Background: an optimization exercise with open tools, aiming at small area and a short achievable clock period. Do not read the settings as production practice.
Where RTL was checked, it was by simulation tests only, not by an equivalence proof against the original.
Some runs may be left out. An edit can pass the tests and still lose a function that they never use.
No functional check of the RTL was part of runs 2 to 6.
Power and IR-drop figures of this design are not reliable: the tool's default activity estimate is inflated in some of its runs.

Fig. 1: run 1, final layout
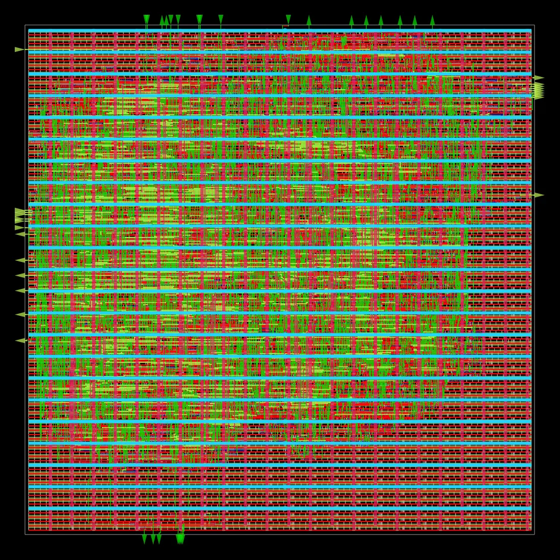
Fig. 2: run 1, the metal 1 layer
Scale: 1.5 px per um. Supply wires on this layer in grey.
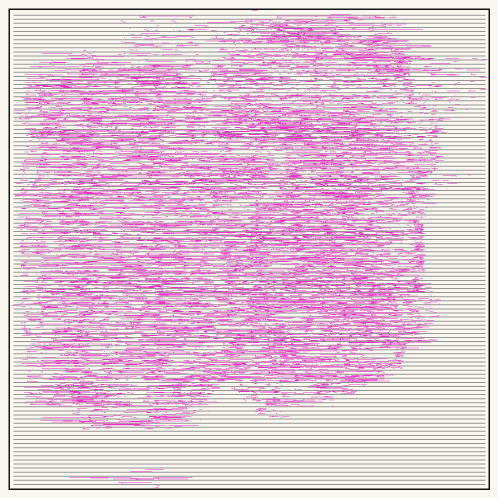
Fig. 3: run 1, track usage over the die
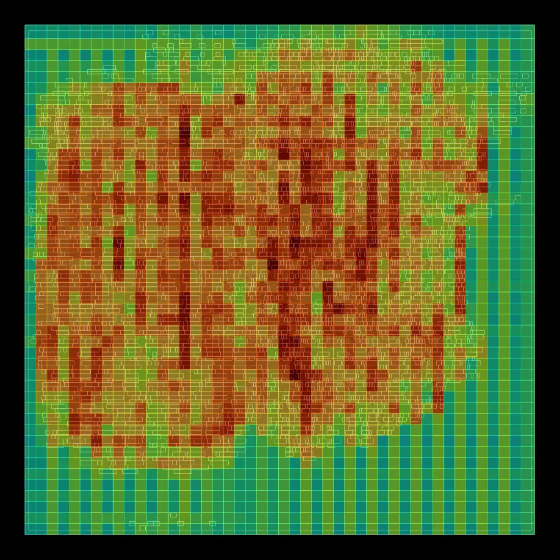
Fig. 4: run 1, floorplan with the power grid
Scale: 1.5 px per um. Pins as bars on the die edge.
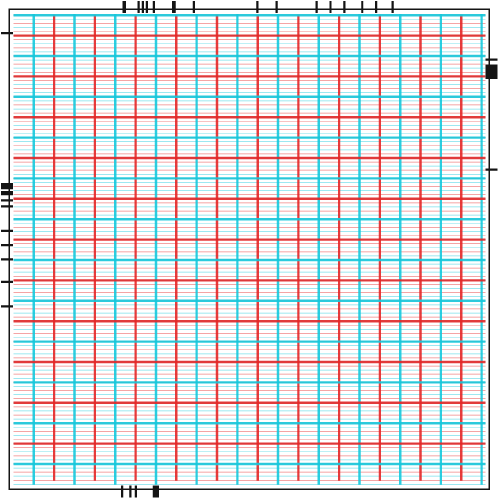
$ cat run.sh
#!/bin/bash
# synth_recipe.tcl (not shown) runs the flow's synth.tcl, then flattens the netlist and writes it again
# the make line also repeats each setting of config.mk as NAME=value (left out here)
make -C /OpenROAD-flow-scripts/flow DESIGN_CONFIG=/design/flow/config.mk WORK_HOME=/design/flow/orfs CLKGATE_MAP_FILE= SYNTH_SCRIPT=/design/flow/synth_recipe.tcl finish
$ cat design.v
module add(
input [15:0] dataA,
input [15:0] dataB,
input [1:0] bitnum,
output [15:0] sum
);
wire [3:0] d0,d1,d2,d3,d4,d5,d6,d7;
wire [4:0] c0,c1,c2,c3;
assign d0 = dataA[3:0];
assign d1 = dataA[7:4];
assign d2 = dataA[11:8];
assign d3 = dataA[15:12];
assign d4 = dataB[3:0];
assign d5 = dataB[7:4];
assign d6 = dataB[11:8];
assign d7 = dataB[15:12];
assign c0[4:0]= d0 + d4;
assign c1[4:0]= (bitnum==2'b00)? (d1+ d5)       : (d1+ d5+ c0[4]);
assign c2[4:0]= (bitnum==2'b10)? (d2+ d6+ c1[4]): (d2+ d6);
assign c3[4:0]= (bitnum==2'b00)? (d3+ d7)       : (d3+ d7+ c2[4]);
assign sum={c3[3:0],c2[3:0],c1[3:0],c0[3:0]};
endmodule
module sub(
input [15:0] dataA,
input [15:0] dataB,
input [1:0] bitnum,
output [15:0] sub
);
wire [4:0] c0,c1,c2,c3;
wire [3:0] d0,d1,d2,d3,d4,d5,d6,d7;
wire [15:0] negB;
assign negB = ~dataB;
assign d0 = dataA[3:0];
assign d1 = dataA[7:4];
assign d2 = dataA[11:8];
assign d3 = dataA[15:12];
assign d4 = negB[3:0];
assign d5 = negB[7:4];
assign d6 = negB[11:8];
assign d7 = negB[15:12];
assign c0[4:0]= d0 + d4 +2'b01;
assign c1[4:0]= (bitnum==2'b00)? (d1+ d5 +2'b01):(d1+ d5 + c0[4]);
assign c2[4:0]= (bitnum==2'b10)? (d2+ d6 +c1[4]):(d2+ d6 +2'b01);
assign c3[4:0]= (bitnum==2'b00)? (d3+ d7 +2'b01):(d3+ d7 + c2[4]);
assign sub = {c3[3:0],c2[3:0],c1[3:0],c0[3:0]};
endmodule
module multi(
input [15:0] A,
input [15:0] B,
input [15:0] dataC,
input [1:0] bitnum,
input select,
output [15:0] multi_H,
output [15:0] multi_L
);
wire [15:0] m0,m1,m2,m3,m4,m5,m6,m7,m8,m9,m10,m11,m12,m13,m14,m15;
wire [31:0] c0,c1,c2;
assign m0 = B[0]? A : 0;
assign m1 = B[1]? A : 0;
assign m2 = B[2]? A : 0;
assign m3 = B[3]? A : 0;
assign m4 = B[4]? A : 0;
assign m5 = B[5]? A : 0;
assign m6 = B[6]? A : 0;
assign m7 = B[7]? A : 0;
assign m8 = B[8]? A : 0;
assign m9 = B[9]? A : 0;
assign m10 = B[10]? A : 0;
assign m11 = B[11]? A : 0;
assign m12 = B[12]? A : 0;
assign m13 = B[13]? A : 0;
assign m14 = B[14]? A : 0;
assign m15 = B[15]? A : 0;
assign c0[7:0]  = {m0[3]  ,m0[3]  ,m0[3]  ,m0[3:0]}   + {m1[3],  m1[3],  m1[3:0],   1'b0}+ {m2[3],  m2[3:0],   2'b0}+ {B[3]? (~m3[3:0]+1):m3[3:0],      3'b0}+ {select? (dataC[3]?4'hf:4'b0):4'b0,select?dataC[3:0]:4'b0};
assign c0[15:8] = {m4[7]  ,m4[7]  ,m4[7]  ,m4[7:4]}   + {m5[7],  m5[7],  m5[7:4],   1'b0}+ {m6[7],  m6[7:4],   2'b0}+ {B[7]? (~m7[7:4]+1):m7[7:4],      3'b0}+ {select? (dataC[7]?4'hf:4'b0):4'b0,select?dataC[7:4]:4'b0};
assign c0[23:16]= {m8[11] ,m8[11] ,m8[11] ,m8[11:8]}  + {m9[11], m9[11], m9[11:8],  1'b0}+ {m10[11],m10[11:8], 2'b0}+ {B[11]?(~m11[11:8]+1):m11[11:8],  3'b0}+ {select? (dataC[11]?4'hf:4'b0):4'b0,select?dataC[11:8]:4'b0};
assign c0[31:24]= {m12[15],m12[15],m12[15],m12[15:12]}+ {m13[15],m13[15],m13[15:12],1'b0}+ {m14[15],m14[15:12],2'b0}+ {B[15]?(~m15[15:12]+1):m15[15:12],3'b0}+ {select? (dataC[15]?4'hf:4'b0):4'b0,select?dataC[15:12]:4'b0};
assign c1[15:0] = {m0[7]?7'h7f:7'h0,m0[7:0]}   +{m1[7]?6'h3F:6'h0,m1[7:0],1'b0}   + {m2[7]?5'h1f:5'h0,m2[7:0],2'b00}    + {m3[7]?4'hf:4'h0,m3[7:0],3'b0}+
				   {m4[7]?3'h7:3'h0, m4[7:0],4'b0}     +{m5[7]?2'h3:2'h0,m5[7:0],5'b0}     +{m6[7],m6[7:0],6'b0}     +{B[7]?(~m7[7:0]+1):m7[7:0],7'b0}      +{select? (dataC[7]?8'hff:8'b0):8'b0,select?dataC[7:0]:8'b0};
assign c1[31:16]= {m8[15]?7'h7f:7'h0,m8[15:8]} +{m9[15]?6'h3F:6'h0,m9[15:8],1'b0} + {m10[15]?5'h1f:5'h0,m10[15:8],2'b00}+ {m11[15]?4'hf:4'h0,m11[15:8],3'b0}+
				   {m12[15]?3'h7:3'h0, m12[15:8],4'b0} +{m13[15]?2'h3:2'h0,m13[15:8],5'b0} +{m14[15],m14[15:8],6'b0} +{B[15]?(~m15[15:8]+1):m15[15:8],7'b0} +{select? (dataC[15]?8'hff:8'b0):8'b0,select?dataC[15:8]:8'b0};
assign c2 = {m0[15]? 15'h7fff:15'h0,m0}       +{m1[15]? 14'h3fff:14'h0, m1,1'b0}  +{m2[15]? 13'h1fff:13'h0,m2 ,2'b0} +{m3[15]? 12'hfff:12'h0,m3,3'b0}
	       +{m4[15]? 11'h7ff :11'h0,m4 ,4'b0} +{m5[15]? 10'h3ff :10'h0, m5,5'b0}  +{m6[15]?  9'h1ff : 9'h0,m6 ,6'b0} +{m7[15]?  8'hff :8'h0, m7,7'b0}
           +{m8[15]?  7'h7f  : 7'h0,m8 ,8'b0} +{m9[15]?  6'h3f  : 6'h0, m9,9'b0}  +{m10[15]? 5'h1f  : 5'h0,m10,10'b0}+{m11[15]? 4'hf  :4'h0, m11,11'b0}
           +{m12[15]? 3'h7   : 3'h0,m12,12'b0}+{m13[15]? 2'h3   : 2'h0, m13,13'b0}+{m14[15]? 1'h1   : 1'h0,m14,14'b0}+{B[15]?(~m15+1):m15,15'b0}+{select? (dataC[15]?16'hffff:16'b0):16'b0,select?dataC:16'b0};
assign multi_H=bitnum[1]? c2[31:16]:(bitnum[0]? c1[31:16]:c0[31:16]);
assign multi_L=bitnum[1]? c2[15:0]:(bitnum[0]? c1[15:0]:c0[15:0]);
endmodule
module am_shifter(
input [15:0] datain,
input right,
input [1:0] bitnum,
output [15:0]dataout
);
wire [14:0]	right_temp = datain[15:1];
wire [14:0] left_temp = datain[14:0];
wire [15:0] data_temp = (right==1'b1)? {datain[15], right_temp} : {left_temp, 1'b0};
assign  dataout[3:0] = {(bitnum == 2'b00)? {(right==1'b1)?datain[3]:data_temp[3], data_temp[2:0]} :{data_temp[3:0]}};
assign  dataout[7:4] = {(bitnum == 2'b10)? {data_temp[7]} : {(right==1'b1)?datain[7]:
                         data_temp[7]},data_temp[6:5],(bitnum == 2'b00)? {right&data_temp[4]} : {data_temp[4]} };
assign  dataout[11:8] = {(bitnum == 2'b00)? {(right==1'b1)?datain[11]:data_temp[11]} :
                          data_temp[11],data_temp[10:9],(bitnum == 2'b10)? {data_temp[8]} : {right&data_temp[8]} };
assign  dataout[15:12]= {data_temp[15:13],(bitnum == 2'b00)? {right&data_temp[12]} : {data_temp[12]} };
endmodule
module lg_shifter(
input [15:0]datain,
input right,
input [1:0] bitnum,
output [15:0]dataout
);
wire [14:0]	right_temp = datain[15:1];
wire [14:0] left_temp = datain[14:0];
wire [15:0] data_temp = (right==1'b1)? {1'b0, right_temp} : {left_temp, 1'b0};
assign  dataout[3:0] = {(bitnum == 2'b00)? {(!right)&data_temp[3], data_temp[2:0]} : {data_temp[3:0]}};
assign  dataout[7:4] = {(bitnum == 2'b10)? {data_temp[7]} : {(!right)&data_temp[7]},
                        data_temp[6:5], (bitnum == 2'b00)? {right&data_temp[4]} : {data_temp[4]} };
assign  dataout[11:8] = {(bitnum == 2'b00)? {(!right)&data_temp[11]} : data_temp[11],
                        data_temp[10:9],(bitnum == 2'b10)? {data_temp[8]} : {right&data_temp[8]} };
assign  dataout[15:12]= {data_temp[15:13], (bitnum == 2'b00)? {right&data_temp[12]} : {data_temp[12]} };
endmodule										  
module AND(
input [15:0] dataA, dataB,
output [15:0] out
);
assign out[0]=dataA[0]&dataB[0];
assign out[1]=dataA[1]&dataB[1];
assign out[2]=dataA[2]&dataB[2];
assign out[3]=dataA[3]&dataB[3];
assign out[4]=dataA[4]&dataB[4];
assign out[5]=dataA[5]&dataB[5];
assign out[6]=dataA[6]&dataB[6];
assign out[7]=dataA[7]&dataB[7];
assign out[8]=dataA[8]&dataB[8];
assign out[9]=dataA[9]&dataB[9];
assign out[10]=dataA[10]&dataB[10];
assign out[11]=dataA[11]&dataB[11];
assign out[12]=dataA[12]&dataB[12];
assign out[13]=dataA[13]&dataB[13];
assign out[14]=dataA[14]&dataB[14];
assign out[15]=dataA[15]&dataB[15];
endmodule
module OR(
input [15:0] dataA, dataB,
output [15:0] out
);
assign out[0]=dataA[0]|dataB[0];
assign out[1]=dataA[1]|dataB[1];
assign out[2]=dataA[2]|dataB[2];
assign out[3]=dataA[3]|dataB[3];
assign out[4]=dataA[4]|dataB[4];
assign out[5]=dataA[5]|dataB[5];
assign out[6]=dataA[6]|dataB[6];
assign out[7]=dataA[7]|dataB[7];
assign out[8]=dataA[8]|dataB[8];
assign out[9]=dataA[9]|dataB[9];
assign out[10]=dataA[10]|dataB[10];
assign out[11]=dataA[11]|dataB[11];
assign out[12]=dataA[12]|dataB[12];
assign out[13]=dataA[13]|dataB[13];
assign out[14]=dataA[14]|dataB[14];
assign out[15]=dataA[15]|dataB[15];
endmodule
module XOR(
input [15:0] dataA, dataB,
output [15:0] out
);
assign out[0]=(dataA[0]==dataB[0])?1'b0:1'b1;
assign out[1]=(dataA[1]==dataB[1])?1'b0:1'b1;
assign out[2]=(dataA[2]==dataB[2])?1'b0:1'b1;
assign out[3]=(dataA[3]==dataB[3])?1'b0:1'b1;
assign out[4]=(dataA[4]==dataB[4])?1'b0:1'b1;
assign out[5]=(dataA[5]==dataB[5])?1'b0:1'b1;
assign out[6]=(dataA[6]==dataB[6])?1'b0:1'b1;
assign out[7]=(dataA[7]==dataB[7])?1'b0:1'b1;
assign out[8]=(dataA[8]==dataB[8])?1'b0:1'b1;
assign out[9]=(dataA[9]==dataB[9])?1'b0:1'b1;
assign out[10]=(dataA[10]==dataB[10])?1'b0:1'b1;
assign out[11]=(dataA[11]==dataB[11])?1'b0:1'b1;
assign out[12]=(dataA[12]==dataB[12])?1'b0:1'b1;
assign out[13]=(dataA[13]==dataB[13])?1'b0:1'b1;
assign out[14]=(dataA[14]==dataB[14])?1'b0:1'b1;
assign out[15]=(dataA[15]==dataB[15])?1'b0:1'b1;
endmodule
module NOT(
input [15:0] dataA,
output [15:0] out
);
assign out[0]=!dataA[0];
assign out[1]=!dataA[1];
assign out[2]=!dataA[2];
assign out[3]=!dataA[3];
assign out[4]=!dataA[4];
assign out[5]=!dataA[5];
assign out[6]=!dataA[6];
assign out[7]=!dataA[7];
assign out[8]=!dataA[8];
assign out[9]=!dataA[9];
assign out[10]=!dataA[10];
assign out[11]=!dataA[11];
assign out[12]=!dataA[12];
assign out[13]=!dataA[13];
assign out[14]=!dataA[14];
assign out[15]=!dataA[15];
endmodule
module SIMD(
input [11:0] instruction,
input clk,
input rst,
output [31:0] outputvalue
);
reg [15:0] register[0:15];
reg [11:0]command;  
reg [1:0]bitwidth;  
reg add_en,sub_en,mux_en,shiftlg_en,mac_en,shiftam_en,and_en,or_en,xor_en,not_en;  
reg [3:0]fa,fb,fc;  
reg [15:0]execute_H,execute,mux_H;  
reg [3:0]wbnum,wb;
wire [15:0] add_out,sub_out,mux_out_H,mux_out_L,and_out,or_out,xor_out,not_out,shifam_out,shiflg_out;  
always @(posedge clk)
begin
  if(rst) begin
            command<=12'b0;
            bitwidth<=2'b0;
            add_en<=0; sub_en<=0; mux_en<=0; mac_en<=0; shiftlg_en<=0; shiftam_en<=0; and_en<=0; or_en<=0; xor_en<=0; not_en<=0;
            fa<=4'b0; fb<=4'b0; fc<=4'b0;
            execute<=16'b0;
            wbnum<=4'b0;
            register[0]<=16'b0;  
            register[1]<=16'b0001_1000_1000_0100;   
            register[2]<=16'b1110_0110_0110_1100;
            register[3]<=16'b0;
            register[4]<=16'b0010_0111_0100_1100;
            register[5]<=16'b1101_1000_1000_0101;
            register[6]<=16'b0;
            register[7]<=16'b0;
            register[8]<=16'b0001_0110_0100_1010;
            register[9]<=16'b1111_1010_1010_0100;
            register[10]<=16'b0;
            register[11]<=16'b0;
            register[12]<=16'b0;
            register[13]<=16'b0001_1000_1000_0100;
            register[14]<=16'b0;
            register[15]<=16'b0;
          end
  else begin
        command<=instruction;
        bitwidth<=command[7:6];
        add_en<=((command[11:8]==4'd0)? 1'b1:1'b0);
        sub_en<=((command[11:8]==4'd1)? 1'b1:1'b0);
        mux_en<=((command[11:8]==4'd2)? 1'b1:1'b0);
        mac_en<=((command[11:8]==4'd3)? 1'b1:1'b0);
        shiftlg_en<=((command[11:8]==4'd4)? 1'b1:1'b0);
        shiftam_en<=((command[11:8]==4'd6)? 1'b1:1'b0);
        and_en<=((command[11:8]==4'd8)? 1'b1:1'b0);
        or_en<=((command[11:8]==4'd9)? 1'b1:1'b0);
        xor_en<=((command[11:8]==4'd10)? 1'b1:1'b0);
        not_en<=((command[11:8]==4'd11)? 1'b1:1'b0);
        fa<={command[7:6],command[1:0]};
        fb<={command[7:6],command[3:2]};
        fc<={command[7:6],command[5:4]};
        execute <= add_en? add_out:(sub_en? sub_out:(mux_en? mux_out_L:(mac_en? mux_out_L:(shiftlg_en? shiflg_out:(
                  shiftam_en? shifam_out:(and_en? and_out:(or_en? or_out:(xor_en? xor_out:(not_en? not_out:0)))))))));
        execute_H <=(mux_en|mac_en)? mux_out_H:16'b0;
        wbnum <= fc;
        register[wbnum] <=execute;
        mux_H<=execute_H;
        wb<=wbnum;
  end
end
add    a(.dataA(register[fa]),.dataB(register[fb]),.bitnum(bitwidth),.sum(add_out));
sub    b(.dataA(register[fa]),.dataB(register[fb]),.bitnum(bitwidth),.sub(sub_out));
multi mu(.A(register[fa]),.B(register[fb]),.dataC(register[fc]),.select(mac_en),.bitnum(bitwidth),.multi_H(mux_out_H),.multi_L(mux_out_L));
AND   an(.dataA(register[{fb[1:0],fa[1:0]}]),.dataB(register[fc]),.out(and_out));
OR     o(.dataA(register[{fb[1:0],fa[1:0]}]),.dataB(register[fc]),.out(or_out));
XOR   xo(.dataA(register[{fb[1:0],fa[1:0]}]),.dataB(register[fc]),.out(xor_out));
NOT   no(.dataA(register[{fb[1:0],fa[1:0]}]),.out(not_out));
am_shifter am(.datain(register[fa]),.right(fb[0]),.bitnum(bitwidth),.dataout(shifam_out));
lg_shifter lg(.datain(register[fa]),.right(fb[0]),.bitnum(bitwidth),.dataout(shiflg_out));
assign outputvalue = {mux_H,register[wb]};
endmodule
$ cat config.mk
export PLATFORM = sky130hd
export DESIGN_NAME = SIMD
export DESIGN_NICKNAME = SIMD
export VERILOG_FILES = /design/flow/design.v
export SDC_FILE = /design/flow/constraint.sdc
export NUM_CORES = 4
export LEC_CHECK = 0
export CAP_MARGIN = 20
export CORE_MARGIN = 2
export CORE_UTILIZATION = 40
export SLEW_MARGIN = 20
$ cat constraint.sdc
create_clock -name core_clock -period 10.0 [get_ports {clk}]
set_input_delay 2.0000 -clock core_clock [delete_from_list [all_inputs] [get_ports {clk}]]
set_output_delay 2.0000 -clock core_clock [all_outputs]
set_load 0.01 [all_outputs]
==> run notes, run 1 <==
Status:
- The run finished with no timing, DRC or antenna violations.

CTS:
- The clock passes through at most 3 buffers.
- In this run, post-CTS hold repair placed 0 buffers.

Worst hold path:
- The worst min-delay path category is reg2reg.

STA:
- The actual transition at the worst max-transition pin is 1.19 ns.
- The final count of pins violating max slew was 0.

Detailed routing:
- The post-detailed-route wirelength per cell is 26.8 um.
- After detailed routing, the number of vias per cell comes to 5.89.
- The initial DRC count is 3354.

Place:
- The final HPWL from detailed placement is 94.5 mm.
- At the end of routability-driven placement, the weighted congestion stood at 0.937.

Synthesis:
- The cell area after technology mapping is 0.0397 mm2.
- In the post-synthesis netlist, the biggest area contributors are sky130_fd_sc_hd__fa_1 (23%), sky130_fd_sc_hd__edfxtp_1 (22%), sky130_fd_sc_hd__mux4_2 (18%).
- The number of enable-type register cells in the synthesized netlist is 292.
- Of the post-synthesis cell area, the dominant cell type holds 0.228.

Job:
- The number of max-capacitance violations reported is 0.

Floorplan:
- During I/O placement, the number of pins put on the boundary was 46.
- The floorplan core area is 0.0984 mm2.

Worst setup path:
- The endpoint of the most critical setup path is execute_H[14].
- Of all nets on the critical path, the largest fanout is 41.

Finish:
- In the final layout, the share of cells above drive strength 1 is 0.165.
- The register with the most flip-flops in the layout has 256 of them.
- The top register by number of flip-flops is register.

Power:
About Fig. 1:
vertical extent of the die: 319 um
routed wire length: 128 mm

About Fig. 2:
- longest straight run: 95.2 um
- main direction: horizontal
- share of all routed wire: 39%
- wire length on this layer: 49.7 mm

About Fig. 3:
Post-Route Utilization: 0.441
fraction of met2 tracks used by global routing: 0.406
peak-usage layer in the global routing report: met2

About Fig. 4:
- VSS: cyan
- VDD: red
- met5 straps: 23
- met4 straps: 23
- signal pins: 46
- rows: 115

## run 1: logic make-up after synthesis
group | share of synthesized area
xor+xnor | 0.0331
compound gates | 0.0577
fa+ha+maj | 0.288
mux | 0.190
flops | 0.248
simple gates | 0.110
buf+inv | 0.0729
## run 1: metrics by stage
step | std cells | setup WS (ns) | utilization | hold slack (ns)
floorplan | 3466 | 1.54 | - | 0.400
global placement | 4703 | 0.852 | 0.426 | 0.402
detailed placement | 4703 | 0.776 | 0.426 | 0.408
CTS | 4781 | 0.780 | 0.441 | 0.422
global route | 4781 | 0.225 | 0.441 | 0.422
finish | 4781 | 0.802 | 0.441 | 0.419
## run 1: cell usage in the layout (no fill, tap or decap), drive strengths merged, types with 106 or more instances in the layout
cell type,synthesis,routed
buf,72,106
fa,451,451
mux4,316,316
edfxtp,292,292
ha,192,192
nand2,250,250
and2,223,223
inv,534,535
nor2,243,243
xnor2,122,122
## run 1: area by class of cell
class	instances	area (um2)
Clock buffer	52	1120
Clock inverter	26	349
Fill cell	9174	55100
Timing Repair Buffer	150	1280
Multi-Input combinational cell	2379	27100
Inverter	541	2040
Sequential cell	346	9880
Tap cell	1287	1610
Fig. 5: run 1, clock wires, drivers and flops
Scale: 1 px per um.
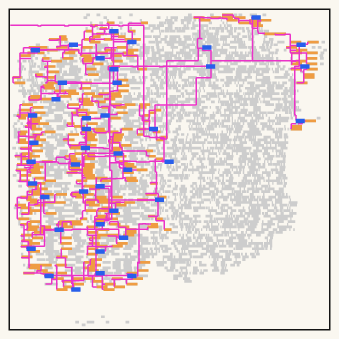

==> run 2: a larger rewrite; changed files in full <==
==> design.v <==
module simd_addsub(
input  [15:0] a,
input  [15:0] b,
input  [1:0]  w,
input         sub,
output [15:0] s
);
wire [15:0] y = sub ? ~b : b;
wire p1 = (w != 2'd0);
wire p2 = (w == 2'd2);
wire [20:0] fx = {a[15:12], p1 | sub, a[11:8], p2 | sub, a[7:4], p1 | sub, a[3:0], sub};
wire [20:0] fy = {y[15:12], ~p1 & sub, y[11:8], ~p2 & sub, y[7:4], ~p1 & sub, y[3:0], sub};
wire [20:0] fs = fx + fy;
assign s = {fs[19:16], fs[14:11], fs[9:6], fs[4:1]};
endmodule
module simd_mul(
  input  [15:0] a,
  input  [15:0] b,
  input  [15:0] c,
  input         m4, m8, m16,
  output [31:0] p
);
  wire nm4 = ~m4, nm8 = ~m8, nm16 = ~m16;
  wire t0 = b[1] & ~b[0];
  wire t1 = b[2] ^ b[1];
  wire t2 = (b[3] & ~b[2] & ~b[1]) | (~b[3] & b[2] & b[1]);
  wire t3 = b[3] & nm4;
  wire t4 = b[4] ^ t3;
  wire t5 = (b[5] & ~b[4] & ~t3) | (~b[5] & b[4] & t3);
  wire t6 = b[6] ^ b[5];
  wire t7 = (b[7] & ~b[6] & ~b[5]) | (~b[7] & b[6] & b[5]);
  wire t8 = b[7] & m16;
  wire t9 = b[8] ^ t8;
  wire t10 = (b[9] & ~b[8] & ~t8) | (~b[9] & b[8] & t8);
  wire t11 = b[10] ^ b[9];
  wire t12 = (b[11] & ~b[10] & ~b[9]) | (~b[11] & b[10] & b[9]);
  wire t13 = b[11] & nm4;
  wire t14 = b[12] ^ t13;
  wire t15 = (b[13] & ~b[12] & ~t13) | (~b[13] & b[12] & t13);
  wire t16 = b[14] ^ b[13];
  wire t17 = (b[15] & ~b[14] & ~b[13]) | (~b[15] & b[14] & b[13]);
  wire t18 = (b[0] & a[0]) ^ b[1];
  wire t19 = ((b[0] & a[1]) | (t0 & a[0])) ^ b[1];
  wire t20 = ((b[0] & a[2]) | (t0 & a[1])) ^ b[1];
  wire t21 = ((b[0] & a[3]) | (t0 & a[2])) ^ b[1];
  wire t22 = (m4 & (~(((b[0] | t0) & a[3]) ^ b[1]))) | (nm4 & (((b[0] & a[4]) | (t0 & a[3])) ^ b[1]));
  wire t23 = b[0] & nm4;
  wire t24 = t0 & nm4;
  wire t25 = b[1] & nm4;
  wire t26 = ((t23 & a[5]) | (t24 & a[4])) ^ t25;
  wire t27 = ((t23 & a[6]) | (t24 & a[5])) ^ t25;
  wire t28 = ((t23 & a[7]) | (t24 & a[6])) ^ t25;
  wire t29 = (m8 & (~(((b[0] | t0) & a[7]) ^ b[1]))) | (m16 & (((b[0] & a[8]) | (t0 & a[7])) ^ b[1]));
  wire t30 = b[0] & m16;
  wire t31 = t0 & m16;
  wire t32 = b[1] & m16;
  wire t33 = ((t30 & a[9]) | (t31 & a[8])) ^ t32;
  wire t34 = ((t30 & a[10]) | (t31 & a[9])) ^ t32;
  wire t35 = ((t30 & a[11]) | (t31 & a[10])) ^ t32;
  wire t36 = ((t30 & a[12]) | (t31 & a[11])) ^ t32;
  wire t37 = ((t30 & a[13]) | (t31 & a[12])) ^ t32;
  wire t38 = ((t30 & a[14]) | (t31 & a[13])) ^ t32;
  wire t39 = ((t30 & a[15]) | (t31 & a[14])) ^ t32;
  wire t40 = m16 & ~(((t30 | t31) & a[15]) ^ t32);
  wire t41 = (t1 & a[0]) ^ b[3];
  wire t42 = ((t1 & a[1]) | (t2 & a[0])) ^ b[3];
  wire t43 = ((t1 & a[2]) | (t2 & a[1])) ^ b[3];
  wire t44 = ((t1 & a[3]) | (t2 & a[2])) ^ b[3];
  wire t45 = (m4 & (~(((t1 | t2) & a[3]) ^ b[3]))) | (nm4 & (((t1 & a[4]) | (t2 & a[3])) ^ b[3]));
  wire t46 = t1 & nm4;
  wire t47 = t2 & nm4;
  wire t48 = b[3] & nm4;
  wire t49 = ((t46 & a[5]) | (t47 & a[4])) ^ t48;
  wire t50 = ((t46 & a[6]) | (t47 & a[5])) ^ t48;
  wire t51 = ((t46 & a[7]) | (t47 & a[6])) ^ t48;
  wire t52 = (m8 & (~(((t1 | t2) & a[7]) ^ b[3]))) | (m16 & (((t1 & a[8]) | (t2 & a[7])) ^ b[3]));
  wire t53 = t1 & m16;
  wire t54 = t2 & m16;
  wire t55 = b[3] & m16;
  wire t56 = ((t53 & a[9]) | (t54 & a[8])) ^ t55;
  wire t57 = ((t53 & a[10]) | (t54 & a[9])) ^ t55;
  wire t58 = ((t53 & a[11]) | (t54 & a[10])) ^ t55;
  wire t59 = ((t53 & a[12]) | (t54 & a[11])) ^ t55;
  wire t60 = ((t53 & a[13]) | (t54 & a[12])) ^ t55;
  wire t61 = ((t53 & a[14]) | (t54 & a[13])) ^ t55;
  wire t62 = ((t53 & a[15]) | (t54 & a[14])) ^ t55;
  wire t63 = m16 & ~(((t53 | t54) & a[15]) ^ t55);
  wire t64 = t4 & nm4;
  wire t65 = t5 & nm4;
  wire t66 = b[5] & nm4;
  wire t67 = (t64 & a[0]) ^ t66;
  wire t68 = ((t64 & a[1]) | (t65 & a[0])) ^ t66;
  wire t69 = ((t64 & a[2]) | (t65 & a[1])) ^ t66;
  wire t70 = ((t64 & a[3]) | (t65 & a[2])) ^ t66;
  wire t71 = (m4 & ((t4 & a[4]) ^ b[5])) | (nm4 & (((t4 & a[4]) | (t5 & a[3])) ^ b[5]));
  wire t72 = ((t4 & a[5]) | (t5 & a[4])) ^ b[5];
  wire t73 = ((t4 & a[6]) | (t5 & a[5])) ^ b[5];
  wire t74 = ((t4 & a[7]) | (t5 & a[6])) ^ b[5];
  wire t75 = (nm16 & (~(((t4 | t5) & a[7]) ^ b[5]))) | (m16 & (((t4 & a[8]) | (t5 & a[7])) ^ b[5]));
  wire t76 = t4 & m16;
  wire t77 = t5 & m16;
  wire t78 = b[5] & m16;
  wire t79 = ((t76 & a[9]) | (t77 & a[8])) ^ t78;
  wire t80 = ((t76 & a[10]) | (t77 & a[9])) ^ t78;
  wire t81 = ((t76 & a[11]) | (t77 & a[10])) ^ t78;
  wire t82 = ((t76 & a[12]) | (t77 & a[11])) ^ t78;
  wire t83 = ((t76 & a[13]) | (t77 & a[12])) ^ t78;
  wire t84 = ((t76 & a[14]) | (t77 & a[13])) ^ t78;
  wire t85 = ((t76 & a[15]) | (t77 & a[14])) ^ t78;
  wire t86 = m16 & ~(((t76 | t77) & a[15]) ^ t78);
  wire t87 = t6 & nm4;
  wire t88 = t7 & nm4;
  wire t89 = b[7] & nm4;
  wire t90 = (t87 & a[0]) ^ t89;
  wire t91 = ((t87 & a[1]) | (t88 & a[0])) ^ t89;
  wire t92 = ((t87 & a[2]) | (t88 & a[1])) ^ t89;
  wire t93 = ((t87 & a[3]) | (t88 & a[2])) ^ t89;
  wire t94 = (m4 & ((t6 & a[4]) ^ b[7])) | (nm4 & (((t6 & a[4]) | (t7 & a[3])) ^ b[7]));
  wire t95 = ((t6 & a[5]) | (t7 & a[4])) ^ b[7];
  wire t96 = ((t6 & a[6]) | (t7 & a[5])) ^ b[7];
  wire t97 = ((t6 & a[7]) | (t7 & a[6])) ^ b[7];
  wire t98 = (nm16 & (~(((t6 | t7) & a[7]) ^ b[7]))) | (m16 & (((t6 & a[8]) | (t7 & a[7])) ^ b[7]));
  wire t99 = t6 & m16;
  wire t100 = t7 & m16;
  wire t101 = b[7] & m16;
  wire t102 = ((t99 & a[9]) | (t100 & a[8])) ^ t101;
  wire t103 = ((t99 & a[10]) | (t100 & a[9])) ^ t101;
  wire t104 = ((t99 & a[11]) | (t100 & a[10])) ^ t101;
  wire t105 = ((t99 & a[12]) | (t100 & a[11])) ^ t101;
  wire t106 = ((t99 & a[13]) | (t100 & a[12])) ^ t101;
  wire t107 = ((t99 & a[14]) | (t100 & a[13])) ^ t101;
  wire t108 = ((t99 & a[15]) | (t100 & a[14])) ^ t101;
  wire t109 = m16 & ~(((t99 | t100) & a[15]) ^ t101);
  wire t110 = t9 & m16;
  wire t111 = t10 & m16;
  wire t112 = b[9] & m16;
  wire t113 = (t110 & a[0]) ^ t112;
  wire t114 = ((t110 & a[1]) | (t111 & a[0])) ^ t112;
  wire t115 = ((t110 & a[2]) | (t111 & a[1])) ^ t112;
  wire t116 = ((t110 & a[3]) | (t111 & a[2])) ^ t112;
  wire t117 = ((t110 & a[4]) | (t111 & a[3])) ^ t112;
  wire t118 = ((t110 & a[5]) | (t111 & a[4])) ^ t112;
  wire t119 = ((t110 & a[6]) | (t111 & a[5])) ^ t112;
  wire t120 = ((t110 & a[7]) | (t111 & a[6])) ^ t112;
  wire t121 = (nm16 & ((t9 & a[8]) ^ b[9])) | (m16 & (((t9 & a[8]) | (t10 & a[7])) ^ b[9]));
  wire t122 = ((t9 & a[9]) | (t10 & a[8])) ^ b[9];
  wire t123 = ((t9 & a[10]) | (t10 & a[9])) ^ b[9];
  wire t124 = ((t9 & a[11]) | (t10 & a[10])) ^ b[9];
  wire t125 = (m4 & (~(((t9 | t10) & a[11]) ^ b[9]))) | (nm4 & (((t9 & a[12]) | (t10 & a[11])) ^ b[9]));
  wire t126 = t9 & nm4;
  wire t127 = t10 & nm4;
  wire t128 = b[9] & nm4;
  wire t129 = ((t126 & a[13]) | (t127 & a[12])) ^ t128;
  wire t130 = ((t126 & a[14]) | (t127 & a[13])) ^ t128;
  wire t131 = ((t126 & a[15]) | (t127 & a[14])) ^ t128;
  wire t132 = nm4 & ~(((t126 | t127) & a[15]) ^ t128);
  wire t133 = t11 & m16;
  wire t134 = t12 & m16;
  wire t135 = b[11] & m16;
  wire t136 = (t133 & a[0]) ^ t135;
  wire t137 = ((t133 & a[1]) | (t134 & a[0])) ^ t135;
  wire t138 = ((t133 & a[2]) | (t134 & a[1])) ^ t135;
  wire t139 = ((t133 & a[3]) | (t134 & a[2])) ^ t135;
  wire t140 = ((t133 & a[4]) | (t134 & a[3])) ^ t135;
  wire t141 = ((t133 & a[5]) | (t134 & a[4])) ^ t135;
  wire t142 = ((t133 & a[6]) | (t134 & a[5])) ^ t135;
  wire t143 = ((t133 & a[7]) | (t134 & a[6])) ^ t135;
  wire t144 = (nm16 & ((t11 & a[8]) ^ b[11])) | (m16 & (((t11 & a[8]) | (t12 & a[7])) ^ b[11]));
  wire t145 = ((t11 & a[9]) | (t12 & a[8])) ^ b[11];
  wire t146 = ((t11 & a[10]) | (t12 & a[9])) ^ b[11];
  wire t147 = ((t11 & a[11]) | (t12 & a[10])) ^ b[11];
  wire t148 = (m4 & (~(((t11 | t12) & a[11]) ^ b[11]))) | (nm4 & (((t11 & a[12]) | (t12 & a[11])) ^ b[11]));
  wire t149 = t11 & nm4;
  wire t150 = t12 & nm4;
  wire t151 = b[11] & nm4;
  wire t152 = ((t149 & a[13]) | (t150 & a[12])) ^ t151;
  wire t153 = ((t149 & a[14]) | (t150 & a[13])) ^ t151;
  wire t154 = ((t149 & a[15]) | (t150 & a[14])) ^ t151;
  wire t155 = nm4 & ~(((t149 | t150) & a[15]) ^ t151);
  wire t156 = t14 & m16;
  wire t157 = t15 & m16;
  wire t158 = b[13] & m16;
  wire t159 = (t156 & a[0]) ^ t158;
  wire t160 = ((t156 & a[1]) | (t157 & a[0])) ^ t158;
  wire t161 = ((t156 & a[2]) | (t157 & a[1])) ^ t158;
  wire t162 = ((t156 & a[3]) | (t157 & a[2])) ^ t158;
  wire t163 = ((t156 & a[4]) | (t157 & a[3])) ^ t158;
  wire t164 = ((t156 & a[5]) | (t157 & a[4])) ^ t158;
  wire t165 = ((t156 & a[6]) | (t157 & a[5])) ^ t158;
  wire t166 = ((t156 & a[7]) | (t157 & a[6])) ^ t158;
  wire t167 = (m8 & ((t14 & a[8]) ^ b[13])) | (m16 & (((t14 & a[8]) | (t15 & a[7])) ^ b[13]));
  wire t168 = t14 & nm4;
  wire t169 = t15 & nm4;
  wire t170 = b[13] & nm4;
  wire t171 = ((t168 & a[9]) | (t169 & a[8])) ^ t170;
  wire t172 = ((t168 & a[10]) | (t169 & a[9])) ^ t170;
  wire t173 = ((t168 & a[11]) | (t169 & a[10])) ^ t170;
  wire t174 = (m4 & ((t14 & a[12]) ^ b[13])) | (nm4 & (((t14 & a[12]) | (t15 & a[11])) ^ b[13]));
  wire t175 = ((t14 & a[13]) | (t15 & a[12])) ^ b[13];
  wire t176 = ((t14 & a[14]) | (t15 & a[13])) ^ b[13];
  wire t177 = ((t14 & a[15]) | (t15 & a[14])) ^ b[13];
  wire t178 = ~(((t14 | t15) & a[15]) ^ b[13]);
  wire t179 = t16 & m16;
  wire t180 = t17 & m16;
  wire t181 = b[15] & m16;
  wire t182 = (t179 & a[0]) ^ t181;
  wire t183 = ((t179 & a[1]) | (t180 & a[0])) ^ t181;
  wire t184 = ((t179 & a[2]) | (t180 & a[1])) ^ t181;
  wire t185 = ((t179 & a[3]) | (t180 & a[2])) ^ t181;
  wire t186 = ((t179 & a[4]) | (t180 & a[3])) ^ t181;
  wire t187 = ((t179 & a[5]) | (t180 & a[4])) ^ t181;
  wire t188 = ((t179 & a[6]) | (t180 & a[5])) ^ t181;
  wire t189 = ((t179 & a[7]) | (t180 & a[6])) ^ t181;
  wire t190 = (m8 & ((t16 & a[8]) ^ b[15])) | (m16 & (((t16 & a[8]) | (t17 & a[7])) ^ b[15]));
  wire t191 = t16 & nm4;
  wire t192 = t17 & nm4;
  wire t193 = b[15] & nm4;
  wire t194 = ((t191 & a[9]) | (t192 & a[8])) ^ t193;
  wire t195 = ((t191 & a[10]) | (t192 & a[9])) ^ t193;
  wire t196 = ((t191 & a[11]) | (t192 & a[10])) ^ t193;
  wire t197 = (m4 & ((t16 & a[12]) ^ b[15])) | (nm4 & (((t16 & a[12]) | (t17 & a[11])) ^ b[15]));
  wire t198 = ((t16 & a[13]) | (t17 & a[12])) ^ b[15];
  wire t199 = ((t16 & a[14]) | (t17 & a[13])) ^ b[15];
  wire t200 = ((t16 & a[15]) | (t17 & a[14])) ^ b[15];
  wire t201 = ~(((t16 | t17) & a[15]) ^ b[15]);
  wire t202 = ^b[3:0];
  wire t203 = ^b[7:4];
  wire t204 = ^b[11:8];
  wire t205 = ^b[15:12];
  wire t206 = t202 ^ t203;
  wire t207 = t204 ^ t205;
  wire t208 = t206 ^ t207;
  wire t209 = (m4 & b[1]) | (m8 & b[1]) | (m16 & b[1]);
  wire t210 = (m4 & c[0]) | (m8 & c[0]) | (m16 & c[0]);
  wire t211 = (m4 & c[1]) | (m8 & c[1]) | (m16 & c[1]);
  wire t212 = (m4 & b[3]) | (m8 & b[3]) | (m16 & b[3]);
  wire t213 = (m4 & c[2]) | (m8 & c[2]) | (m16 & c[2]);
  wire t214 = (m4 & c[3]) | (m8 & c[3]) | (m16 & c[3]);
  wire t215 = (m4 & ~c[3]) | (m8 & b[5]) | (m16 & b[5]);
  wire t216 = (m8 & c[4]) | (m16 & c[4]);
  wire t217 = (m8 & c[5]) | (m16 & c[5]) | m4;
  wire t218 = (m8 & b[7]) | (m16 & b[7]);
  wire t219 = (m8 & c[6]) | (m16 & c[6]);
  wire t220 = (m4 & ~(a[3] & t202)) | (m8 & c[7]) | (m16 & c[7]);
  wire t221 = (m4 & b[5]) | (m8 & ~c[7]) | (m16 & b[9]);
  wire t222 = (m4 & c[4]) | (m16 & c[8]);
  wire t223 = (m4 & c[5]) | (m16 & c[9]) | m8;
  wire t224 = (m4 & b[7]) | (m16 & b[11]);
  wire t225 = (m4 & c[6]) | (m16 & c[10]);
  wire t226 = (m4 & c[7]) | (m16 & c[11]) | m8;
  wire t227 = (m4 & ~c[7]) | (m16 & b[13]);
  wire t228 = (m16 & c[12]);
  wire t229 = (m16 & c[13]) | nm16;
  wire t230 = (m16 & b[15]);
  wire t231 = (m16 & c[14]);
  wire t232 = (m4 & ~(a[7] & t203)) | (m8 & ~(a[7] & t206)) | (m16 & c[15]);
  wire t233 = (m4 & b[9]) | (m8 & b[9]) | (m16 & ~c[15]);
  wire t234 = (m4 & c[8]) | (m8 & c[8]);
  wire t235 = (m4 & c[9]) | (m8 & c[9]) | m16;
  wire t236 = (m4 & b[11]) | (m8 & b[11]);
  wire t237 = (m4 & c[10]) | (m8 & c[10]);
  wire t238 = (m4 & c[11]) | (m8 & c[11]) | m16;
  wire t239 = (m4 & ~c[11]) | (m8 & b[13]);
  wire t240 = (m8 & c[12]);
  wire t241 = (m8 & c[13]) | nm8;
  wire t242 = (m8 & b[15]);
  wire t243 = (m8 & c[14]);
  wire t244 = (m4 & ~(a[11] & t204)) | (m8 & c[15]) | m16;
  wire t245 = (m4 & b[13]) | (m8 & ~c[15]);
  wire t246 = (m4 & c[12]);
  wire t247 = (m4 & c[13]) | nm4;
  wire t248 = (m4 & b[15]);
  wire t249 = (m4 & c[14]);
  wire t250 = (m4 & c[15]) | nm4;
  wire t251 = (m4 & ~c[15]);
  wire t252 = 1'b1;
  wire t253 = (m4 & ~(a[15] & t205)) | (m8 & ~(a[15] & t207)) | (m16 & ~(a[15] & t208));
  wire t254 = t209 ^ t210;
  wire t255 = t209 & t210;
  wire t256 = t211 ^ t19;
  wire t257 = t211 & t19;
  wire fs258, fc258;
  assign {fc258, fs258} = {1'b0, t212} + {1'b0, t213} + {1'b0, t20};
  wire t259 = t41 ^ t257;
  wire t260 = t41 & t257;
  wire fs261, fc261;
  assign {fc261, fs261} = {1'b0, t214} + {1'b0, t21} + {1'b0, t42};
  wire t262 = fc258 ^ t260;
  wire t263 = fc258 & t260;
  wire fs264, fc264;
  assign {fc264, fs264} = {1'b0, t215} + {1'b0, t216} + {1'b0, t43};
  wire fs265, fc265;
  assign {fc265, fs265} = {1'b0, t67} + {1'b0, t22} + {1'b0, fc261};
  wire t266 = fs264 ^ t263;
  wire t267 = fs264 & t263;
  wire fs268, fc268;
  assign {fc268, fs268} = {1'b0, t217} + {1'b0, t26} + {1'b0, t44};
  wire fs269, fc269;
  assign {fc269, fs269} = {1'b0, t68} + {1'b0, fc264} + {1'b0, fs268};
  wire t270 = fc265 ^ t267;
  wire t271 = fc265 & t267;
  wire fs272, fc272;
  assign {fc272, fs272} = {1'b0, t218} + {1'b0, t219} + {1'b0, t27};
  wire fs273, fc273;
  assign {fc273, fs273} = {1'b0, t69} + {1'b0, t90} + {1'b0, t45};
  wire fs274, fc274;
  assign {fc274, fs274} = {1'b0, fc268} + {1'b0, fs272} + {1'b0, fs273};
  wire t275 = fc269 ^ t271;
  wire t276 = fc269 & t271;
  wire fs277, fc277;
  assign {fc277, fs277} = {1'b0, t28} + {1'b0, t49} + {1'b0, t70};
  wire t278 = fc277 & nm4;
  wire fs279, fc279;
  assign {fc279, fs279} = {1'b0, t91} + {1'b0, t220} + {1'b0, fc272};
  wire t280 = fc279 & nm4;
  wire fs281, fc281;
  assign {fc281, fs281} = {1'b0, fs277} + {1'b0, fc273} + {1'b0, fs279};
  wire t282 = fc281 & nm4;
  wire t283 = fc274 ^ t276;
  wire t284 = fc274 & t276;
  wire t285 = t284 & nm4;
  wire fs286, fc286;
  assign {fc286, fs286} = {1'b0, t221} + {1'b0, t222} + {1'b0, t50};
  wire fs287, fc287;
  assign {fc287, fs287} = {1'b0, t92} + {1'b0, t113} + {1'b0, t29};
  wire fs288, fc288;
  assign {fc288, fs288} = {1'b0, t71} + {1'b0, fs286} + {1'b0, t278};
  wire fs289, fc289;
  assign {fc289, fs289} = {1'b0, fs287} + {1'b0, t280} + {1'b0, fs288};
  wire t290 = t282 ^ fs289;
  wire t291 = t282 & fs289;
  wire fs292, fc292;
  assign {fc292, fs292} = {1'b0, t223} + {1'b0, t33} + {1'b0, t51};
  wire fs293, fc293;
  assign {fc293, fs293} = {1'b0, t72} + {1'b0, t93} + {1'b0, t114};
  wire fs294, fc294;
  assign {fc294, fs294} = {1'b0, fc286} + {1'b0, fs292} + {1'b0, fs293};
  wire fs295, fc295;
  assign {fc295, fs295} = {1'b0, fc287} + {1'b0, fs294} + {1'b0, fc288};
  wire t296 = fc289 ^ fs295;
  wire t297 = fc289 & fs295;
  wire fs298, fc298;
  assign {fc298, fs298} = {1'b0, t224} + {1'b0, t225} + {1'b0, t34};
  wire fs299, fc299;
  assign {fc299, fs299} = {1'b0, t73} + {1'b0, t115} + {1'b0, t136};
  wire fs300, fc300;
  assign {fc300, fs300} = {1'b0, t52} + {1'b0, t94} + {1'b0, fc292};
  wire fs301, fc301;
  assign {fc301, fs301} = {1'b0, fc293} + {1'b0, fs298} + {1'b0, fs299};
  wire fs302, fc302;
  assign {fc302, fs302} = {1'b0, fc294} + {1'b0, fs300} + {1'b0, fs301};
  wire t303 = fs302 ^ fc295;
  wire t304 = fs302 & fc295;
  wire fs305, fc305;
  assign {fc305, fs305} = {1'b0, t226} + {1'b0, t35} + {1'b0, t56};
  wire fs306, fc306;
  assign {fc306, fs306} = {1'b0, t74} + {1'b0, t95} + {1'b0, t116};
  wire fs307, fc307;
  assign {fc307, fs307} = {1'b0, t137} + {1'b0, fc298} + {1'b0, fc299};
  wire fs308, fc308;
  assign {fc308, fs308} = {1'b0, fs305} + {1'b0, fs306} + {1'b0, fc300};
  wire fs309, fc309;
  assign {fc309, fs309} = {1'b0, fc301} + {1'b0, fs307} + {1'b0, fc302};
  wire t310 = fs308 ^ t304;
  wire t311 = fs308 & t304;
  wire fs312, fc312;
  assign {fc312, fs312} = {1'b0, t227} + {1'b0, t228} + {1'b0, t36};
  wire fs313, fc313;
  assign {fc313, fs313} = {1'b0, t57} + {1'b0, t96} + {1'b0, t117};
  wire fs314, fc314;
  assign {fc314, fs314} = {1'b0, t138} + {1'b0, t159} + {1'b0, t75};
  wire fs315, fc315;
  assign {fc315, fs315} = {1'b0, fc305} + {1'b0, fc306} + {1'b0, fs312};
  wire fs316, fc316;
  assign {fc316, fs316} = {1'b0, fs313} + {1'b0, fs314} + {1'b0, fc307};
  wire fs317, fc317;
  assign {fc317, fs317} = {1'b0, fs315} + {1'b0, fc308} + {1'b0, fs316};
  wire t318 = fc309 ^ fs317;
  wire t319 = fc309 & fs317;
  wire fs320, fc320;
  assign {fc320, fs320} = {1'b0, t229} + {1'b0, t37} + {1'b0, t58};
  wire fs321, fc321;
  assign {fc321, fs321} = {1'b0, t79} + {1'b0, t97} + {1'b0, t118};
  wire fs322, fc322;
  assign {fc322, fs322} = {1'b0, t139} + {1'b0, t160} + {1'b0, fc312};
  wire fs323, fc323;
  assign {fc323, fs323} = {1'b0, fc313} + {1'b0, fs320} + {1'b0, fs321};
  wire fs324, fc324;
  assign {fc324, fs324} = {1'b0, fc314} + {1'b0, fc315} + {1'b0, fs322};
  wire fs325, fc325;
  assign {fc325, fs325} = {1'b0, fs323} + {1'b0, fc316} + {1'b0, fs324};
  wire t326 = fc317 ^ fs325;
  wire t327 = fc317 & fs325;
  wire fs328, fc328;
  assign {fc328, fs328} = {1'b0, t230} + {1'b0, t231} + {1'b0, t38};
  wire fs329, fc329;
  assign {fc329, fs329} = {1'b0, t59} + {1'b0, t80} + {1'b0, t119};
  wire fs330, fc330;
  assign {fc330, fs330} = {1'b0, t140} + {1'b0, t161} + {1'b0, t182};
  wire fs331, fc331;
  assign {fc331, fs331} = {1'b0, t98} + {1'b0, fc320} + {1'b0, fc321};
  wire fs332, fc332;
  assign {fc332, fs332} = {1'b0, fs328} + {1'b0, fs329} + {1'b0, fs330};
  wire fs333, fc333;
  assign {fc333, fs333} = {1'b0, fc322} + {1'b0, fc323} + {1'b0, fs331};
  wire fs334, fc334;
  assign {fc334, fs334} = {1'b0, fs332} + {1'b0, fc324} + {1'b0, fs333};
  wire t335 = fc325 ^ fs334;
  wire t336 = fc325 & fs334;
  wire fs337, fc337;
  assign {fc337, fs337} = {1'b0, t39} + {1'b0, t60} + {1'b0, t81};
  wire t338 = fc337 & m16;
  wire fs339, fc339;
  assign {fc339, fs339} = {1'b0, t102} + {1'b0, t120} + {1'b0, t141};
  wire t340 = fc339 & m16;
  wire fs341, fc341;
  assign {fc341, fs341} = {1'b0, t162} + {1'b0, t183} + {1'b0, t232};
  wire t342 = fc341 & m16;
  wire fs343, fc343;
  assign {fc343, fs343} = {1'b0, fc328} + {1'b0, fc329} + {1'b0, fc330};
  wire t344 = fc343 & m16;
  wire fs345, fc345;
  assign {fc345, fs345} = {1'b0, fs337} + {1'b0, fs339} + {1'b0, fc331};
  wire t346 = fc345 & m16;
  wire fs347, fc347;
  assign {fc347, fs347} = {1'b0, fc332} + {1'b0, fs341} + {1'b0, fs343};
  wire t348 = fc347 & m16;
  wire fs349, fc349;
  assign {fc349, fs349} = {1'b0, fc333} + {1'b0, fs345} + {1'b0, fs347};
  wire t350 = fc349 & m16;
  wire t351 = fc334 ^ fs349;
  wire t352 = fc334 & fs349;
  wire t353 = t352 & m16;
  wire fs354, fc354;
  assign {fc354, fs354} = {1'b0, t233} + {1'b0, t234} + {1'b0, t40};
  wire fs355, fc355;
  assign {fc355, fs355} = {1'b0, t61} + {1'b0, t82} + {1'b0, t103};
  wire fs356, fc356;
  assign {fc356, fs356} = {1'b0, t142} + {1'b0, t163} + {1'b0, t184};
  wire fs357, fc357;
  assign {fc357, fs357} = {1'b0, t121} + {1'b0, fs354} + {1'b0, fs355};
  wire fs358, fc358;
  assign {fc358, fs358} = {1'b0, fs356} + {1'b0, t338} + {1'b0, t340};
  wire fs359, fc359;
  assign {fc359, fs359} = {1'b0, fs357} + {1'b0, t342} + {1'b0, t344};
  wire fs360, fc360;
  assign {fc360, fs360} = {1'b0, fs358} + {1'b0, t346} + {1'b0, t348};
  wire fs361, fc361;
  assign {fc361, fs361} = {1'b0, fs359} + {1'b0, t350} + {1'b0, fs360};
  wire fs362, fc362;
  assign {fc362, fs362} = {1'b0, t235} + {1'b0, t62} + {1'b0, t83};
  wire fs363, fc363;
  assign {fc363, fs363} = {1'b0, t104} + {1'b0, t122} + {1'b0, t143};
  wire fs364, fc364;
  assign {fc364, fs364} = {1'b0, t164} + {1'b0, t185} + {1'b0, fc354};
  wire fs365, fc365;
  assign {fc365, fs365} = {1'b0, fc355} + {1'b0, fc356} + {1'b0, fs362};
  wire fs366, fc366;
  assign {fc366, fs366} = {1'b0, fs363} + {1'b0, fc357} + {1'b0, fs364};
  wire fs367, fc367;
  assign {fc367, fs367} = {1'b0, fs365} + {1'b0, fc358} + {1'b0, fs366};
  wire fs368, fc368;
  assign {fc368, fs368} = {1'b0, fc359} + {1'b0, fs367} + {1'b0, fc360};
  wire fs369, fc369;
  assign {fc369, fs369} = {1'b0, t236} + {1'b0, t237} + {1'b0, t63};
  wire fs370, fc370;
  assign {fc370, fs370} = {1'b0, t84} + {1'b0, t105} + {1'b0, t123};
  wire fs371, fc371;
  assign {fc371, fs371} = {1'b0, t165} + {1'b0, t186} + {1'b0, t144};
  wire fs372, fc372;
  assign {fc372, fs372} = {1'b0, fc362} + {1'b0, fc363} + {1'b0, fs369};
  wire fs373, fc373;
  assign {fc373, fs373} = {1'b0, fs370} + {1'b0, fs371} + {1'b0, fc364};
  wire fs374, fc374;
  assign {fc374, fs374} = {1'b0, fc365} + {1'b0, fs372} + {1'b0, fc366};
  wire fs375, fc375;
  assign {fc375, fs375} = {1'b0, fs373} + {1'b0, fc367} + {1'b0, fs374};
  wire fs376, fc376;
  assign {fc376, fs376} = {1'b0, t238} + {1'b0, t85} + {1'b0, t106};
  wire fs377, fc377;
  assign {fc377, fs377} = {1'b0, t124} + {1'b0, t145} + {1'b0, t166};
  wire fs378, fc378;
  assign {fc378, fs378} = {1'b0, t187} + {1'b0, fc369} + {1'b0, fc370};
  wire fs379, fc379;
  assign {fc379, fs379} = {1'b0, fs376} + {1'b0, fs377} + {1'b0, fc371};
  wire fs380, fc380;
  assign {fc380, fs380} = {1'b0, fc372} + {1'b0, fs378} + {1'b0, fs379};
  wire fs381, fc381;
  assign {fc381, fs381} = {1'b0, fc373} + {1'b0, fs380} + {1'b0, fc374};
  wire fs382, fc382;
  assign {fc382, fs382} = {1'b0, t239} + {1'b0, t240} + {1'b0, t86};
  wire fs383, fc383;
  assign {fc383, fs383} = {1'b0, t107} + {1'b0, t146} + {1'b0, t188};
  wire fs384, fc384;
  assign {fc384, fs384} = {1'b0, t125} + {1'b0, t167} + {1'b0, fc376};
  wire fs385, fc385;
  assign {fc385, fs385} = {1'b0, fc377} + {1'b0, fs382} + {1'b0, fs383};
  wire fs386, fc386;
  assign {fc386, fs386} = {1'b0, fc378} + {1'b0, fs384} + {1'b0, fs385};
  wire fs387, fc387;
  assign {fc387, fs387} = {1'b0, fc379} + {1'b0, fs386} + {1'b0, fc380};
  wire fs388, fc388;
  assign {fc388, fs388} = {1'b0, t241} + {1'b0, t108} + {1'b0, t129};
  wire fs389, fc389;
  assign {fc389, fs389} = {1'b0, t147} + {1'b0, t171} + {1'b0, t189};
  wire fs390, fc390;
  assign {fc390, fs390} = {1'b0, fc382} + {1'b0, fc383} + {1'b0, fs388};
  wire fs391, fc391;
  assign {fc391, fs391} = {1'b0, fs389} + {1'b0, fc384} + {1'b0, fc385};
  wire fs392, fc392;
  assign {fc392, fs392} = {1'b0, fs390} + {1'b0, fc386} + {1'b0, fs391};
  wire fs393, fc393;
  assign {fc393, fs393} = {1'b0, t242} + {1'b0, t243} + {1'b0, t109};
  wire fs394, fc394;
  assign {fc394, fs394} = {1'b0, t130} + {1'b0, t172} + {1'b0, t148};
  wire fs395, fc395;
  assign {fc395, fs395} = {1'b0, t190} + {1'b0, fc388} + {1'b0, fc389};
  wire fs396, fc396;
  assign {fc396, fs396} = {1'b0, fs393} + {1'b0, fs394} + {1'b0, fc390};
  wire fs397, fc397;
  assign {fc397, fs397} = {1'b0, fs395} + {1'b0, fc391} + {1'b0, fs396};
  wire fs398, fc398;
  assign {fc398, fs398} = {1'b0, t131} + {1'b0, t152} + {1'b0, t173};
  wire t399 = fc398 & nm4;
  wire fs400, fc400;
  assign {fc400, fs400} = {1'b0, t194} + {1'b0, t244} + {1'b0, fc393};
  wire t401 = fc400 & nm4;
  wire fs402, fc402;
  assign {fc402, fs402} = {1'b0, fs398} + {1'b0, fc394} + {1'b0, fc395};
  wire t403 = fc402 & nm4;
  wire fs404, fc404;
  assign {fc404, fs404} = {1'b0, fs400} + {1'b0, fc396} + {1'b0, fs402};
  wire t405 = fc404 & nm4;
  wire fs406, fc406;
  assign {fc406, fs406} = {1'b0, t245} + {1'b0, t246} + {1'b0, t132};
  wire fs407, fc407;
  assign {fc407, fs407} = {1'b0, t153} + {1'b0, t195} + {1'b0, t174};
  wire fs408, fc408;
  assign {fc408, fs408} = {1'b0, fs406} + {1'b0, t399} + {1'b0, fs407};
  wire fs409, fc409;
  assign {fc409, fs409} = {1'b0, t401} + {1'b0, fs408} + {1'b0, t403};
  wire fs410, fc410;
  assign {fc410, fs410} = {1'b0, t247} + {1'b0, t154} + {1'b0, t175};
  wire fs411, fc411;
  assign {fc411, fs411} = {1'b0, t196} + {1'b0, fc406} + {1'b0, fs410};
  wire fs412, fc412;
  assign {fc412, fs412} = {1'b0, fc407} + {1'b0, fs411} + {1'b0, fc408};
  wire fs413, fc413;
  assign {fc413, fs413} = {1'b0, t248} + {1'b0, t249} + {1'b0, t155};
  wire fs414, fc414;
  assign {fc414, fs414} = {1'b0, t176} + {1'b0, t197} + {1'b0, fc410};
  wire fs415, fc415;
  assign {fc415, fs415} = {1'b0, fs413} + {1'b0, fc411} + {1'b0, fs414};
  wire fs416, fc416;
  assign {fc416, fs416} = {1'b0, t250} + {1'b0, t177} + {1'b0, t198};
  wire fs417, fc417;
  assign {fc417, fs417} = {1'b0, fc413} + {1'b0, fs416} + {1'b0, fc414};
  wire fs418, fc418;
  assign {fc418, fs418} = {1'b0, t251} + {1'b0, t178} + {1'b0, t199};
  wire t419 = fc416 ^ fs418;
  wire t420 = fc416 & fs418;
  wire fs421, fc421;
  assign {fc421, fs421} = {1'b0, t252} + {1'b0, t200} + {1'b0, fc418};
  wire [34:0] fx = {t253, t201, t420, fc417, fc415, fc412, fc409, t405, nm4, fc397, fc392, fc387, fc381, fc375, fc368, fc361, t353, m16, t336, t327, t319, t311, fs309, t297, t291, t285, nm4, fs281, fs274, fs269, fs265, fs261, fs258, t255, t18};
  wire [34:0] fy = {1'b0, fc421, fs421, t419, fs417, fs415, fs412, fs409, 1'b0, fs404, fs397, fs392, fs387, fs381, fs375, fs368, fs361, 1'b0, t351, t335, t326, t318, t310, t303, t296, t290, 1'b0, t283, t275, t270, t266, t262, t259, t256, t254};
  wire [34:0] fs = fx + fy;
  assign p = {fs[34:27], fs[25:18], fs[16:9], fs[7:0]};
endmodule
module simd_shift(
input  [15:0] d,
input  [1:0]  w,
input         right,
input         arith,
output [15:0] q
);
wire s4 = (w == 2'd0);
wire s16 = (w == 2'd2);
wire [15:0] tops = {1'b1, 3'b0, s4, 3'b0, ~s16, 3'b0, s4, 3'b0};
wire [15:0] bots = {3'b0, s4, 3'b0, ~s16, 3'b0, s4, 3'b0, 1'b1};
wire [15:0] rsh = ({1'b0, d[15:1]} & ~tops) | (d & tops & {16{arith}});
wire [15:0] lsh = {d[14:0], 1'b0} & ~bots;
assign q = right ? rsh : lsh;
endmodule
module SIMD(
input [11:0] instruction,
input clk,
input rst,
output [31:0] outputvalue
);
reg  [11:0] cmd;             
reg  [255:0] rf;             
reg  [15:0] ra, rb, rc;      
reg  e_as, e_sub, e_mul, e_mac, e_sh, e_arith, e_and, e_or, e_xor, e_not;
reg  [1:0] e_w;
reg  e_m4, e_m8, e_m16, e_right;
reg  [3:0] e_dst;
reg  [15:0] res_l, res_h, out_l, out_h;
wire [3:0] op = cmd[11:8];
wire [1:0] w  = cmd[7:6];
wire [1:0] fc = cmd[5:4];
wire [1:0] fb = cmd[3:2];
wire [1:0] fa = cmd[1:0];
wire is_logic = (op[3:2] == 2'b10);
wire [3:0] addr_a = is_logic ? {fb, fa} : {w, fa};
wire [15:0] bank0 = rf[16*{w,2'd0} +: 16];
wire [15:0] bank1 = rf[16*{w,2'd1} +: 16];
wire [15:0] bank2 = rf[16*{w,2'd2} +: 16];
wire [15:0] bank3 = rf[16*{w,2'd3} +: 16];
wire [15:0] rd_a = rf[16*addr_a +: 16];
wire [15:0] rd_b = fb[1] ? (fb[0] ? bank3 : bank2) : (fb[0] ? bank1 : bank0);
wire [15:0] rd_c = fc[1] ? (fc[0] ? bank3 : bank2) : (fc[0] ? bank1 : bank0);
always @(posedge clk) begin
  ra <= rd_a;
  rb <= rd_b;
  rc <= rd_c;
  e_w <= w;
  e_m4 <= (w == 2'd0);
  e_m8 <= (w == 2'd1);
  e_m16 <= w[1];
  e_right <= fb[0];
  if (rst) begin
    cmd <= 12'd0;
    {e_as, e_sub, e_mul, e_mac, e_sh, e_arith, e_and, e_or, e_xor, e_not} <= 10'd0;
    e_dst <= 4'd0;
  end else begin
    cmd <= instruction;
    e_as    <= (op[3:1] == 3'd0);
    e_sub   <= (op == 4'd1);
    e_mul   <= (op[3:1] == 3'd1);
    e_mac   <= (op == 4'd3);
    e_sh    <= (op == 4'd4) | (op == 4'd6);
    e_arith <= (op == 4'd6);
    e_and   <= (op == 4'd8);
    e_or    <= (op == 4'd9);
    e_xor   <= (op == 4'd10);
    e_not   <= (op == 4'd11);
    e_dst   <= {w, fc};
  end
end
wire [31:0] prod;
simd_mul mu(.a(ra), .b(rb), .c(e_mac ? rc : 16'd0), .m4(e_m4), .m8(e_m8), .m16(e_m16), .p(prod));
wire [15:0] as_out;
simd_addsub as(.a(ra), .b(rb), .w(e_w), .sub(e_sub), .s(as_out));
wire [15:0] sh_out;
simd_shift sh(.d(ra), .w(e_w), .right(e_right), .arith(e_arith), .q(sh_out));
wire [15:0] res = ({16{e_mul}} & prod[15:0])
                | ({16{e_as}}  & as_out)
                | ({16{e_sh}}  & sh_out)
                | ({16{e_and}} & (ra & rc))
                | ({16{e_or}}  & (ra | rc))
                | ({16{e_xor}} & (ra ^ rc))
                | ({16{e_not}} & ~ra);
wire [15:0] wd0 = res & ~{16{rst}};
wire [15:0] wd1 = res | {16{rst}};
integer i;
always @(posedge clk) begin
  res_l <= res;
  res_h <= {16{e_mul}} & prod[31:16];
  out_l <= res_l;
  out_h <= res_h;
  for (i = 0; i < 16; i = i + 1)
    if (rst | (e_dst == i))
      rf[16*i +: 16] <= (wd1 & rf_init(i)) | (wd0 & ~rf_init(i));
end
function [15:0] rf_init(input integer r);
  case (r)
    1:  rf_init = 16'b0001_1000_1000_0100;
    2:  rf_init = 16'b1110_0110_0110_1100;
    4:  rf_init = 16'b0010_0111_0100_1100;
    5:  rf_init = 16'b1101_1000_1000_0101;
    8:  rf_init = 16'b0001_0110_0100_1010;
    9:  rf_init = 16'b1111_1010_1010_0100;
    13: rf_init = 16'b0001_1000_1000_0100;
    default: rf_init = 16'b0;
  endcase
endfunction
assign outputvalue = {out_h, out_l};
endmodule
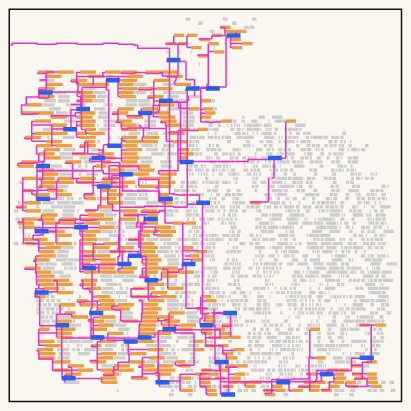
Fig. 6. Clock wires, drivers and flops (run 2).
Scale: 1.5 px per um.
- clock wires: magenta (length 4960 um)
- clock drivers: blue (count 44)
- flip-flops: orange (count 399)
- routed clock nets: 45

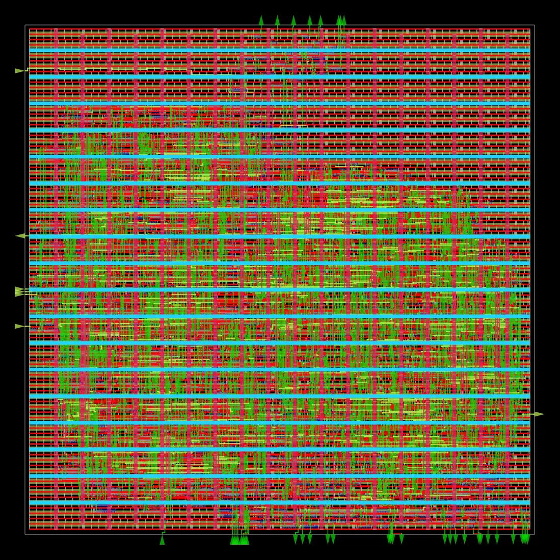
Fig. 7. Final layout (run 2).
Horiz. Die Dim: 260 um
Post-Route Utilization: 0.448
routed wire length: 78.2 mm
num ports: 46

==> run notes, run 2 <==
Worst setup path:
- The worst register-to-register path ends at rf[14].
- The highest net fanout along the worst path came to 18 (-56%).
- On the worst path, the slowest cell contributes a delay of 0.94 ns.
- The worst setup path is launched from a flip-flop.
- At the worst endpoint, the required time is 10.30 ns.
- Counting cells, the worst reg-to-reg path comes to 20.

STA:
- The actual transition at the worst max-transition pin came to 1.16 ns (-0.0306 ns).
- The worst setup margin is 2.24 ns (+1.43 ns).
- The tightest hold margin was 0.323 ns (-0.0964 ns).
- The final count of pins violating max slew is 0 (unchanged).

Synthesis:
- The average footprint of a synthesized cell is 11.9 um2.
- The area fraction in compound gates after synthesis was 0.115 (+0.0576).
- The adder and majority cell fraction of the synthesized area is 0.143 (-0.145).
- The share of synthesized area spent on multiplexers is 0.144 (-0.0463).
- The share of the synthesized area in the top cell type is 0.292 (+0.0648).
- After synthesis, the largest family of logic cells by area is multiplexers.
- In the post-synthesis netlist, the biggest area contributors are sky130_fd_sc_hd__edfxtp_1 (29%), sky130_fd_sc_hd__mux4_2 (14%), sky130_fd_sc_hd__dfxtp_1 (11%).
- The simple-gate share of the synthesized area is 0.0849 (-0.0249).
- The cell area after technology mapping is 0.0263 mm2 (-34%).
- The xor/xnor cell area share of the yosys netlist was 0.0653 (+0.0322).
- The number of enable-type register cells in the synthesized netlist was 256 (-12%).
- After synthesis, the netlist uses 73 different library cells.

Place:
- The final HPWL from detailed placement was 52.9 mm (-44%).
- The worst slack at placement is 2.36 ns (+1.59 ns).
- The number of instances in the placed design was 3005 (-36%).
- The last weighted congestion value of the routability-driven placer is 0.932 (-0.49%).

Floorplan:
- The effective utilization at floorplan is 0.402.
- The floorplan core area is 0.0654 mm2 (-34%).

Finish:
- In the layout the commonest cells are sky130_fd_sc_hd__edfxtp_1 (256), sky130_fd_sc_hd__nand2_1 (179), sky130_fd_sc_hd__mux4_2 (160), sky130_fd_sc_hd__xnor2_1 (155), sky130_fd_sc_hd__dfxtp_1 (137).
- The most common cell after layout, fill and taps aside is sky130_fd_sc_hd__edfxtp_1.
- The post-layout instance area is 0.0293 mm2.
- Relative to the synthesized area, the layout overhead comes to 11.3%.
- Ranked by flip-flop count, first place goes to rf.
- The number of flip-flops in the largest register came to 256 (unchanged).
- The number of antenna diodes in the final layout is 0.
- The final cell count without fillers was 3087 (-35%).
- The share of layout cells above drive strength 1 is 0.153 (-0.0120).

Worst hold path:
- The endpoint with the worst hold slack is out_l[3].
- The worst min-delay path category is reg2reg.

Detailed routing:
- The post-detailed-route wirelength per cell is 25.3 um (-5.3%).
- The number of vias per cell is 6.01 (+2.0%).
- The remaining number of nets flagged by the antenna check after routing is 0.
- The initial DRC count is 2076 (-38%).

Global route:
- After global routing, the most crowded layer is met2.
- For this run, the total global-route usage over all layers was measured as 0.231.
- The met1 track demand over resource is 0.313.
- The met2 track demand over resource was 0.371 (-0.0350).

CTS:
- The number of hold buffers added after cts was 0 (unchanged).
- The tree is rooted in a sky130_fd_sc_hd__clkbuf_16.
- The number of buffers on the longest clock path is 3 (unchanged).

Job:
- The number of max-capacitance violations reported was 0 (unchanged).

Status:
- The flow ran to the end and the layout has no timing, DRC or antenna violations.
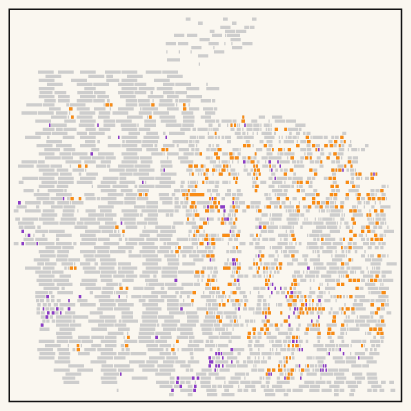
Fig. 8. Gate-type map (run 2).
Scale: 1.5 px per um.
- aoi and oai cells: orange (cells 365; most used a22oi_1)
- nor cells: purple (cells 115; most used nor2_1)

[run 2: cell count changes in the layout (fill, tap and decap cells not counted), sizes merged, moves of 89 or more]
cell	before	now
and2	223	30
nor2	243	67
fa	451	117
inv	535	146
a22oi	5	123
mux4	316	160
dfxtp	54	143
[run 2: how the worst max path moves through the flow]
| stage | endpoint | cells past startpoint | slack (ns) |
|---|---|---|---|
| detailed placement | rf[238] | 20 | 2.36 |
| global route | rf[207] | 21 | 2.07 |
| finish | rf[14] | 20 | 2.24 |
| CTS | rf[78] | 20 | 2.33 |
| global placement | rf[175] | 21 | 2.59 |
| floorplan | res_h[15] | 24 | 3.73 |
[run 2: final cells by class]
cell class / count / area, um2
fill: 5983 / 36100
multi-input combinational: 1489 / 14600
sequential: 399 / 10600
clock buffer: 59 / 1280
tap: 864 / 1080
timing repair buffer: 109 / 926
inverter: 144 / 541
clock inverter: 23 / 333
[run 2: per-layer routing]
| layer | vias to the layer above | wire length (um) |
|---|---|---|
| li1 | 8063 | - |
| met1 | 9394 | 31800 |
| met2 | 910 | 36900 |
| met3 | 182 | 6170 |
| met4 | 0 | 3350 |
| met5 | - | 0 |
Fig. 9: run 2, the metal 1 layer
Scale: 2 px per um. Supply wires on this layer in grey.
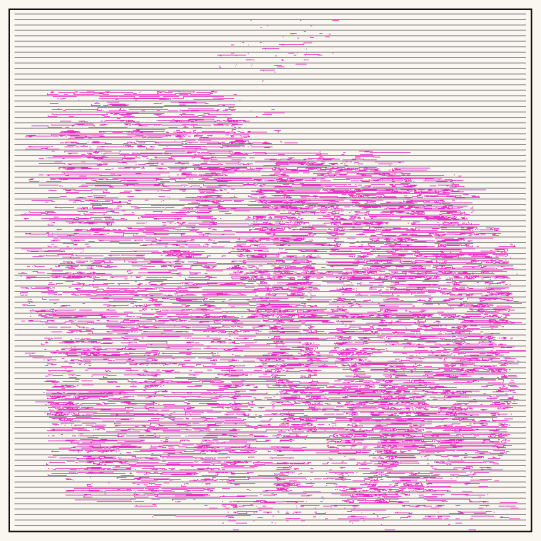

==> run 2 -> run 3 <==
--- a/config.mk
+++ b/config.mk
@@ -8,4 +8,5 @@
 export CAP_MARGIN = 20
 export CORE_MARGIN = 2
 export CORE_UTILIZATION = 40
+export SETUP_SLACK_MARGIN = 5
 export SLEW_MARGIN = 20
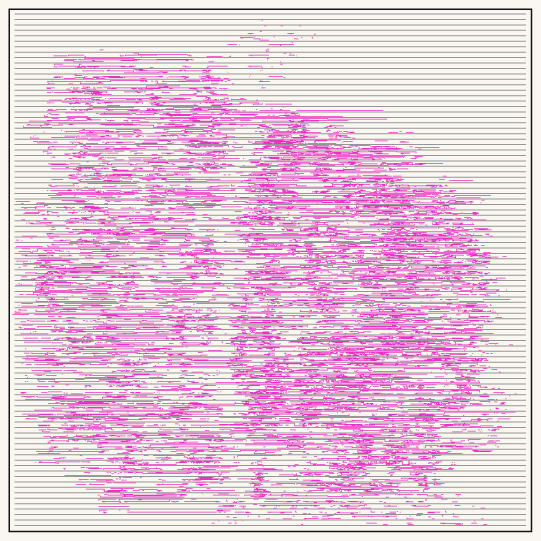
Fig. 10. The metal 1 layer (run 3).
Scale: 2 px per um. Supply wires on this layer in grey.
- share of all routed wire: 39%
- nets with wire on the layer: 2391
- main direction: horizontal

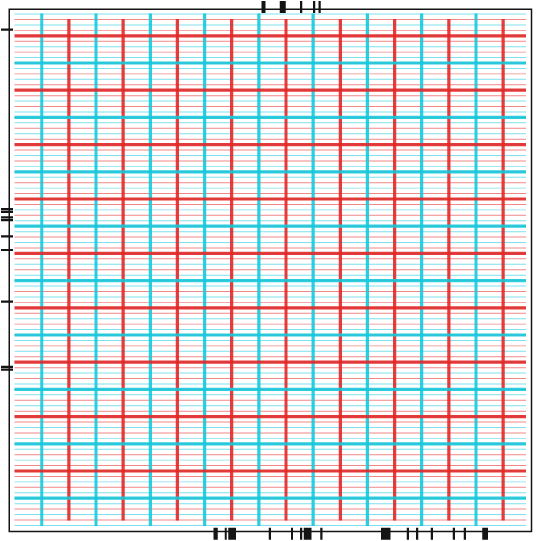
Fig. 11. Floorplan with the power grid (run 3).
Scale: 2 px per um. Pins as bars on the die edge.
- VDD: red
- VSS: cyan
- rows: 94
- met4 straps: 18
- met1 rails: 95

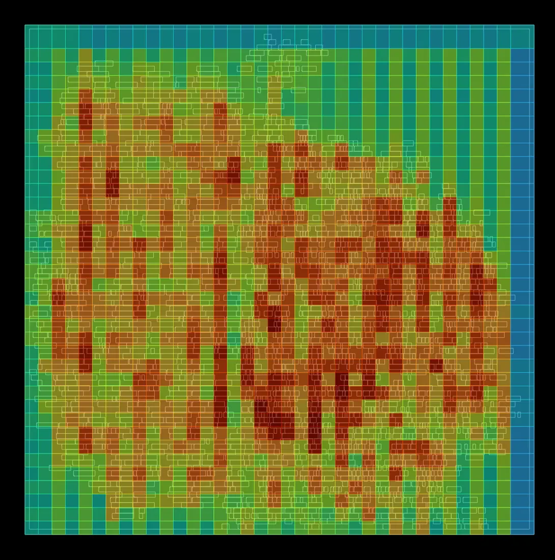
Fig. 12. Track usage over the die (run 3).
fraction of met2 tracks used by global routing: 0.394
Post-Route Utilization: 0.489

==> run notes, run 3 <==
STA:
- The worst setup margin is 4.06 ns (+1.82 ns).
- The minimum clock period is 5.94 ns.
- The final count of pins violating max slew came to 0 (unchanged).
- The actual transition at the worst max-transition pin is 1.13 ns (-0.0277 ns).
- The tightest hold margin is 0.324 ns (+0.00110 ns).
- Setup total negative slack on the finished layout was measured at 0 ns.

Floorplan:
- The count of boundary I/O pins is 46 (unchanged).
- The horizontal extent of the die is 260 um (unchanged).
- The floorplan core area is 0.0654 mm2 (unchanged).
- The effective utilization at floorplan is 0.402 (unchanged).

Synthesis:
- For this run, the register share of the synthesized area comes to 0.401.
- The number of enable-type register cells in the synthesized netlist is 256 (unchanged).
- The share of synthesized area spent on multiplexers is 0.144 (unchanged).
- The share of the synthesized area in the top cell type is 0.292 (unchanged).
- The combinational family with the most area after synthesis is multiplexers.
- The average footprint of a synthesized cell came to 11.9 um2 (unchanged).
- The simple-gate share of the synthesized area is 0.0849 (unchanged).
- The xor/xnor cell area share of the yosys netlist came to 0.0653 (unchanged).
- The cell area after technology mapping was 0.0263 mm2 (unchanged).
- After synthesis, the cell types taking the most area are sky130_fd_sc_hd__edfxtp_1 (29%), sky130_fd_sc_hd__mux4_2 (14%), sky130_fd_sc_hd__dfxtp_1 (11%).
- The count of unique library cells instantiated by Yosys is 73 (unchanged).
- The cell taking the most area after synthesis is sky130_fd_sc_hd__edfxtp_1.
- The area fraction in compound gates after synthesis was 0.115 (unchanged).
- The adder and majority cell fraction of the synthesized area came to 0.143 (unchanged).

Worst setup path:
- The highest net fanout along the worst path is 6 (-12).
- The worst endpoint required time is 10.30 ns (about the same).
- The longest individual stage delay on the worst path came to 0.57 ns (-0.37 ns).
- The startpoint type of the worst setup path is a flip-flop.
- The kind of cell with the highest combined delay on the critical path is adder cells.

Status:
- The flow ran to the end and the layout has no timing, DRC or antenna violations.

Place:
- The final HPWL from detailed placement is 52.1 mm (-1.4%).
- The last weighted congestion value of the routability-driven placer is 0.892 (-4.3%).
- The number of instances in the placed design came to 2994 (-0.37%).
- The worst slack at placement is 2.95 ns (+0.591 ns).
- In this run the tool buffered the top-level ports with 45 buffer cells.

CTS:
- The number of buffers on the longest clock path is 3 (unchanged).
- The clock tree from TritonCTS is yes.
- In this run the clock root is driven by a sky130_fd_sc_hd__clkbuf_16.
- The number of hold buffers added after cts was 0 (unchanged).

Detailed routing:
- The post-detailed-route wirelength per cell came to 25.1 um (-1.0%).
- The sum of routed wire length over all layers was 80.7 mm (+3.2%).
- The remaining number of nets flagged by the antenna check after routing was 0 (unchanged).
- The initial DRC count was 1971 (-5.1%).

Finish:
- In the layout the commonest cells are sky130_fd_sc_hd__edfxtp_1 (256), sky130_fd_sc_hd__nand2_1 (173), sky130_fd_sc_hd__mux4_2 (160), sky130_fd_sc_hd__buf_4 (155), sky130_fd_sc_hd__xnor2_1 (146).
- The share of layout cells above drive strength 1 came to 0.292 (+0.138).
- The library cell used most frequently in the layout, excluding fill and tap cells, is sky130_fd_sc_hd__edfxtp_1.
- The post-layout instance area was 0.0320 mm2 (+9.3%).
- The number of flip-flops in the largest register is 256 (unchanged).
- The final cell count without fillers was 3220 (+4.3%).
- The area overhead of the layout relative to synthesis is 21.6%.
- The antenna cell count is 0 (unchanged).

Worst hold path:
- The worst min-delay path category is reg2reg.

Job:
- The number of max-capacitance violations reported was 0 (unchanged).
## run 3: worst paths after layout
kind / startpoint / to / slack, ns / cells past startpoint
min: res_l[2] / out_l[2] / 0.32 / 0
min reg2reg: res_l[2] / out_l[2] / 0.32 / 0
max: e_m4 / rf[47] / 4.06 / 24
max reg2reg: e_m4 / rf[47] / 4.06 / 24
## run 3: kinds of logic after synthesis
kind of cell             Yosys count
flip-flops                       399
XOR/XNOR                         196
AO/OA/AOI/OAI                    427
AND/OR/NAND/NOR                  459
adder cells (fa/ha/maj)          230
buffers and inverters            320
multiplexers                     177
## run 3: layer usage
layer	global-route usage	up-vias	share of wire
met3	0.0349	204	0.079
li1	-	8342	-
met1	0.306	9932	0.39
met2	0.394	915	0.49
met4	0.0875	2	0.038
met5	0	-	0.00012
## run 3: layout make-up
type                    count  area [um2]
fillers                  5697       33400
multi-input cells        1497       16000
flip-flops and latches    399       10600
repair buffers            240        2270
clock buffers              60        1240
well taps                 864        1080
inverters                 144         589
clock inverters            16         143
Fig. 13: run 3, gate-type map
Scale: 1.5 px per um.
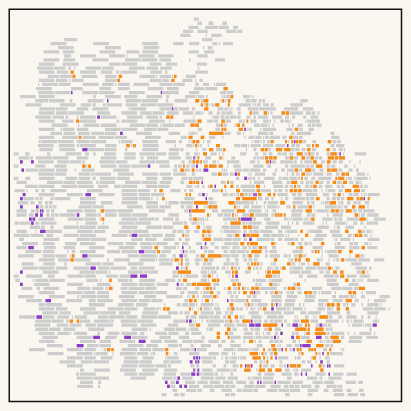

## Run 4: large edit since run 3, in outline
design.v: 678 -> 973 lines; modules unchanged: 3
  simd_mul: edited, 553 -> 848 lines
--- a/config.mk
+++ b/config.mk
@@ -9,4 +9,3 @@
 export CORE_MARGIN = 2
 export CORE_UTILIZATION = 40
-export SETUP_SLACK_MARGIN = 5
 export SLEW_MARGIN = 20
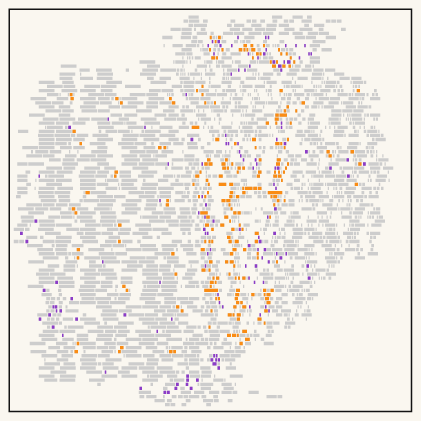
Fig. 14. Gate-type map (run 4).
Scale: 1.5 px per um.
- aoi and oai cells: orange (cells 219; most used a21oi_1)
- nor cells: purple (cells 137; most used nor2_1)

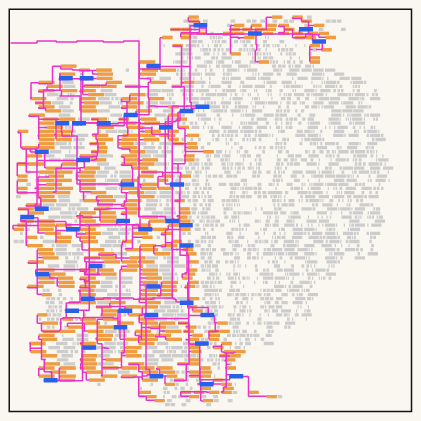
Fig. 15. Clock wires, drivers and flops (run 4).
Scale: 1.5 px per um.
- flip-flops: orange (count 399)
- clock wires: magenta (length 4690 um)
- clock drivers: blue (count 42)
- routed clock nets: 43

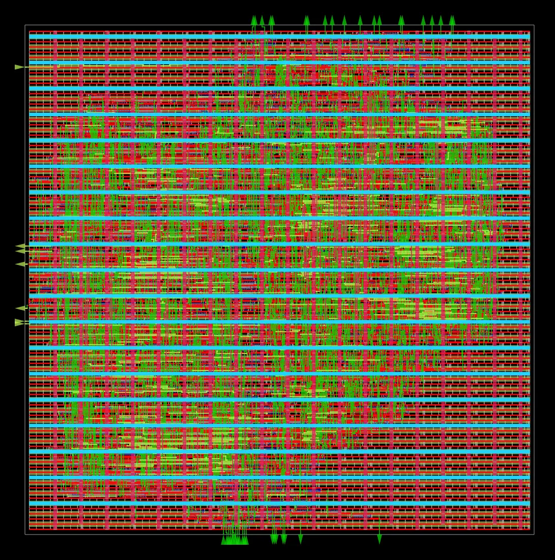
Fig. 16. Final layout (run 4).
total number of placement rows: 96
Horiz. Die Dim: 267 um
vertical extent of the die: 267 um
count of non-filler cells in the finished layout: 3260
Die Footprint: 0.0714 mm2

==> run notes, run 4 <==
Status:
- The flow ran to the end and the layout has no timing, DRC or antenna violations.

Synthesis:
- The count of unique library cells instantiated by Yosys was 81 (+11%).
- sky130_fd_sc_hd__edfxtp_1 takes more of the synthesized area than any other cell.
- The xor/xnor cell area share of the yosys netlist is 0.0272 (-0.0381).
- The share of the synthesized area in the top cell type was 0.277 (-0.0149).
- The simple-gate share of the synthesized area is 0.115 (+0.0301).

Finish:
- The number of flip-flops and latches is 399 (unchanged).
- The number of flip-flops in the largest register is 256 (unchanged).
- The number of ordinary and repair buffers in the finished layout was 100 (-58%).
- The most common cell after layout, fill and taps aside is sky130_fd_sc_hd__edfxtp_1.
- The library cells used most frequently in the layout, excluding fill and tap cells, are sky130_fd_sc_hd__edfxtp_1 (256), sky130_fd_sc_hd__inv_1 (252), sky130_fd_sc_hd__fa_1 (223), sky130_fd_sc_hd__nand2_1 (187), sky130_fd_sc_hd__mux4_2 (160).
- The antenna cell count came to 1 (+1).
- The fraction of area in registers came to 0.347 (+0.0152).
- The inverter count of the layout excluding clock inverters came to 253 (+76%).
- The area occupied by multi-input gates is 0.0156 mm2 (-2.8%).

Worst setup path:
- The worst setup path is launched from a flip-flop.
- In this run the worst setup path terminates at rf[14].
- The kind of cell with the highest combined delay on the critical path is adder cells.
- The first element of the critical path is e_w[1].
- The highest net fanout along the worst path is 89 (+83).
- The total number of cells along the worst setup path was 19 (-21%).

Place:
- The last weighted congestion value of the routability-driven placer is 0.928 (+4.1%).
- The final HPWL from detailed placement is 52.9 mm (+1.5%).

Worst hold path:
- The hold-critical path depth is 0 (unchanged).
- The path with the worst hold slack has its endpoint at out_h[11].

Detailed routing:
- The initial DRC count is 1692 (-14%).
- The wire length on met2 came to 38.3 mm (-3.0%).
- After detailed routing, no signal wire sits above met4.

CTS:
- The number of hold buffers added after cts came to 0 (unchanged).
- TritonCTS built the clock tree.

Global route:
- The met1 track demand over resource was 0.282 (-0.0243).

Floorplan:
- The count of boundary I/O pins is 46 (unchanged).
- The floorplan core area is 0.0686 mm2 (+4.9%).
- The number of tap cells added at floorplan came to 931 (+7.8%).

STA:
- The final count of pins violating max slew was 0 (unchanged).
==> run 4: cell count changes in the layout (fill, tap and decap cells not counted), moves of 69 or more <==
cell                      previous run  this run
sky130_fd_sc_hd__a22oi_1            99         7
sky130_fd_sc_hd__and2_1             26        98
sky130_fd_sc_hd__and3_1             13        82
sky130_fd_sc_hd__buf_4             155        55
sky130_fd_sc_hd__fa_1               88       223
sky130_fd_sc_hd__inv_1             127       252
sky130_fd_sc_hd__xnor2_1           146        45
==> run 4: through the flow <==
step / worst slack [ns] / instances / area [um2] / hold slack, ns / utilization
floorplan: 3.15 / 2311 / 27700 / 0.310 / -
global placement: 2.71 / 3182 / 29100 / 0.312 / 0.425
detailed placement: 2.63 / 3182 / 29100 / 0.313 / 0.425
CTS: 2.57 / 3259 / 30400 / 0.323 / 0.444
global route: 2.00 / 3259 / 30400 / 0.322 / 0.444
finish: 2.42 / 3260 / 30400 / 0.321 / 0.444
==> run 4: cells by family (layout without fill, tap and decap cells) <==
kind of cell,Yosys count,count (layout)
AOI/OAI and AO/OA,295,295
xor gates and xnor gates,86,86
adders and majority gates,319,319
buffers and inverters,413,430
DFF,399,399
muxes,176,176
other,0,1
and+or+nand+nor,623,623
==> run 4 -> run 5 <==
--- a/config.mk
+++ b/config.mk
@@ -5,6 +5,7 @@
 export SDC_FILE = /design/flow/constraint.sdc
 export NUM_CORES = 4
 export LEC_CHECK = 0
+export ABC_CLOCK_PERIOD_IN_PS = 5000
 export CAP_MARGIN = 20
 export CORE_MARGIN = 2
 export CORE_UTILIZATION = 40
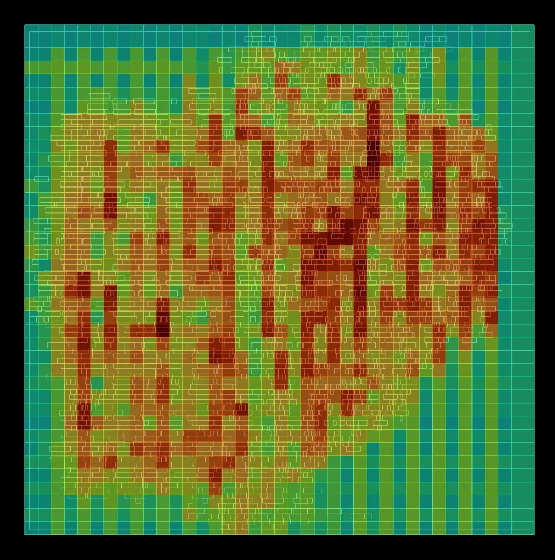
Fig. 17. Track usage over the die (run 5).
global-route usage over all layers: 0.223
Post-Route Utilization: 0.444
fraction of met2 tracks used by global routing: 0.380

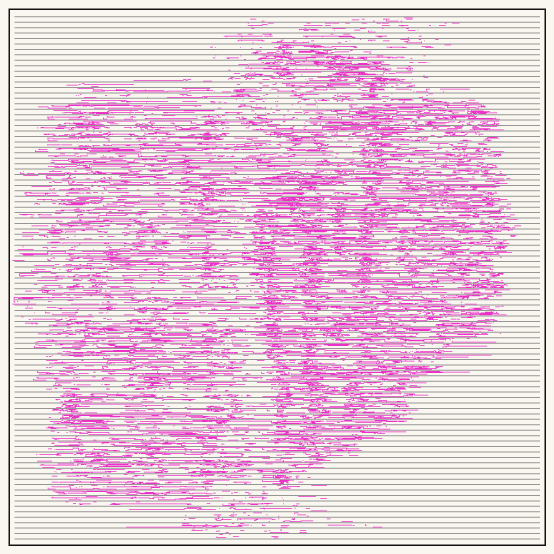
Fig. 18. The metal 1 layer (run 5).
Scale: 2 px per um. Supply wires on this layer in grey.
- main direction: horizontal
- longest straight run: 59.3 um
- share of all routed wire: 39%
- nets with wire on the layer: 2436

==> run notes, run 5 <==
Finish:
- The number of flip-flops in the largest register is 256 (unchanged).
- The final cell count without fillers was 3260 (unchanged).
- The most common cell after layout, fill and taps aside is sky130_fd_sc_hd__edfxtp_1.
- The area occupied by multi-input gates is 0.0156 mm2 (unchanged).
- Leaving out fill and tap cells, the most frequent cells in the layout are sky130_fd_sc_hd__edfxtp_1 (256), sky130_fd_sc_hd__inv_1 (252), sky130_fd_sc_hd__fa_1 (223), sky130_fd_sc_hd__nand2_1 (187), sky130_fd_sc_hd__mux4_2 (160).
- The filler cells instantiated in the layout total 6208.
- The post-layout instance area was 0.0304 mm2 (unchanged).
- More flip-flops sit in one register than any other, and that register is rf.

Place:
- The placed cell area is 0.0291 mm2 (unchanged).
- The last weighted congestion value of the routability-driven placer is 0.928 (unchanged).
- The worst slack at placement is 2.63 ns (unchanged).
- The final HPWL from detailed placement is 52.9 mm (unchanged).
- The number of instances in the placed design is 3182 (unchanged).

Synthesis:
- The Yosys warning count is 1.
- The combinational family with the most area after synthesis is adder cells.
- The number of enable-type register cells in the synthesized netlist is 256.
- The cell taking the most area after synthesis is sky130_fd_sc_hd__edfxtp_1.
- The xor/xnor cell area share of the yosys netlist is 0.0272 (unchanged).
- The simple-gate share of the synthesized area is 0.115 (unchanged).
- The share of the synthesized area in the top cell type came to 0.277 (unchanged).
- The count of unique library cells instantiated by Yosys is 81 (unchanged).

Floorplan:
- The row count is 96 (unchanged).
- The die boundary height is 267 um (unchanged).
- The effective utilization at floorplan is 0.404.
- The horizontal extent of the die is 267 um (unchanged).
- The overall die area is 0.0714 mm2 (unchanged).
- The count of boundary I/O pins is 46 (unchanged).

Worst setup path:
- STA classifies the critical path startpoint as a flip-flop.
- The kind of cell with the highest combined delay on the critical path is adder cells.
- At the worst endpoint, the arrival time is 7.82 ns.
- Counting both buffers and inverters, the worst setup path holds a total of 4.
- The highest net fanout along the worst path is 89 (unchanged).

CTS:
- The number of hold buffers added after cts is 0 (unchanged).
- The number of clock sinks seen by CTS is 399.
- The clock edge transition at the registers on the reported setup and hold paths is 0.06 ns.
- The clock tree from TritonCTS is yes.
- The clock root buffer is sky130_fd_sc_hd__clkbuf_16.

Global route:
- The met1 track demand over resource came to 0.282 (unchanged).
- The largest net degree at the start of global routing is 90.
- The number of global-route vias before repair is 19.8k.

Detailed routing:
- The wire length on met2 is 38.3 mm (unchanged).
- The initial DRC count came to 1692 (unchanged).
- The top layer reached by signal wires is met4.
- For this block, the routed nets add up to 78.1 mm of wire.

STA:
- The worst setup margin is 2.42 ns (unchanged).
- Setup repair after global routing left no endpoint under its margin.
- The final count of pins violating max slew came to 0 (unchanged).
- The tightest hold margin was 0.321 ns (unchanged).

Status:
- The run finished with no timing, DRC or antenna violations.
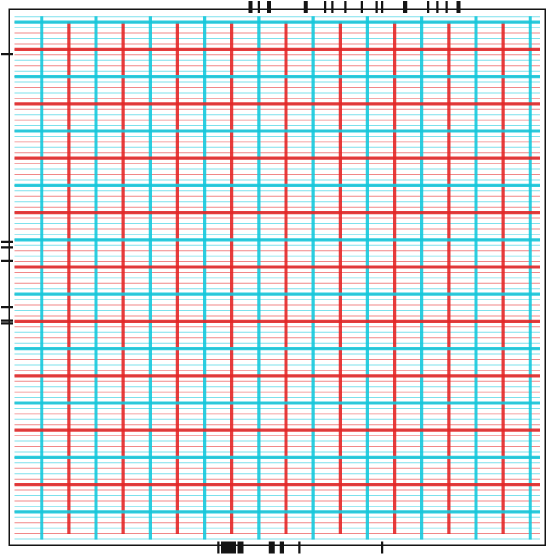
Fig. 19. Floorplan with the power grid (run 5).
Scale: 2 px per um. Pins as bars on the die edge.
area of the core: 0.0686 mm2

## run 5: cell counts after synthesis
Identical to the previous run, type by type.
## run 5: final timing paths
path,from,end,slack (ns),depth (start not counted)
max,e_w[1],rf[14],2.42,19
min,res_h[11],out_h[11],0.32,0
max reg2reg,e_w[1],rf[14],2.42,19
min reg2reg,res_h[11],out_h[11],0.32,0
## run 5: logic make-up (layout without fill, tap and decap cells)
kind of cell,after synthesis,count (layout)
xor gates and xnor gates,86,86
adders and majority gates,319,319
AOI/OAI and AO/OA,295,295
muxes,176,176
buffers and inverters,413,430
DFF,399,399
other,0,1
and+or+nand+nor,623,623
## run 5: layout make-up
cell class / instances / share of cell area
Clock buffer: 52 / 0.0371
Inverter: 253 / 0.0312
Multi-Input combinational cell: 1499 / 0.512
Timing Repair Buffer: 100 / 0.0282
Sequential cell: 399 / 0.347
Antenna cell: 1 / 0.0000822
Tap cell: 931 / 0.0383
Clock inverter: 25 / 0.00592
==> run 5 -> run 6 <==
--- a/config.mk
+++ b/config.mk
@@ -5,8 +5,8 @@
 export SDC_FILE = /design/flow/constraint.sdc
 export NUM_CORES = 4
 export LEC_CHECK = 0
-export ABC_CLOCK_PERIOD_IN_PS = 5000
 export CAP_MARGIN = 20
 export CORE_MARGIN = 2
 export CORE_UTILIZATION = 40
+export SETUP_SLACK_MARGIN = 3
 export SLEW_MARGIN = 20
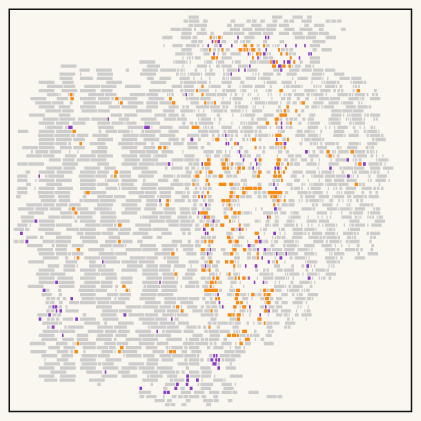
Fig. 20. Gate-type map (run 6).
Scale: 1.5 px per um.
- aoi and oai cells: orange (cells 219; most used a21oi_1)
- nor cells: purple (cells 137; most used nor2_1)

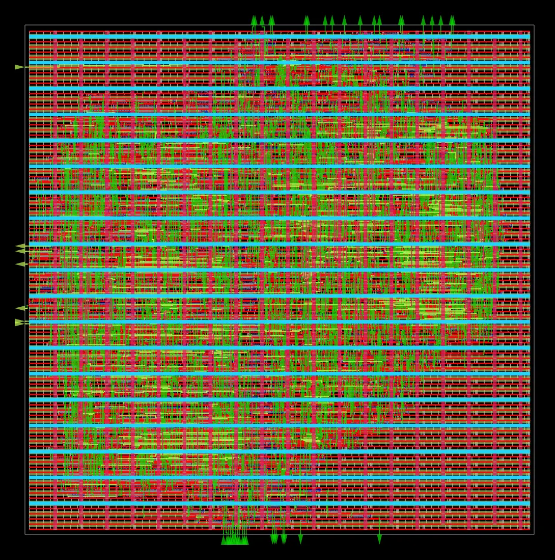
Fig. 21. Final layout (run 6).
final instance area: 0.0306 mm2
Post-Route Utilization: 0.445

==> run notes, run 6 <==
Synthesis:
- The share of the synthesized area in the top cell type is 0.277 (unchanged).
- The count of unique library cells instantiated by Yosys is 81 (unchanged).
- The largest total area in the synthesized netlist belongs to sky130_fd_sc_hd__edfxtp_1.
- The number of enable-type register cells in the synthesized netlist came to 256 (unchanged).
- The Yosys warning count is 1 (unchanged).

Finish:
- The top register by number of flip-flops is rf.
- The number of fill cells in the layout is 6200 (-0.13%).
- The number of flip-flops and latches is 399 (unchanged).
- The area occupied by multi-input gates came to 0.0156 mm2 (+0.14%).
- The library cells used most frequently in the layout, excluding fill and tap cells, are sky130_fd_sc_hd__edfxtp_1 (256), sky130_fd_sc_hd__inv_1 (252), sky130_fd_sc_hd__fa_1 (223), sky130_fd_sc_hd__nand2_1 (187), sky130_fd_sc_hd__mux4_2 (160).
- The fraction of area in registers is 0.346 (-0.00121).
- The antenna cell count is 1 (unchanged).
- The number of ordinary and repair buffers in the finished layout came to 103 (+3.0%).
- The buffer share of cell area is 0.0311 (+0.00288).
- The multi-input combinational area share is 0.511 (-0.00123).
- The count of multi-input gates is 1499 (unchanged).
- The clock tree buffer count of the final layout is 52 (unchanged).
- The inverter count of the layout excluding clock inverters came to 253 (unchanged).

Worst setup path:
- The total number of cells along the worst setup path is 20 (+1).
- The worst-case register-to-register setup slack is 3.24 ns (+0.82 ns).
- The depth of the worst register-to-register path is 20 (+1).
- The highest net fanout along the worst path is 18 (-80%).
- The critical path ends at res_h[12].
- The signal arrival time at the worst endpoint is 7.25 ns (-0.57 ns).
- The count of buffer and inverter cells on the critical path is 5 (+1).
- The startpoint type of the worst setup path is a flip-flop.
- The worst register-to-register path ends at res_h[12].
- Grouping stages by cell kind, the critical path spends the most delay in adder cells.
- The first element of the critical path is rb[10].

Global route:
- The combined global-route utilization of all metal layers is 0.224 (+0.000927).
- The number of global-route vias before repair is 19.8k (+0.19%).
- The largest net degree at the start of global routing was 82 (-8.9%).

Floorplan:
- The number of tap cells added at floorplan is 931 (unchanged).
- The row count is 96 (unchanged).
- The die boundary height is 267 um (unchanged).
- The overall die area is 0.0714 mm2 (unchanged).
- The floorplan core area is 0.0686 mm2 (unchanged).
- The count of boundary I/O pins is 46 (unchanged).

Status:
- The flow ran to the end and the layout has no timing, DRC or antenna violations.

STA:
- The actual transition at the worst max-transition pin is 1.19 ns.
- The tightest hold margin came to 0.322 ns (+0.000397 ns).
- The worst setup margin is 3.24 ns (+0.816 ns).
- The final count of pins violating max slew came to 0 (unchanged).

Detailed routing:
- The initial DRC count came to 1642 (-3.0%).
- The sum of routed wire length over all layers is 78.9 mm (+1.0%).

CTS:
- The number of clock sinks seen by CTS was 399 (unchanged).
- The clock tree from TritonCTS is yes.
- The clock edge transition at the registers on the reported setup and hold paths was 0.06 ns (about the same).
- The number of hold buffers added after cts came to 0 (unchanged).
- The tree is rooted in a sky130_fd_sc_hd__clkbuf_16.

Place:
- The worst slack at placement is 2.63 ns (unchanged).
- The number of instances in the placed design is 3182 (unchanged).
- The last weighted congestion value of the routability-driven placer came to 0.928 (unchanged).
- The placed cell area is 0.0291 mm2 (unchanged).

Worst hold path:
- In this run the most critical hold path is launched from res_h[11].
- The hold-critical path depth is 0 (unchanged).
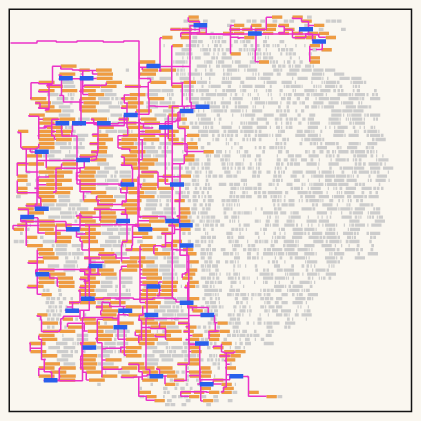
Fig. 22. Clock wires, drivers and flops (run 6).
Scale: 1.5 px per um.
Clk Latency, worst-skew pair: 0.57 ns

==> run 6: metal layers <==
| metal | vias up | GRT usage | part of all wire | routed length (um) |
|---|---|---|---|---|
| met3 | 206 | 0.0381 | 0.080 | 6330 |
| met5 | - | 0 | 0 | 0 |
| met2 | 861 | 0.381 | 0.49 | 38500 |
| met1 | 9568 | 0.284 | 0.39 | 30800 |
| met4 | 0 | 0.0925 | 0.042 | 3300 |
| li1 | 8118 | - | - | - |
==> run 6: logic make-up (layout without fill, tap and decap cells) <==
| group | after synthesis | count (layout) | share of synthesized area |
|---|---|---|---|
| flip-flops | 399 | 399 | 0.381 |
| AO/OA/AOI/OAI | 295 | 295 | 0.0786 |
| adder cells (fa/ha/maj) | 319 | 319 | 0.204 |
| buffers and inverters | 413 | 433 | 0.0578 |
| AND/OR/NAND/NOR | 623 | 623 | 0.115 |
| XOR/XNOR | 86 | 86 | 0.0272 |
| multiplexers | 176 | 176 | 0.136 |
| other | 0 | 1 | 0 |
Fig. 23: run 6, track usage over the die
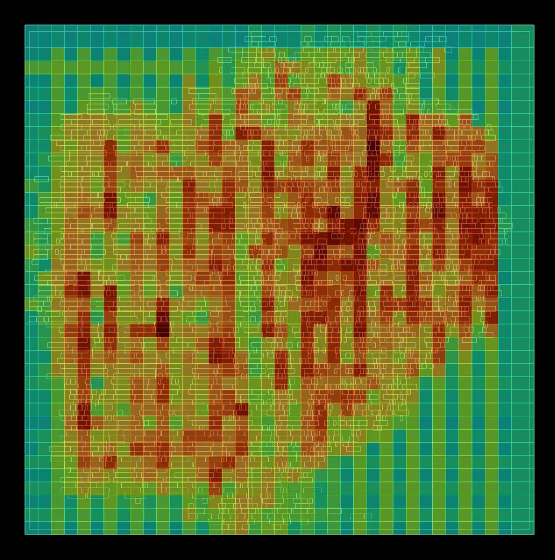

==> run 6 -> run 7 <==
--- a/design.v
+++ b/design.v
@@ -346,26 +346,26 @@
   wire t322 = (m4 & (c[15]));
   wire t323 = (m4 & (~c[15]));
   wire t324 = (m4 & (~(a[15] & t291))) | (m8 & (~(a[15] & t293))) | (m16 & (~(a[15] & t294)));
-  wire t325 = t33 ^ t48;
-  wire t326 = t33 & t48;
+  wire t325 = t33 ^ t48 ^ t296;
+  wire t326 = (t33 & t48) | (t33 & t296) | (t48 & t296);
   wire t327 = t34 ^ t49 ^ t64;
   wire t328 = (t34 & t49) | (t34 & t64) | (t49 & t64);
-  wire t329 = t297 ^ t326;
-  wire t330 = t297 & t326;
+  wire t329 = t297 ^ t327 ^ t326;
+  wire t330 = (t297 & t327) | (t297 & t326) | (t327 & t326);
   wire t331 = t50 ^ t65 ^ t35;
   wire t332 = (t50 & t65) | (t50 & t35) | (t65 & t35);
   wire t333 = t80 ^ t298 ^ t328;
   wire t334 = (t80 & t298) | (t80 & t328) | (t298 & t328);
-  wire t335 = t330 ^ t331;
-  wire t336 = t330 & t331;
+  wire t335 = t331 ^ t333 ^ t330;
+  wire t336 = (t331 & t333) | (t331 & t330) | (t333 & t330);
   wire t337 = t36 ^ t66 ^ t96;
   wire t338 = (t36 & t66) | (t36 & t96) | (t66 & t96);
   wire t339 = t51 ^ t81 ^ t299;
   wire t340 = (t51 & t81) | (t51 & t299) | (t81 & t299);
   wire t341 = t337 ^ t332 ^ t339;
   wire t342 = (t337 & t332) | (t337 & t339) | (t332 & t339);
-  wire t343 = t334 ^ t336;
-  wire t344 = t334 & t336;
+  wire t343 = t334 ^ t341 ^ t336;
+  wire t344 = (t334 & t341) | (t334 & t336) | (t341 & t336);
   wire t345 = t37 ^ t52 ^ t97;
   wire t346 = (t37 & t52) | (t37 & t97) | (t52 & t97);
   wire t347 = t112 ^ t67 ^ t82;
@@ -374,8 +374,8 @@
   wire t350 = (t300 & t338) | (t300 & t345) | (t338 & t345);
   wire t351 = t340 ^ t347 ^ t349;
   wire t352 = (t340 & t347) | (t340 & t349) | (t347 & t349);
-  wire t353 = t342 ^ t344;
-  wire t354 = t342 & t344;
+  wire t353 = t342 ^ t351 ^ t344;
+  wire t354 = (t342 & t351) | (t342 & t344) | (t351 & t344);
   wire t355 = t38 ^ t53 ^ t68;
   wire t356 = (t38 & t53) | (t38 & t68) | (t53 & t68);
   wire t357 = t83 ^ t98 ^ t113;
@@ -386,8 +386,8 @@
   wire t362 = (t355 & t357) | (t355 & t348) | (t357 & t348);
   wire t363 = t350 ^ t359 ^ t361;
   wire t364 = (t350 & t359) | (t350 & t361) | (t359 & t361);
-  wire t365 = t352 ^ t354;
-  wire t366 = t352 & t354;
+  wire t365 = t352 ^ t363 ^ t354;
+  wire t366 = (t352 & t363) | (t352 & t354) | (t363 & t354);
   wire t367 = t54 ^ t69 ^ t84;
   wire t368 = (t54 & t69) | (t54 & t84) | (t69 & t84);
   wire t369 = t368 & nm4;
@@ -406,8 +406,8 @@
   wire t382 = t376 ^ t362 ^ t379;
   wire t383 = (t376 & t362) | (t376 & t379) | (t362 & t379);
   wire t384 = t383 & nm4;
-  wire t385 = t364 ^ t366;
-  wire t386 = t364 & t366;
+  wire t385 = t364 ^ t382 ^ t366;
+  wire t386 = (t364 & t382) | (t364 & t366) | (t382 & t366);
   wire t387 = t386 & nm4;
   wire t388 = t40 ^ t70 ^ t85;
   wire t389 = (t40 & t70) | (t40 & t85) | (t70 & t85);
@@ -423,8 +423,8 @@
   wire t399 = (t394 & t375) | (t394 & t378) | (t375 & t378);
   wire t400 = t396 ^ t381 ^ t398;
   wire t401 = (t396 & t381) | (t396 & t398) | (t381 & t398);
-  wire t402 = t384 ^ t387;
-  wire t403 = t384 & t387;
+  wire t402 = t384 ^ t400 ^ t387;
+  wire t403 = (t384 & t400) | (t384 & t387) | (t400 & t387);
   wire t404 = t41 ^ t56 ^ t86;
   wire t405 = (t41 & t56) | (t41 & t86) | (t56 & t86);
   wire t406 = t101 ^ t116 ^ t131;
@@ -441,8 +441,8 @@
   wire t417 = (t410 & t412) | (t410 & t397) | (t412 & t397);
   wire t418 = t414 ^ t399 ^ t416;
   wire t419 = (t414 & t399) | (t414 & t416) | (t399 & t416);
-  wire t420 = t401 ^ t418;
-  wire t421 = t401 & t418;
+  wire t420 = t401 ^ t418 ^ t403;
+  wire t421 = (t401 & t418) | (t401 & t403) | (t418 & t403);
   wire t422 = t42 ^ t57 ^ t72;
   wire t423 = (t42 & t57) | (t42 & t72) | (t57 & t72);
   wire t424 = t102 ^ t117 ^ t132;
@@ -461,8 +461,8 @@
   wire t437 = (t430 & t432) | (t430 & t415) | (t432 & t415);
   wire t438 = t434 ^ t417 ^ t436;
   wire t439 = (t434 & t417) | (t434 & t436) | (t417 & t436);
-  wire t440 = t419 ^ t421;
-  wire t441 = t419 & t421;
+  wire t440 = t419 ^ t438 ^ t421;
+  wire t441 = (t419 & t438) | (t419 & t421) | (t438 & t421);
   wire t442 = t43 ^ t58 ^ t73;
   wire t443 = (t43 & t58) | (t43 & t73) | (t58 & t73);
   wire t444 = t88 ^ t118 ^ t133;
@@ -483,8 +483,8 @@
   wire t459 = (t433 & t454) | (t433 & t435) | (t454 & t435);
   wire t460 = t456 ^ t437 ^ t458;
   wire t461 = (t456 & t437) | (t456 & t458) | (t437 & t458);
-  wire t462 = t439 ^ t460;
-  wire t463 = t439 & t460;
+  wire t462 = t439 ^ t460 ^ t441;
+  wire t463 = (t439 & t460) | (t439 & t441) | (t460 & t441);
   wire t464 = t44 ^ t59 ^ t74;
   wire t465 = (t44 & t59) | (t44 & t74) | (t59 & t74);
   wire t466 = t89 ^ t104 ^ t134;
@@ -507,8 +507,8 @@
   wire t483 = (t476 & t457) | (t476 & t478) | (t457 & t478);
   wire t484 = t480 ^ t459 ^ t482;
   wire t485 = (t480 & t459) | (t480 & t482) | (t459 & t482);
-  wire t486 = t461 ^ t484;
-  wire t487 = t461 & t484;
+  wire t486 = t461 ^ t484 ^ t463;
+  wire t487 = (t461 & t484) | (t461 & t463) | (t484 & t463);
   wire t488 = t45 ^ t60 ^ t75;
   wire t489 = (t45 & t60) | (t45 & t75) | (t60 & t75);
   wire t490 = t90 ^ t105 ^ t120;
@@ -533,8 +533,8 @@
   wire t509 = (t479 & t504) | (t479 & t481) | (t504 & t481);
   wire t510 = t506 ^ t483 ^ t508;
   wire t511 = (t506 & t483) | (t506 & t508) | (t483 & t508);
-  wire t512 = t485 ^ t487;
-  wire t513 = t485 & t487;
+  wire t512 = t485 ^ t510 ^ t487;
+  wire t513 = (t485 & t510) | (t485 & t487) | (t510 & t487);
   wire t514 = t46 ^ t61 ^ t76;
   wire t515 = (t46 & t61) | (t46 & t76) | (t61 & t76);
   wire t516 = t91 ^ t106 ^ t121;
@@ -561,8 +561,8 @@
   wire t537 = (t530 & t532) | (t530 & t507) | (t532 & t507);
   wire t538 = t534 ^ t509 ^ t536;
   wire t539 = (t534 & t509) | (t534 & t536) | (t509 & t536);
-  wire t540 = t511 ^ t538;
-  wire t541 = t511 & t538;
+  wire t540 = t511 ^ t538 ^ t513;
+  wire t541 = (t511 & t538) | (t511 & t513) | (t538 & t513);
   wire t542 = t62 ^ t77 ^ t92;
   wire t543 = (t62 & t77) | (t62 & t92) | (t77 & t92);
   wire t544 = t543 & m16;
@@ -605,8 +605,8 @@
   wire t581 = t575 ^ t537 ^ t578;
   wire t582 = (t575 & t537) | (t575 & t578) | (t537 & t578);
   wire t583 = t582 & m16;
-  wire t584 = t539 ^ t541;
-  wire t585 = t539 & t541;
+  wire t584 = t539 ^ t581 ^ t541;
+  wire t585 = (t539 & t581) | (t539 & t541) | (t581 & t541);
   wire t586 = t585 & m16;
   wire t587 = t78 ^ t93 ^ t108;
   wire t588 = (t78 & t93) | (t78 & t108) | (t93 & t108);
@@ -636,8 +636,8 @@
   wire t612 = (t605 & t607) | (t605 & t577) | (t607 & t577);
   wire t613 = t609 ^ t580 ^ t611;
   wire t614 = (t609 & t580) | (t609 & t611) | (t580 & t611);
-  wire t615 = t583 ^ t613;
-  wire t616 = t583 & t613;
+  wire t615 = t583 ^ t613 ^ t586;
+  wire t616 = (t583 & t613) | (t583 & t586) | (t613 & t586);
   wire t617 = t94 ^ t109 ^ t124;
   wire t618 = (t94 & t109) | (t94 & t124) | (t109 & t124);
   wire t619 = t139 ^ t154 ^ t169;
@@ -852,12 +852,12 @@
   wire t828 = (t818 & t825) | (t818 & t820) | (t825 & t820);
   wire t829 = t271 ^ t286 ^ t824;
   wire t830 = (t271 & t286) | (t271 & t824) | (t286 & t824);
-  wire t831 = t826 ^ t829;
-  wire t832 = t826 & t829;
-  wire t833 = t287 ^ t830;
-  wire t834 = t287 & t830;
-  wire [34:0] fx = {t324, t832, t828, t822, t814, t804, t792, t778, nm4, t754, t736, t716, t694, t670, t644, t616, t586, m16, t581, t513, t510, t463, t441, t438, t403, t400, nm4, t382, t363, t351, t341, t333, t327, t296, t32};
-  wire [34:0] fy = {t834, t833, t831, t827, t821, t813, t803, t791, 1'b0, t776, t753, t735, t715, t693, t669, t643, t615, 1'b0, t584, t540, t512, t486, t462, t440, t420, t402, 1'b0, t385, t365, t353, t343, t335, t329, t325, t295};
+  wire t831 = t826 ^ t829 ^ t828;
+  wire t832 = (t826 & t829) | (t826 & t828) | (t829 & t828);
+  wire t833 = t287 ^ t830 ^ t832;
+  wire t834 = (t287 & t830) | (t287 & t832) | (t830 & t832);
+  wire [34:0] fx = {t324, t833, t831, t822, t814, t804, t792, t778, nm4, t754, t736, t716, t694, t670, t644, t616, t615, m16, t584, t540, t512, t486, t462, t440, t420, t402, nm4, t385, t365, t353, t343, t335, t329, t325, t32};
+  wire [34:0] fy = {t834, 1'b0, 1'b0, t827, t821, t813, t803, t791, 1'b0, t776, t753, t735, t715, t693, t669, t643, 1'b0, 1'b0, 1'b0, 1'b0, 1'b0, 1'b0, 1'b0, 1'b0, 1'b0, 1'b0, 1'b0, 1'b0, 1'b0, 1'b0, 1'b0, 1'b0, 1'b0, 1'b0, t295};
   wire [34:0] fs = fx + fy;
   assign p = {fs[34:27], fs[25:18], fs[16:9], fs[7:0]};
 endmodule
@@ -945,17 +945,18 @@
                 | ({16{e_or}}  & (ra | rc))
                 | ({16{e_xor}} & (ra ^ rc))
                 | ({16{e_not}} & ~ra);
-wire [15:0] wd0 = res & ~{16{rst}};
-wire [15:0] wd1 = res | {16{rst}};
 integer i;
 always @(posedge clk) begin
   res_l <= res;
   res_h <= {16{e_mul}} & prod[31:16];
   out_l <= res_l;
   out_h <= res_h;
-  for (i = 0; i < 16; i = i + 1)
-    if (rst | (e_dst == i))
-      rf[16*i +: 16] <= (wd1 & rf_init(i)) | (wd0 & ~rf_init(i));
+  for (i = 0; i < 16; i = i + 1) begin
+    if (rst)
+      rf[16*i +: 16] <= rf_init(i);
+    else if (e_dst == i)
+      rf[16*i +: 16] <= res;
+  end
 end
 function [15:0] rf_init(input integer r);
   case (r)
--- a/config.mk
+++ b/config.mk
@@ -8,5 +8,4 @@
 export CAP_MARGIN = 20
 export CORE_MARGIN = 2
 export CORE_UTILIZATION = 40
-export SETUP_SLACK_MARGIN = 3
 export SLEW_MARGIN = 20
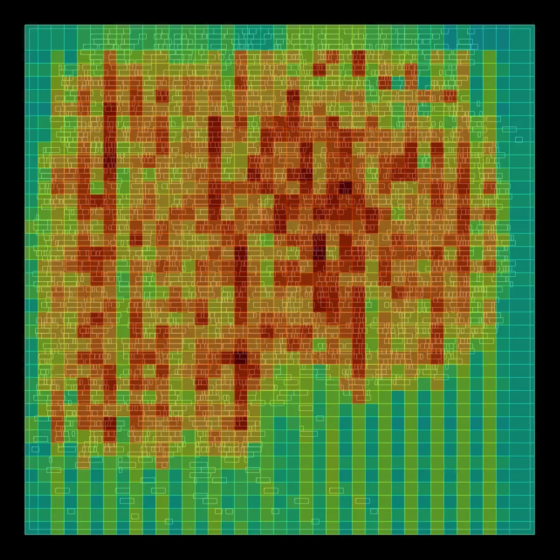
Fig. 24. Track usage over the die (run 7).
global-route usage over all layers: 0.245
fraction of met2 tracks used by global routing: 0.408
routing usage on met3: 0.0406
met1 demand-to-capacity share in global routing: 0.320
Post-Route Utilization: 0.445

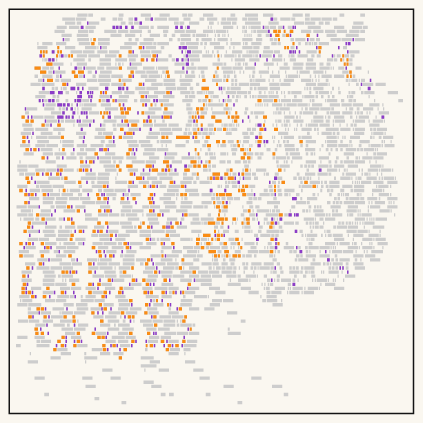
Fig. 25. Gate-type map (run 7).
Scale: 1.5 px per um.
- nor cells: purple (cells 413; most used nor2_1)
- aoi and oai cells: orange (cells 416; most used a211oi_1)

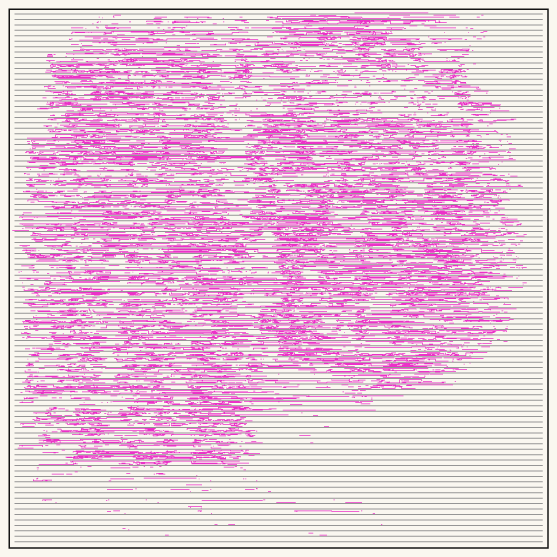
Fig. 26. The metal 1 layer (run 7).
Scale: 2 px per um. Supply wires on this layer in grey.
total via count in the routed design: 21.8k
routed wire length: 87.1 mm

==> run notes, run 7 <==
CTS:
- The clock latency at the later pin of the worst-skew pair is 0.60 ns (+0.03 ns).
- The number of clock sinks seen by CTS is 399 (unchanged).
- The number of hold buffers added after cts came to 0 (unchanged).
- The clock tree from TritonCTS is yes.

Place:
- The last weighted congestion value of the routability-driven placer is 0.923 (-0.50%).
- The number of instances in the placed design came to 3678 (+16%).
- The placed cell area was 0.0294 mm2 (+0.89%).
- The worst slack at placement is 0.150 ns (-2.48 ns).

Worst setup path:
- The worst-case register-to-register setup slack is 0.50 ns (-2.74 ns).
- Tracing the worst setup path back leads to its startpoint at e_w[1].
- The worst register-to-register path ends at res_h[11].
- The highest net fanout along the worst path is 9 (-9).
- The endpoint of the most critical setup path is res_h[11].
- The kind of cell with the highest combined delay on the critical path is adder cells.
- The count of buffer and inverter cells on the critical path is 3 (-2).

Finish:
- In the layout the commonest cells are sky130_fd_sc_hd__dfxtp_1 (391), sky130_fd_sc_hd__nor2_1 (309), sky130_fd_sc_hd__inv_1 (264), sky130_fd_sc_hd__fa_1 (236), sky130_fd_sc_hd__a211oi_1 (196).
- More flip-flops sit in one register than any other, and that register is rf.
- The post-layout instance area is 0.0310 mm2 (+1.5%).
- The buffer share of cell area was 0.0352 (+0.00415).
- The area occupied by multi-input gates came to 0.0181 mm2 (+16%).
- The multi-input combinational area share is 0.585 (+0.0739).
- The fraction of area in registers was 0.258 (-0.0875).
- The inverter count of the layout excluding clock inverters is 265 (+4.7%).
- The number of fill cells in the layout is 6649 (+7.2%).
- The number of flip-flops and latches was 399 (unchanged).
- The count of multi-input gates was 1944 (+30%).
- The antenna cell count is 1 (unchanged).
- The clock tree buffer count of the final layout is 65 (+25%).
- The number of ordinary and repair buffers in the finished layout came to 130 (+26%).

Synthesis:
- The share of the synthesized area in the top cell type came to 0.285 (+0.00790).
- The number of enable-type register cells in the synthesized netlist came to 0 (-100%).
- The largest total area in the synthesized netlist belongs to sky130_fd_sc_hd__dfxtp_1.
- The Yosys warning count was 1 (unchanged).
- The count of unique library cells instantiated by Yosys came to 79 (-2.5%).

Status:
- The flow ran to the end and the layout has no timing, DRC or antenna violations.

Global route:
- The number of global-route vias before repair is 22.3k (+13%).
- The layer with the highest usage is met2.
- The largest net degree at the start of global routing is 104 (+27%).

STA:
- The worst setup margin was 0.498 ns (-2.74 ns).
- The tightest hold margin was 0.324 ns (+0.00192 ns).
- The final count of pins violating max slew is 0 (unchanged).

Floorplan:
- The row count came to 97 (+1.0%).
- The floorplan core area came to 0.0697 mm2 (+1.6%).

Detailed routing:
- The wire length on met1 is 35.8 mm (+16%).
- The top layer reached by signal wires is met5.
- The wire length on met2 was 41.5 mm (+7.6%).
- The met3 wirelength from detailed routing is 6.66 mm (+5.2%).
- The initial DRC count was 2231 (+36%).

Worst hold path:
- The hold-critical path depth is 0 (unchanged).
[run 7: changes by cell type in the layout (fill, tap and decap cells not counted), moves of 9 or more]
cell	before	now
sky130_fd_sc_hd__inv_1	252	264
sky130_fd_sc_hd__a211oi_2	2	11
sky130_fd_sc_hd__a211oi_1	22	196
sky130_fd_sc_hd__ha_1	96	61
sky130_fd_sc_hd__nor2_1	75	309
sky130_fd_sc_hd__a21o_1	37	14
sky130_fd_sc_hd__nor3_1	10	33
sky130_fd_sc_hd__dfxtp_1	136	391
sky130_fd_sc_hd__buf_4	48	85
sky130_fd_sc_hd__nand3_1	59	47
sky130_fd_sc_hd__edfxtp_1	256	0
sky130_fd_sc_hd__a211o_1	5	35
sky130_fd_sc_hd__fa_1	223	236
[run 7: cells by family (layout without fill, tap and decap cells)]
kind of cell    after synthesis  count (layout)  synth area share
compound gates              493             493             0.133
xor+xnor                     91              91            0.0285
fa+ha+maj                   301             301             0.199
buf+inv                     519             476            0.0713
flops                       399             399             0.285
mux                         170             170             0.132
other cells                   0               1                 0
simple gates                889             889             0.151
[run 7: timing repair]
action | 4_1_cts | 5_1_grt
setup endpoints to repair | 0 | 8
gates resized for setup | 0 | 7
setup buffers | 0 | 0

==> static timing again, ports no longer ideal <==
The flow's constraints put no driver on any port. The routed layouts listed below were extracted and timed again, unchanged, in two steps.
Step 1 (the two cells are an assumption about what drives the block):
set clk [get_ports {clk}]
set_driving_cell -lib_cell sky130_fd_sc_hd__clkbuf_16 $clk
set_driving_cell -lib_cell sky130_fd_sc_hd__buf_2 [delete_from_list [all_inputs] $clk]
Step 2, shift: input delay + t, output delay - t, t = (earliest + latest rising clock arrival at the registers) / 2. This alone moves slack from input paths to output paths.
Slacks: ideal / step 1 / step 2; pairs: ideal / step 1.
| run | t, ns | setup slack, ns | worst hold slack (ns) | clock arrival spread, ns |
|---|---|---|---|---|
| run 1 | 0.676 | 0.802 / 0.802 / 0.802 | 0.419 / 0.419 / 0.419 | 0.048 / 0.048 |
| run 2 | 0.636 | 2.236 / 2.236 / 2.236 | 0.323 / 0.323 / 0.323 | 0.040 / 0.040 |
| run 3 | 0.629 | 4.059 / 4.059 / 4.059 | 0.324 / 0.324 / 0.324 | 0.023 / 0.023 |
| run 4 | 0.615 | 2.422 / 2.422 / 2.422 | 0.321 / 0.321 / 0.321 | 0.028 / 0.029 |
| run 5 | 0.615 | 2.422 / 2.422 / 2.422 | 0.321 / 0.321 / 0.321 | 0.028 / 0.029 |
| run 6 | 0.614 | 3.237 / 3.237 / 3.237 | 0.322 / 0.322 / 0.322 | 0.028 / 0.028 |
| run 7 | 0.645 | 0.498 / 0.498 / 0.498 | 0.324 / 0.324 / 0.324 | 0.031 / 0.031 |
After both steps every run listed still meets setup and hold.
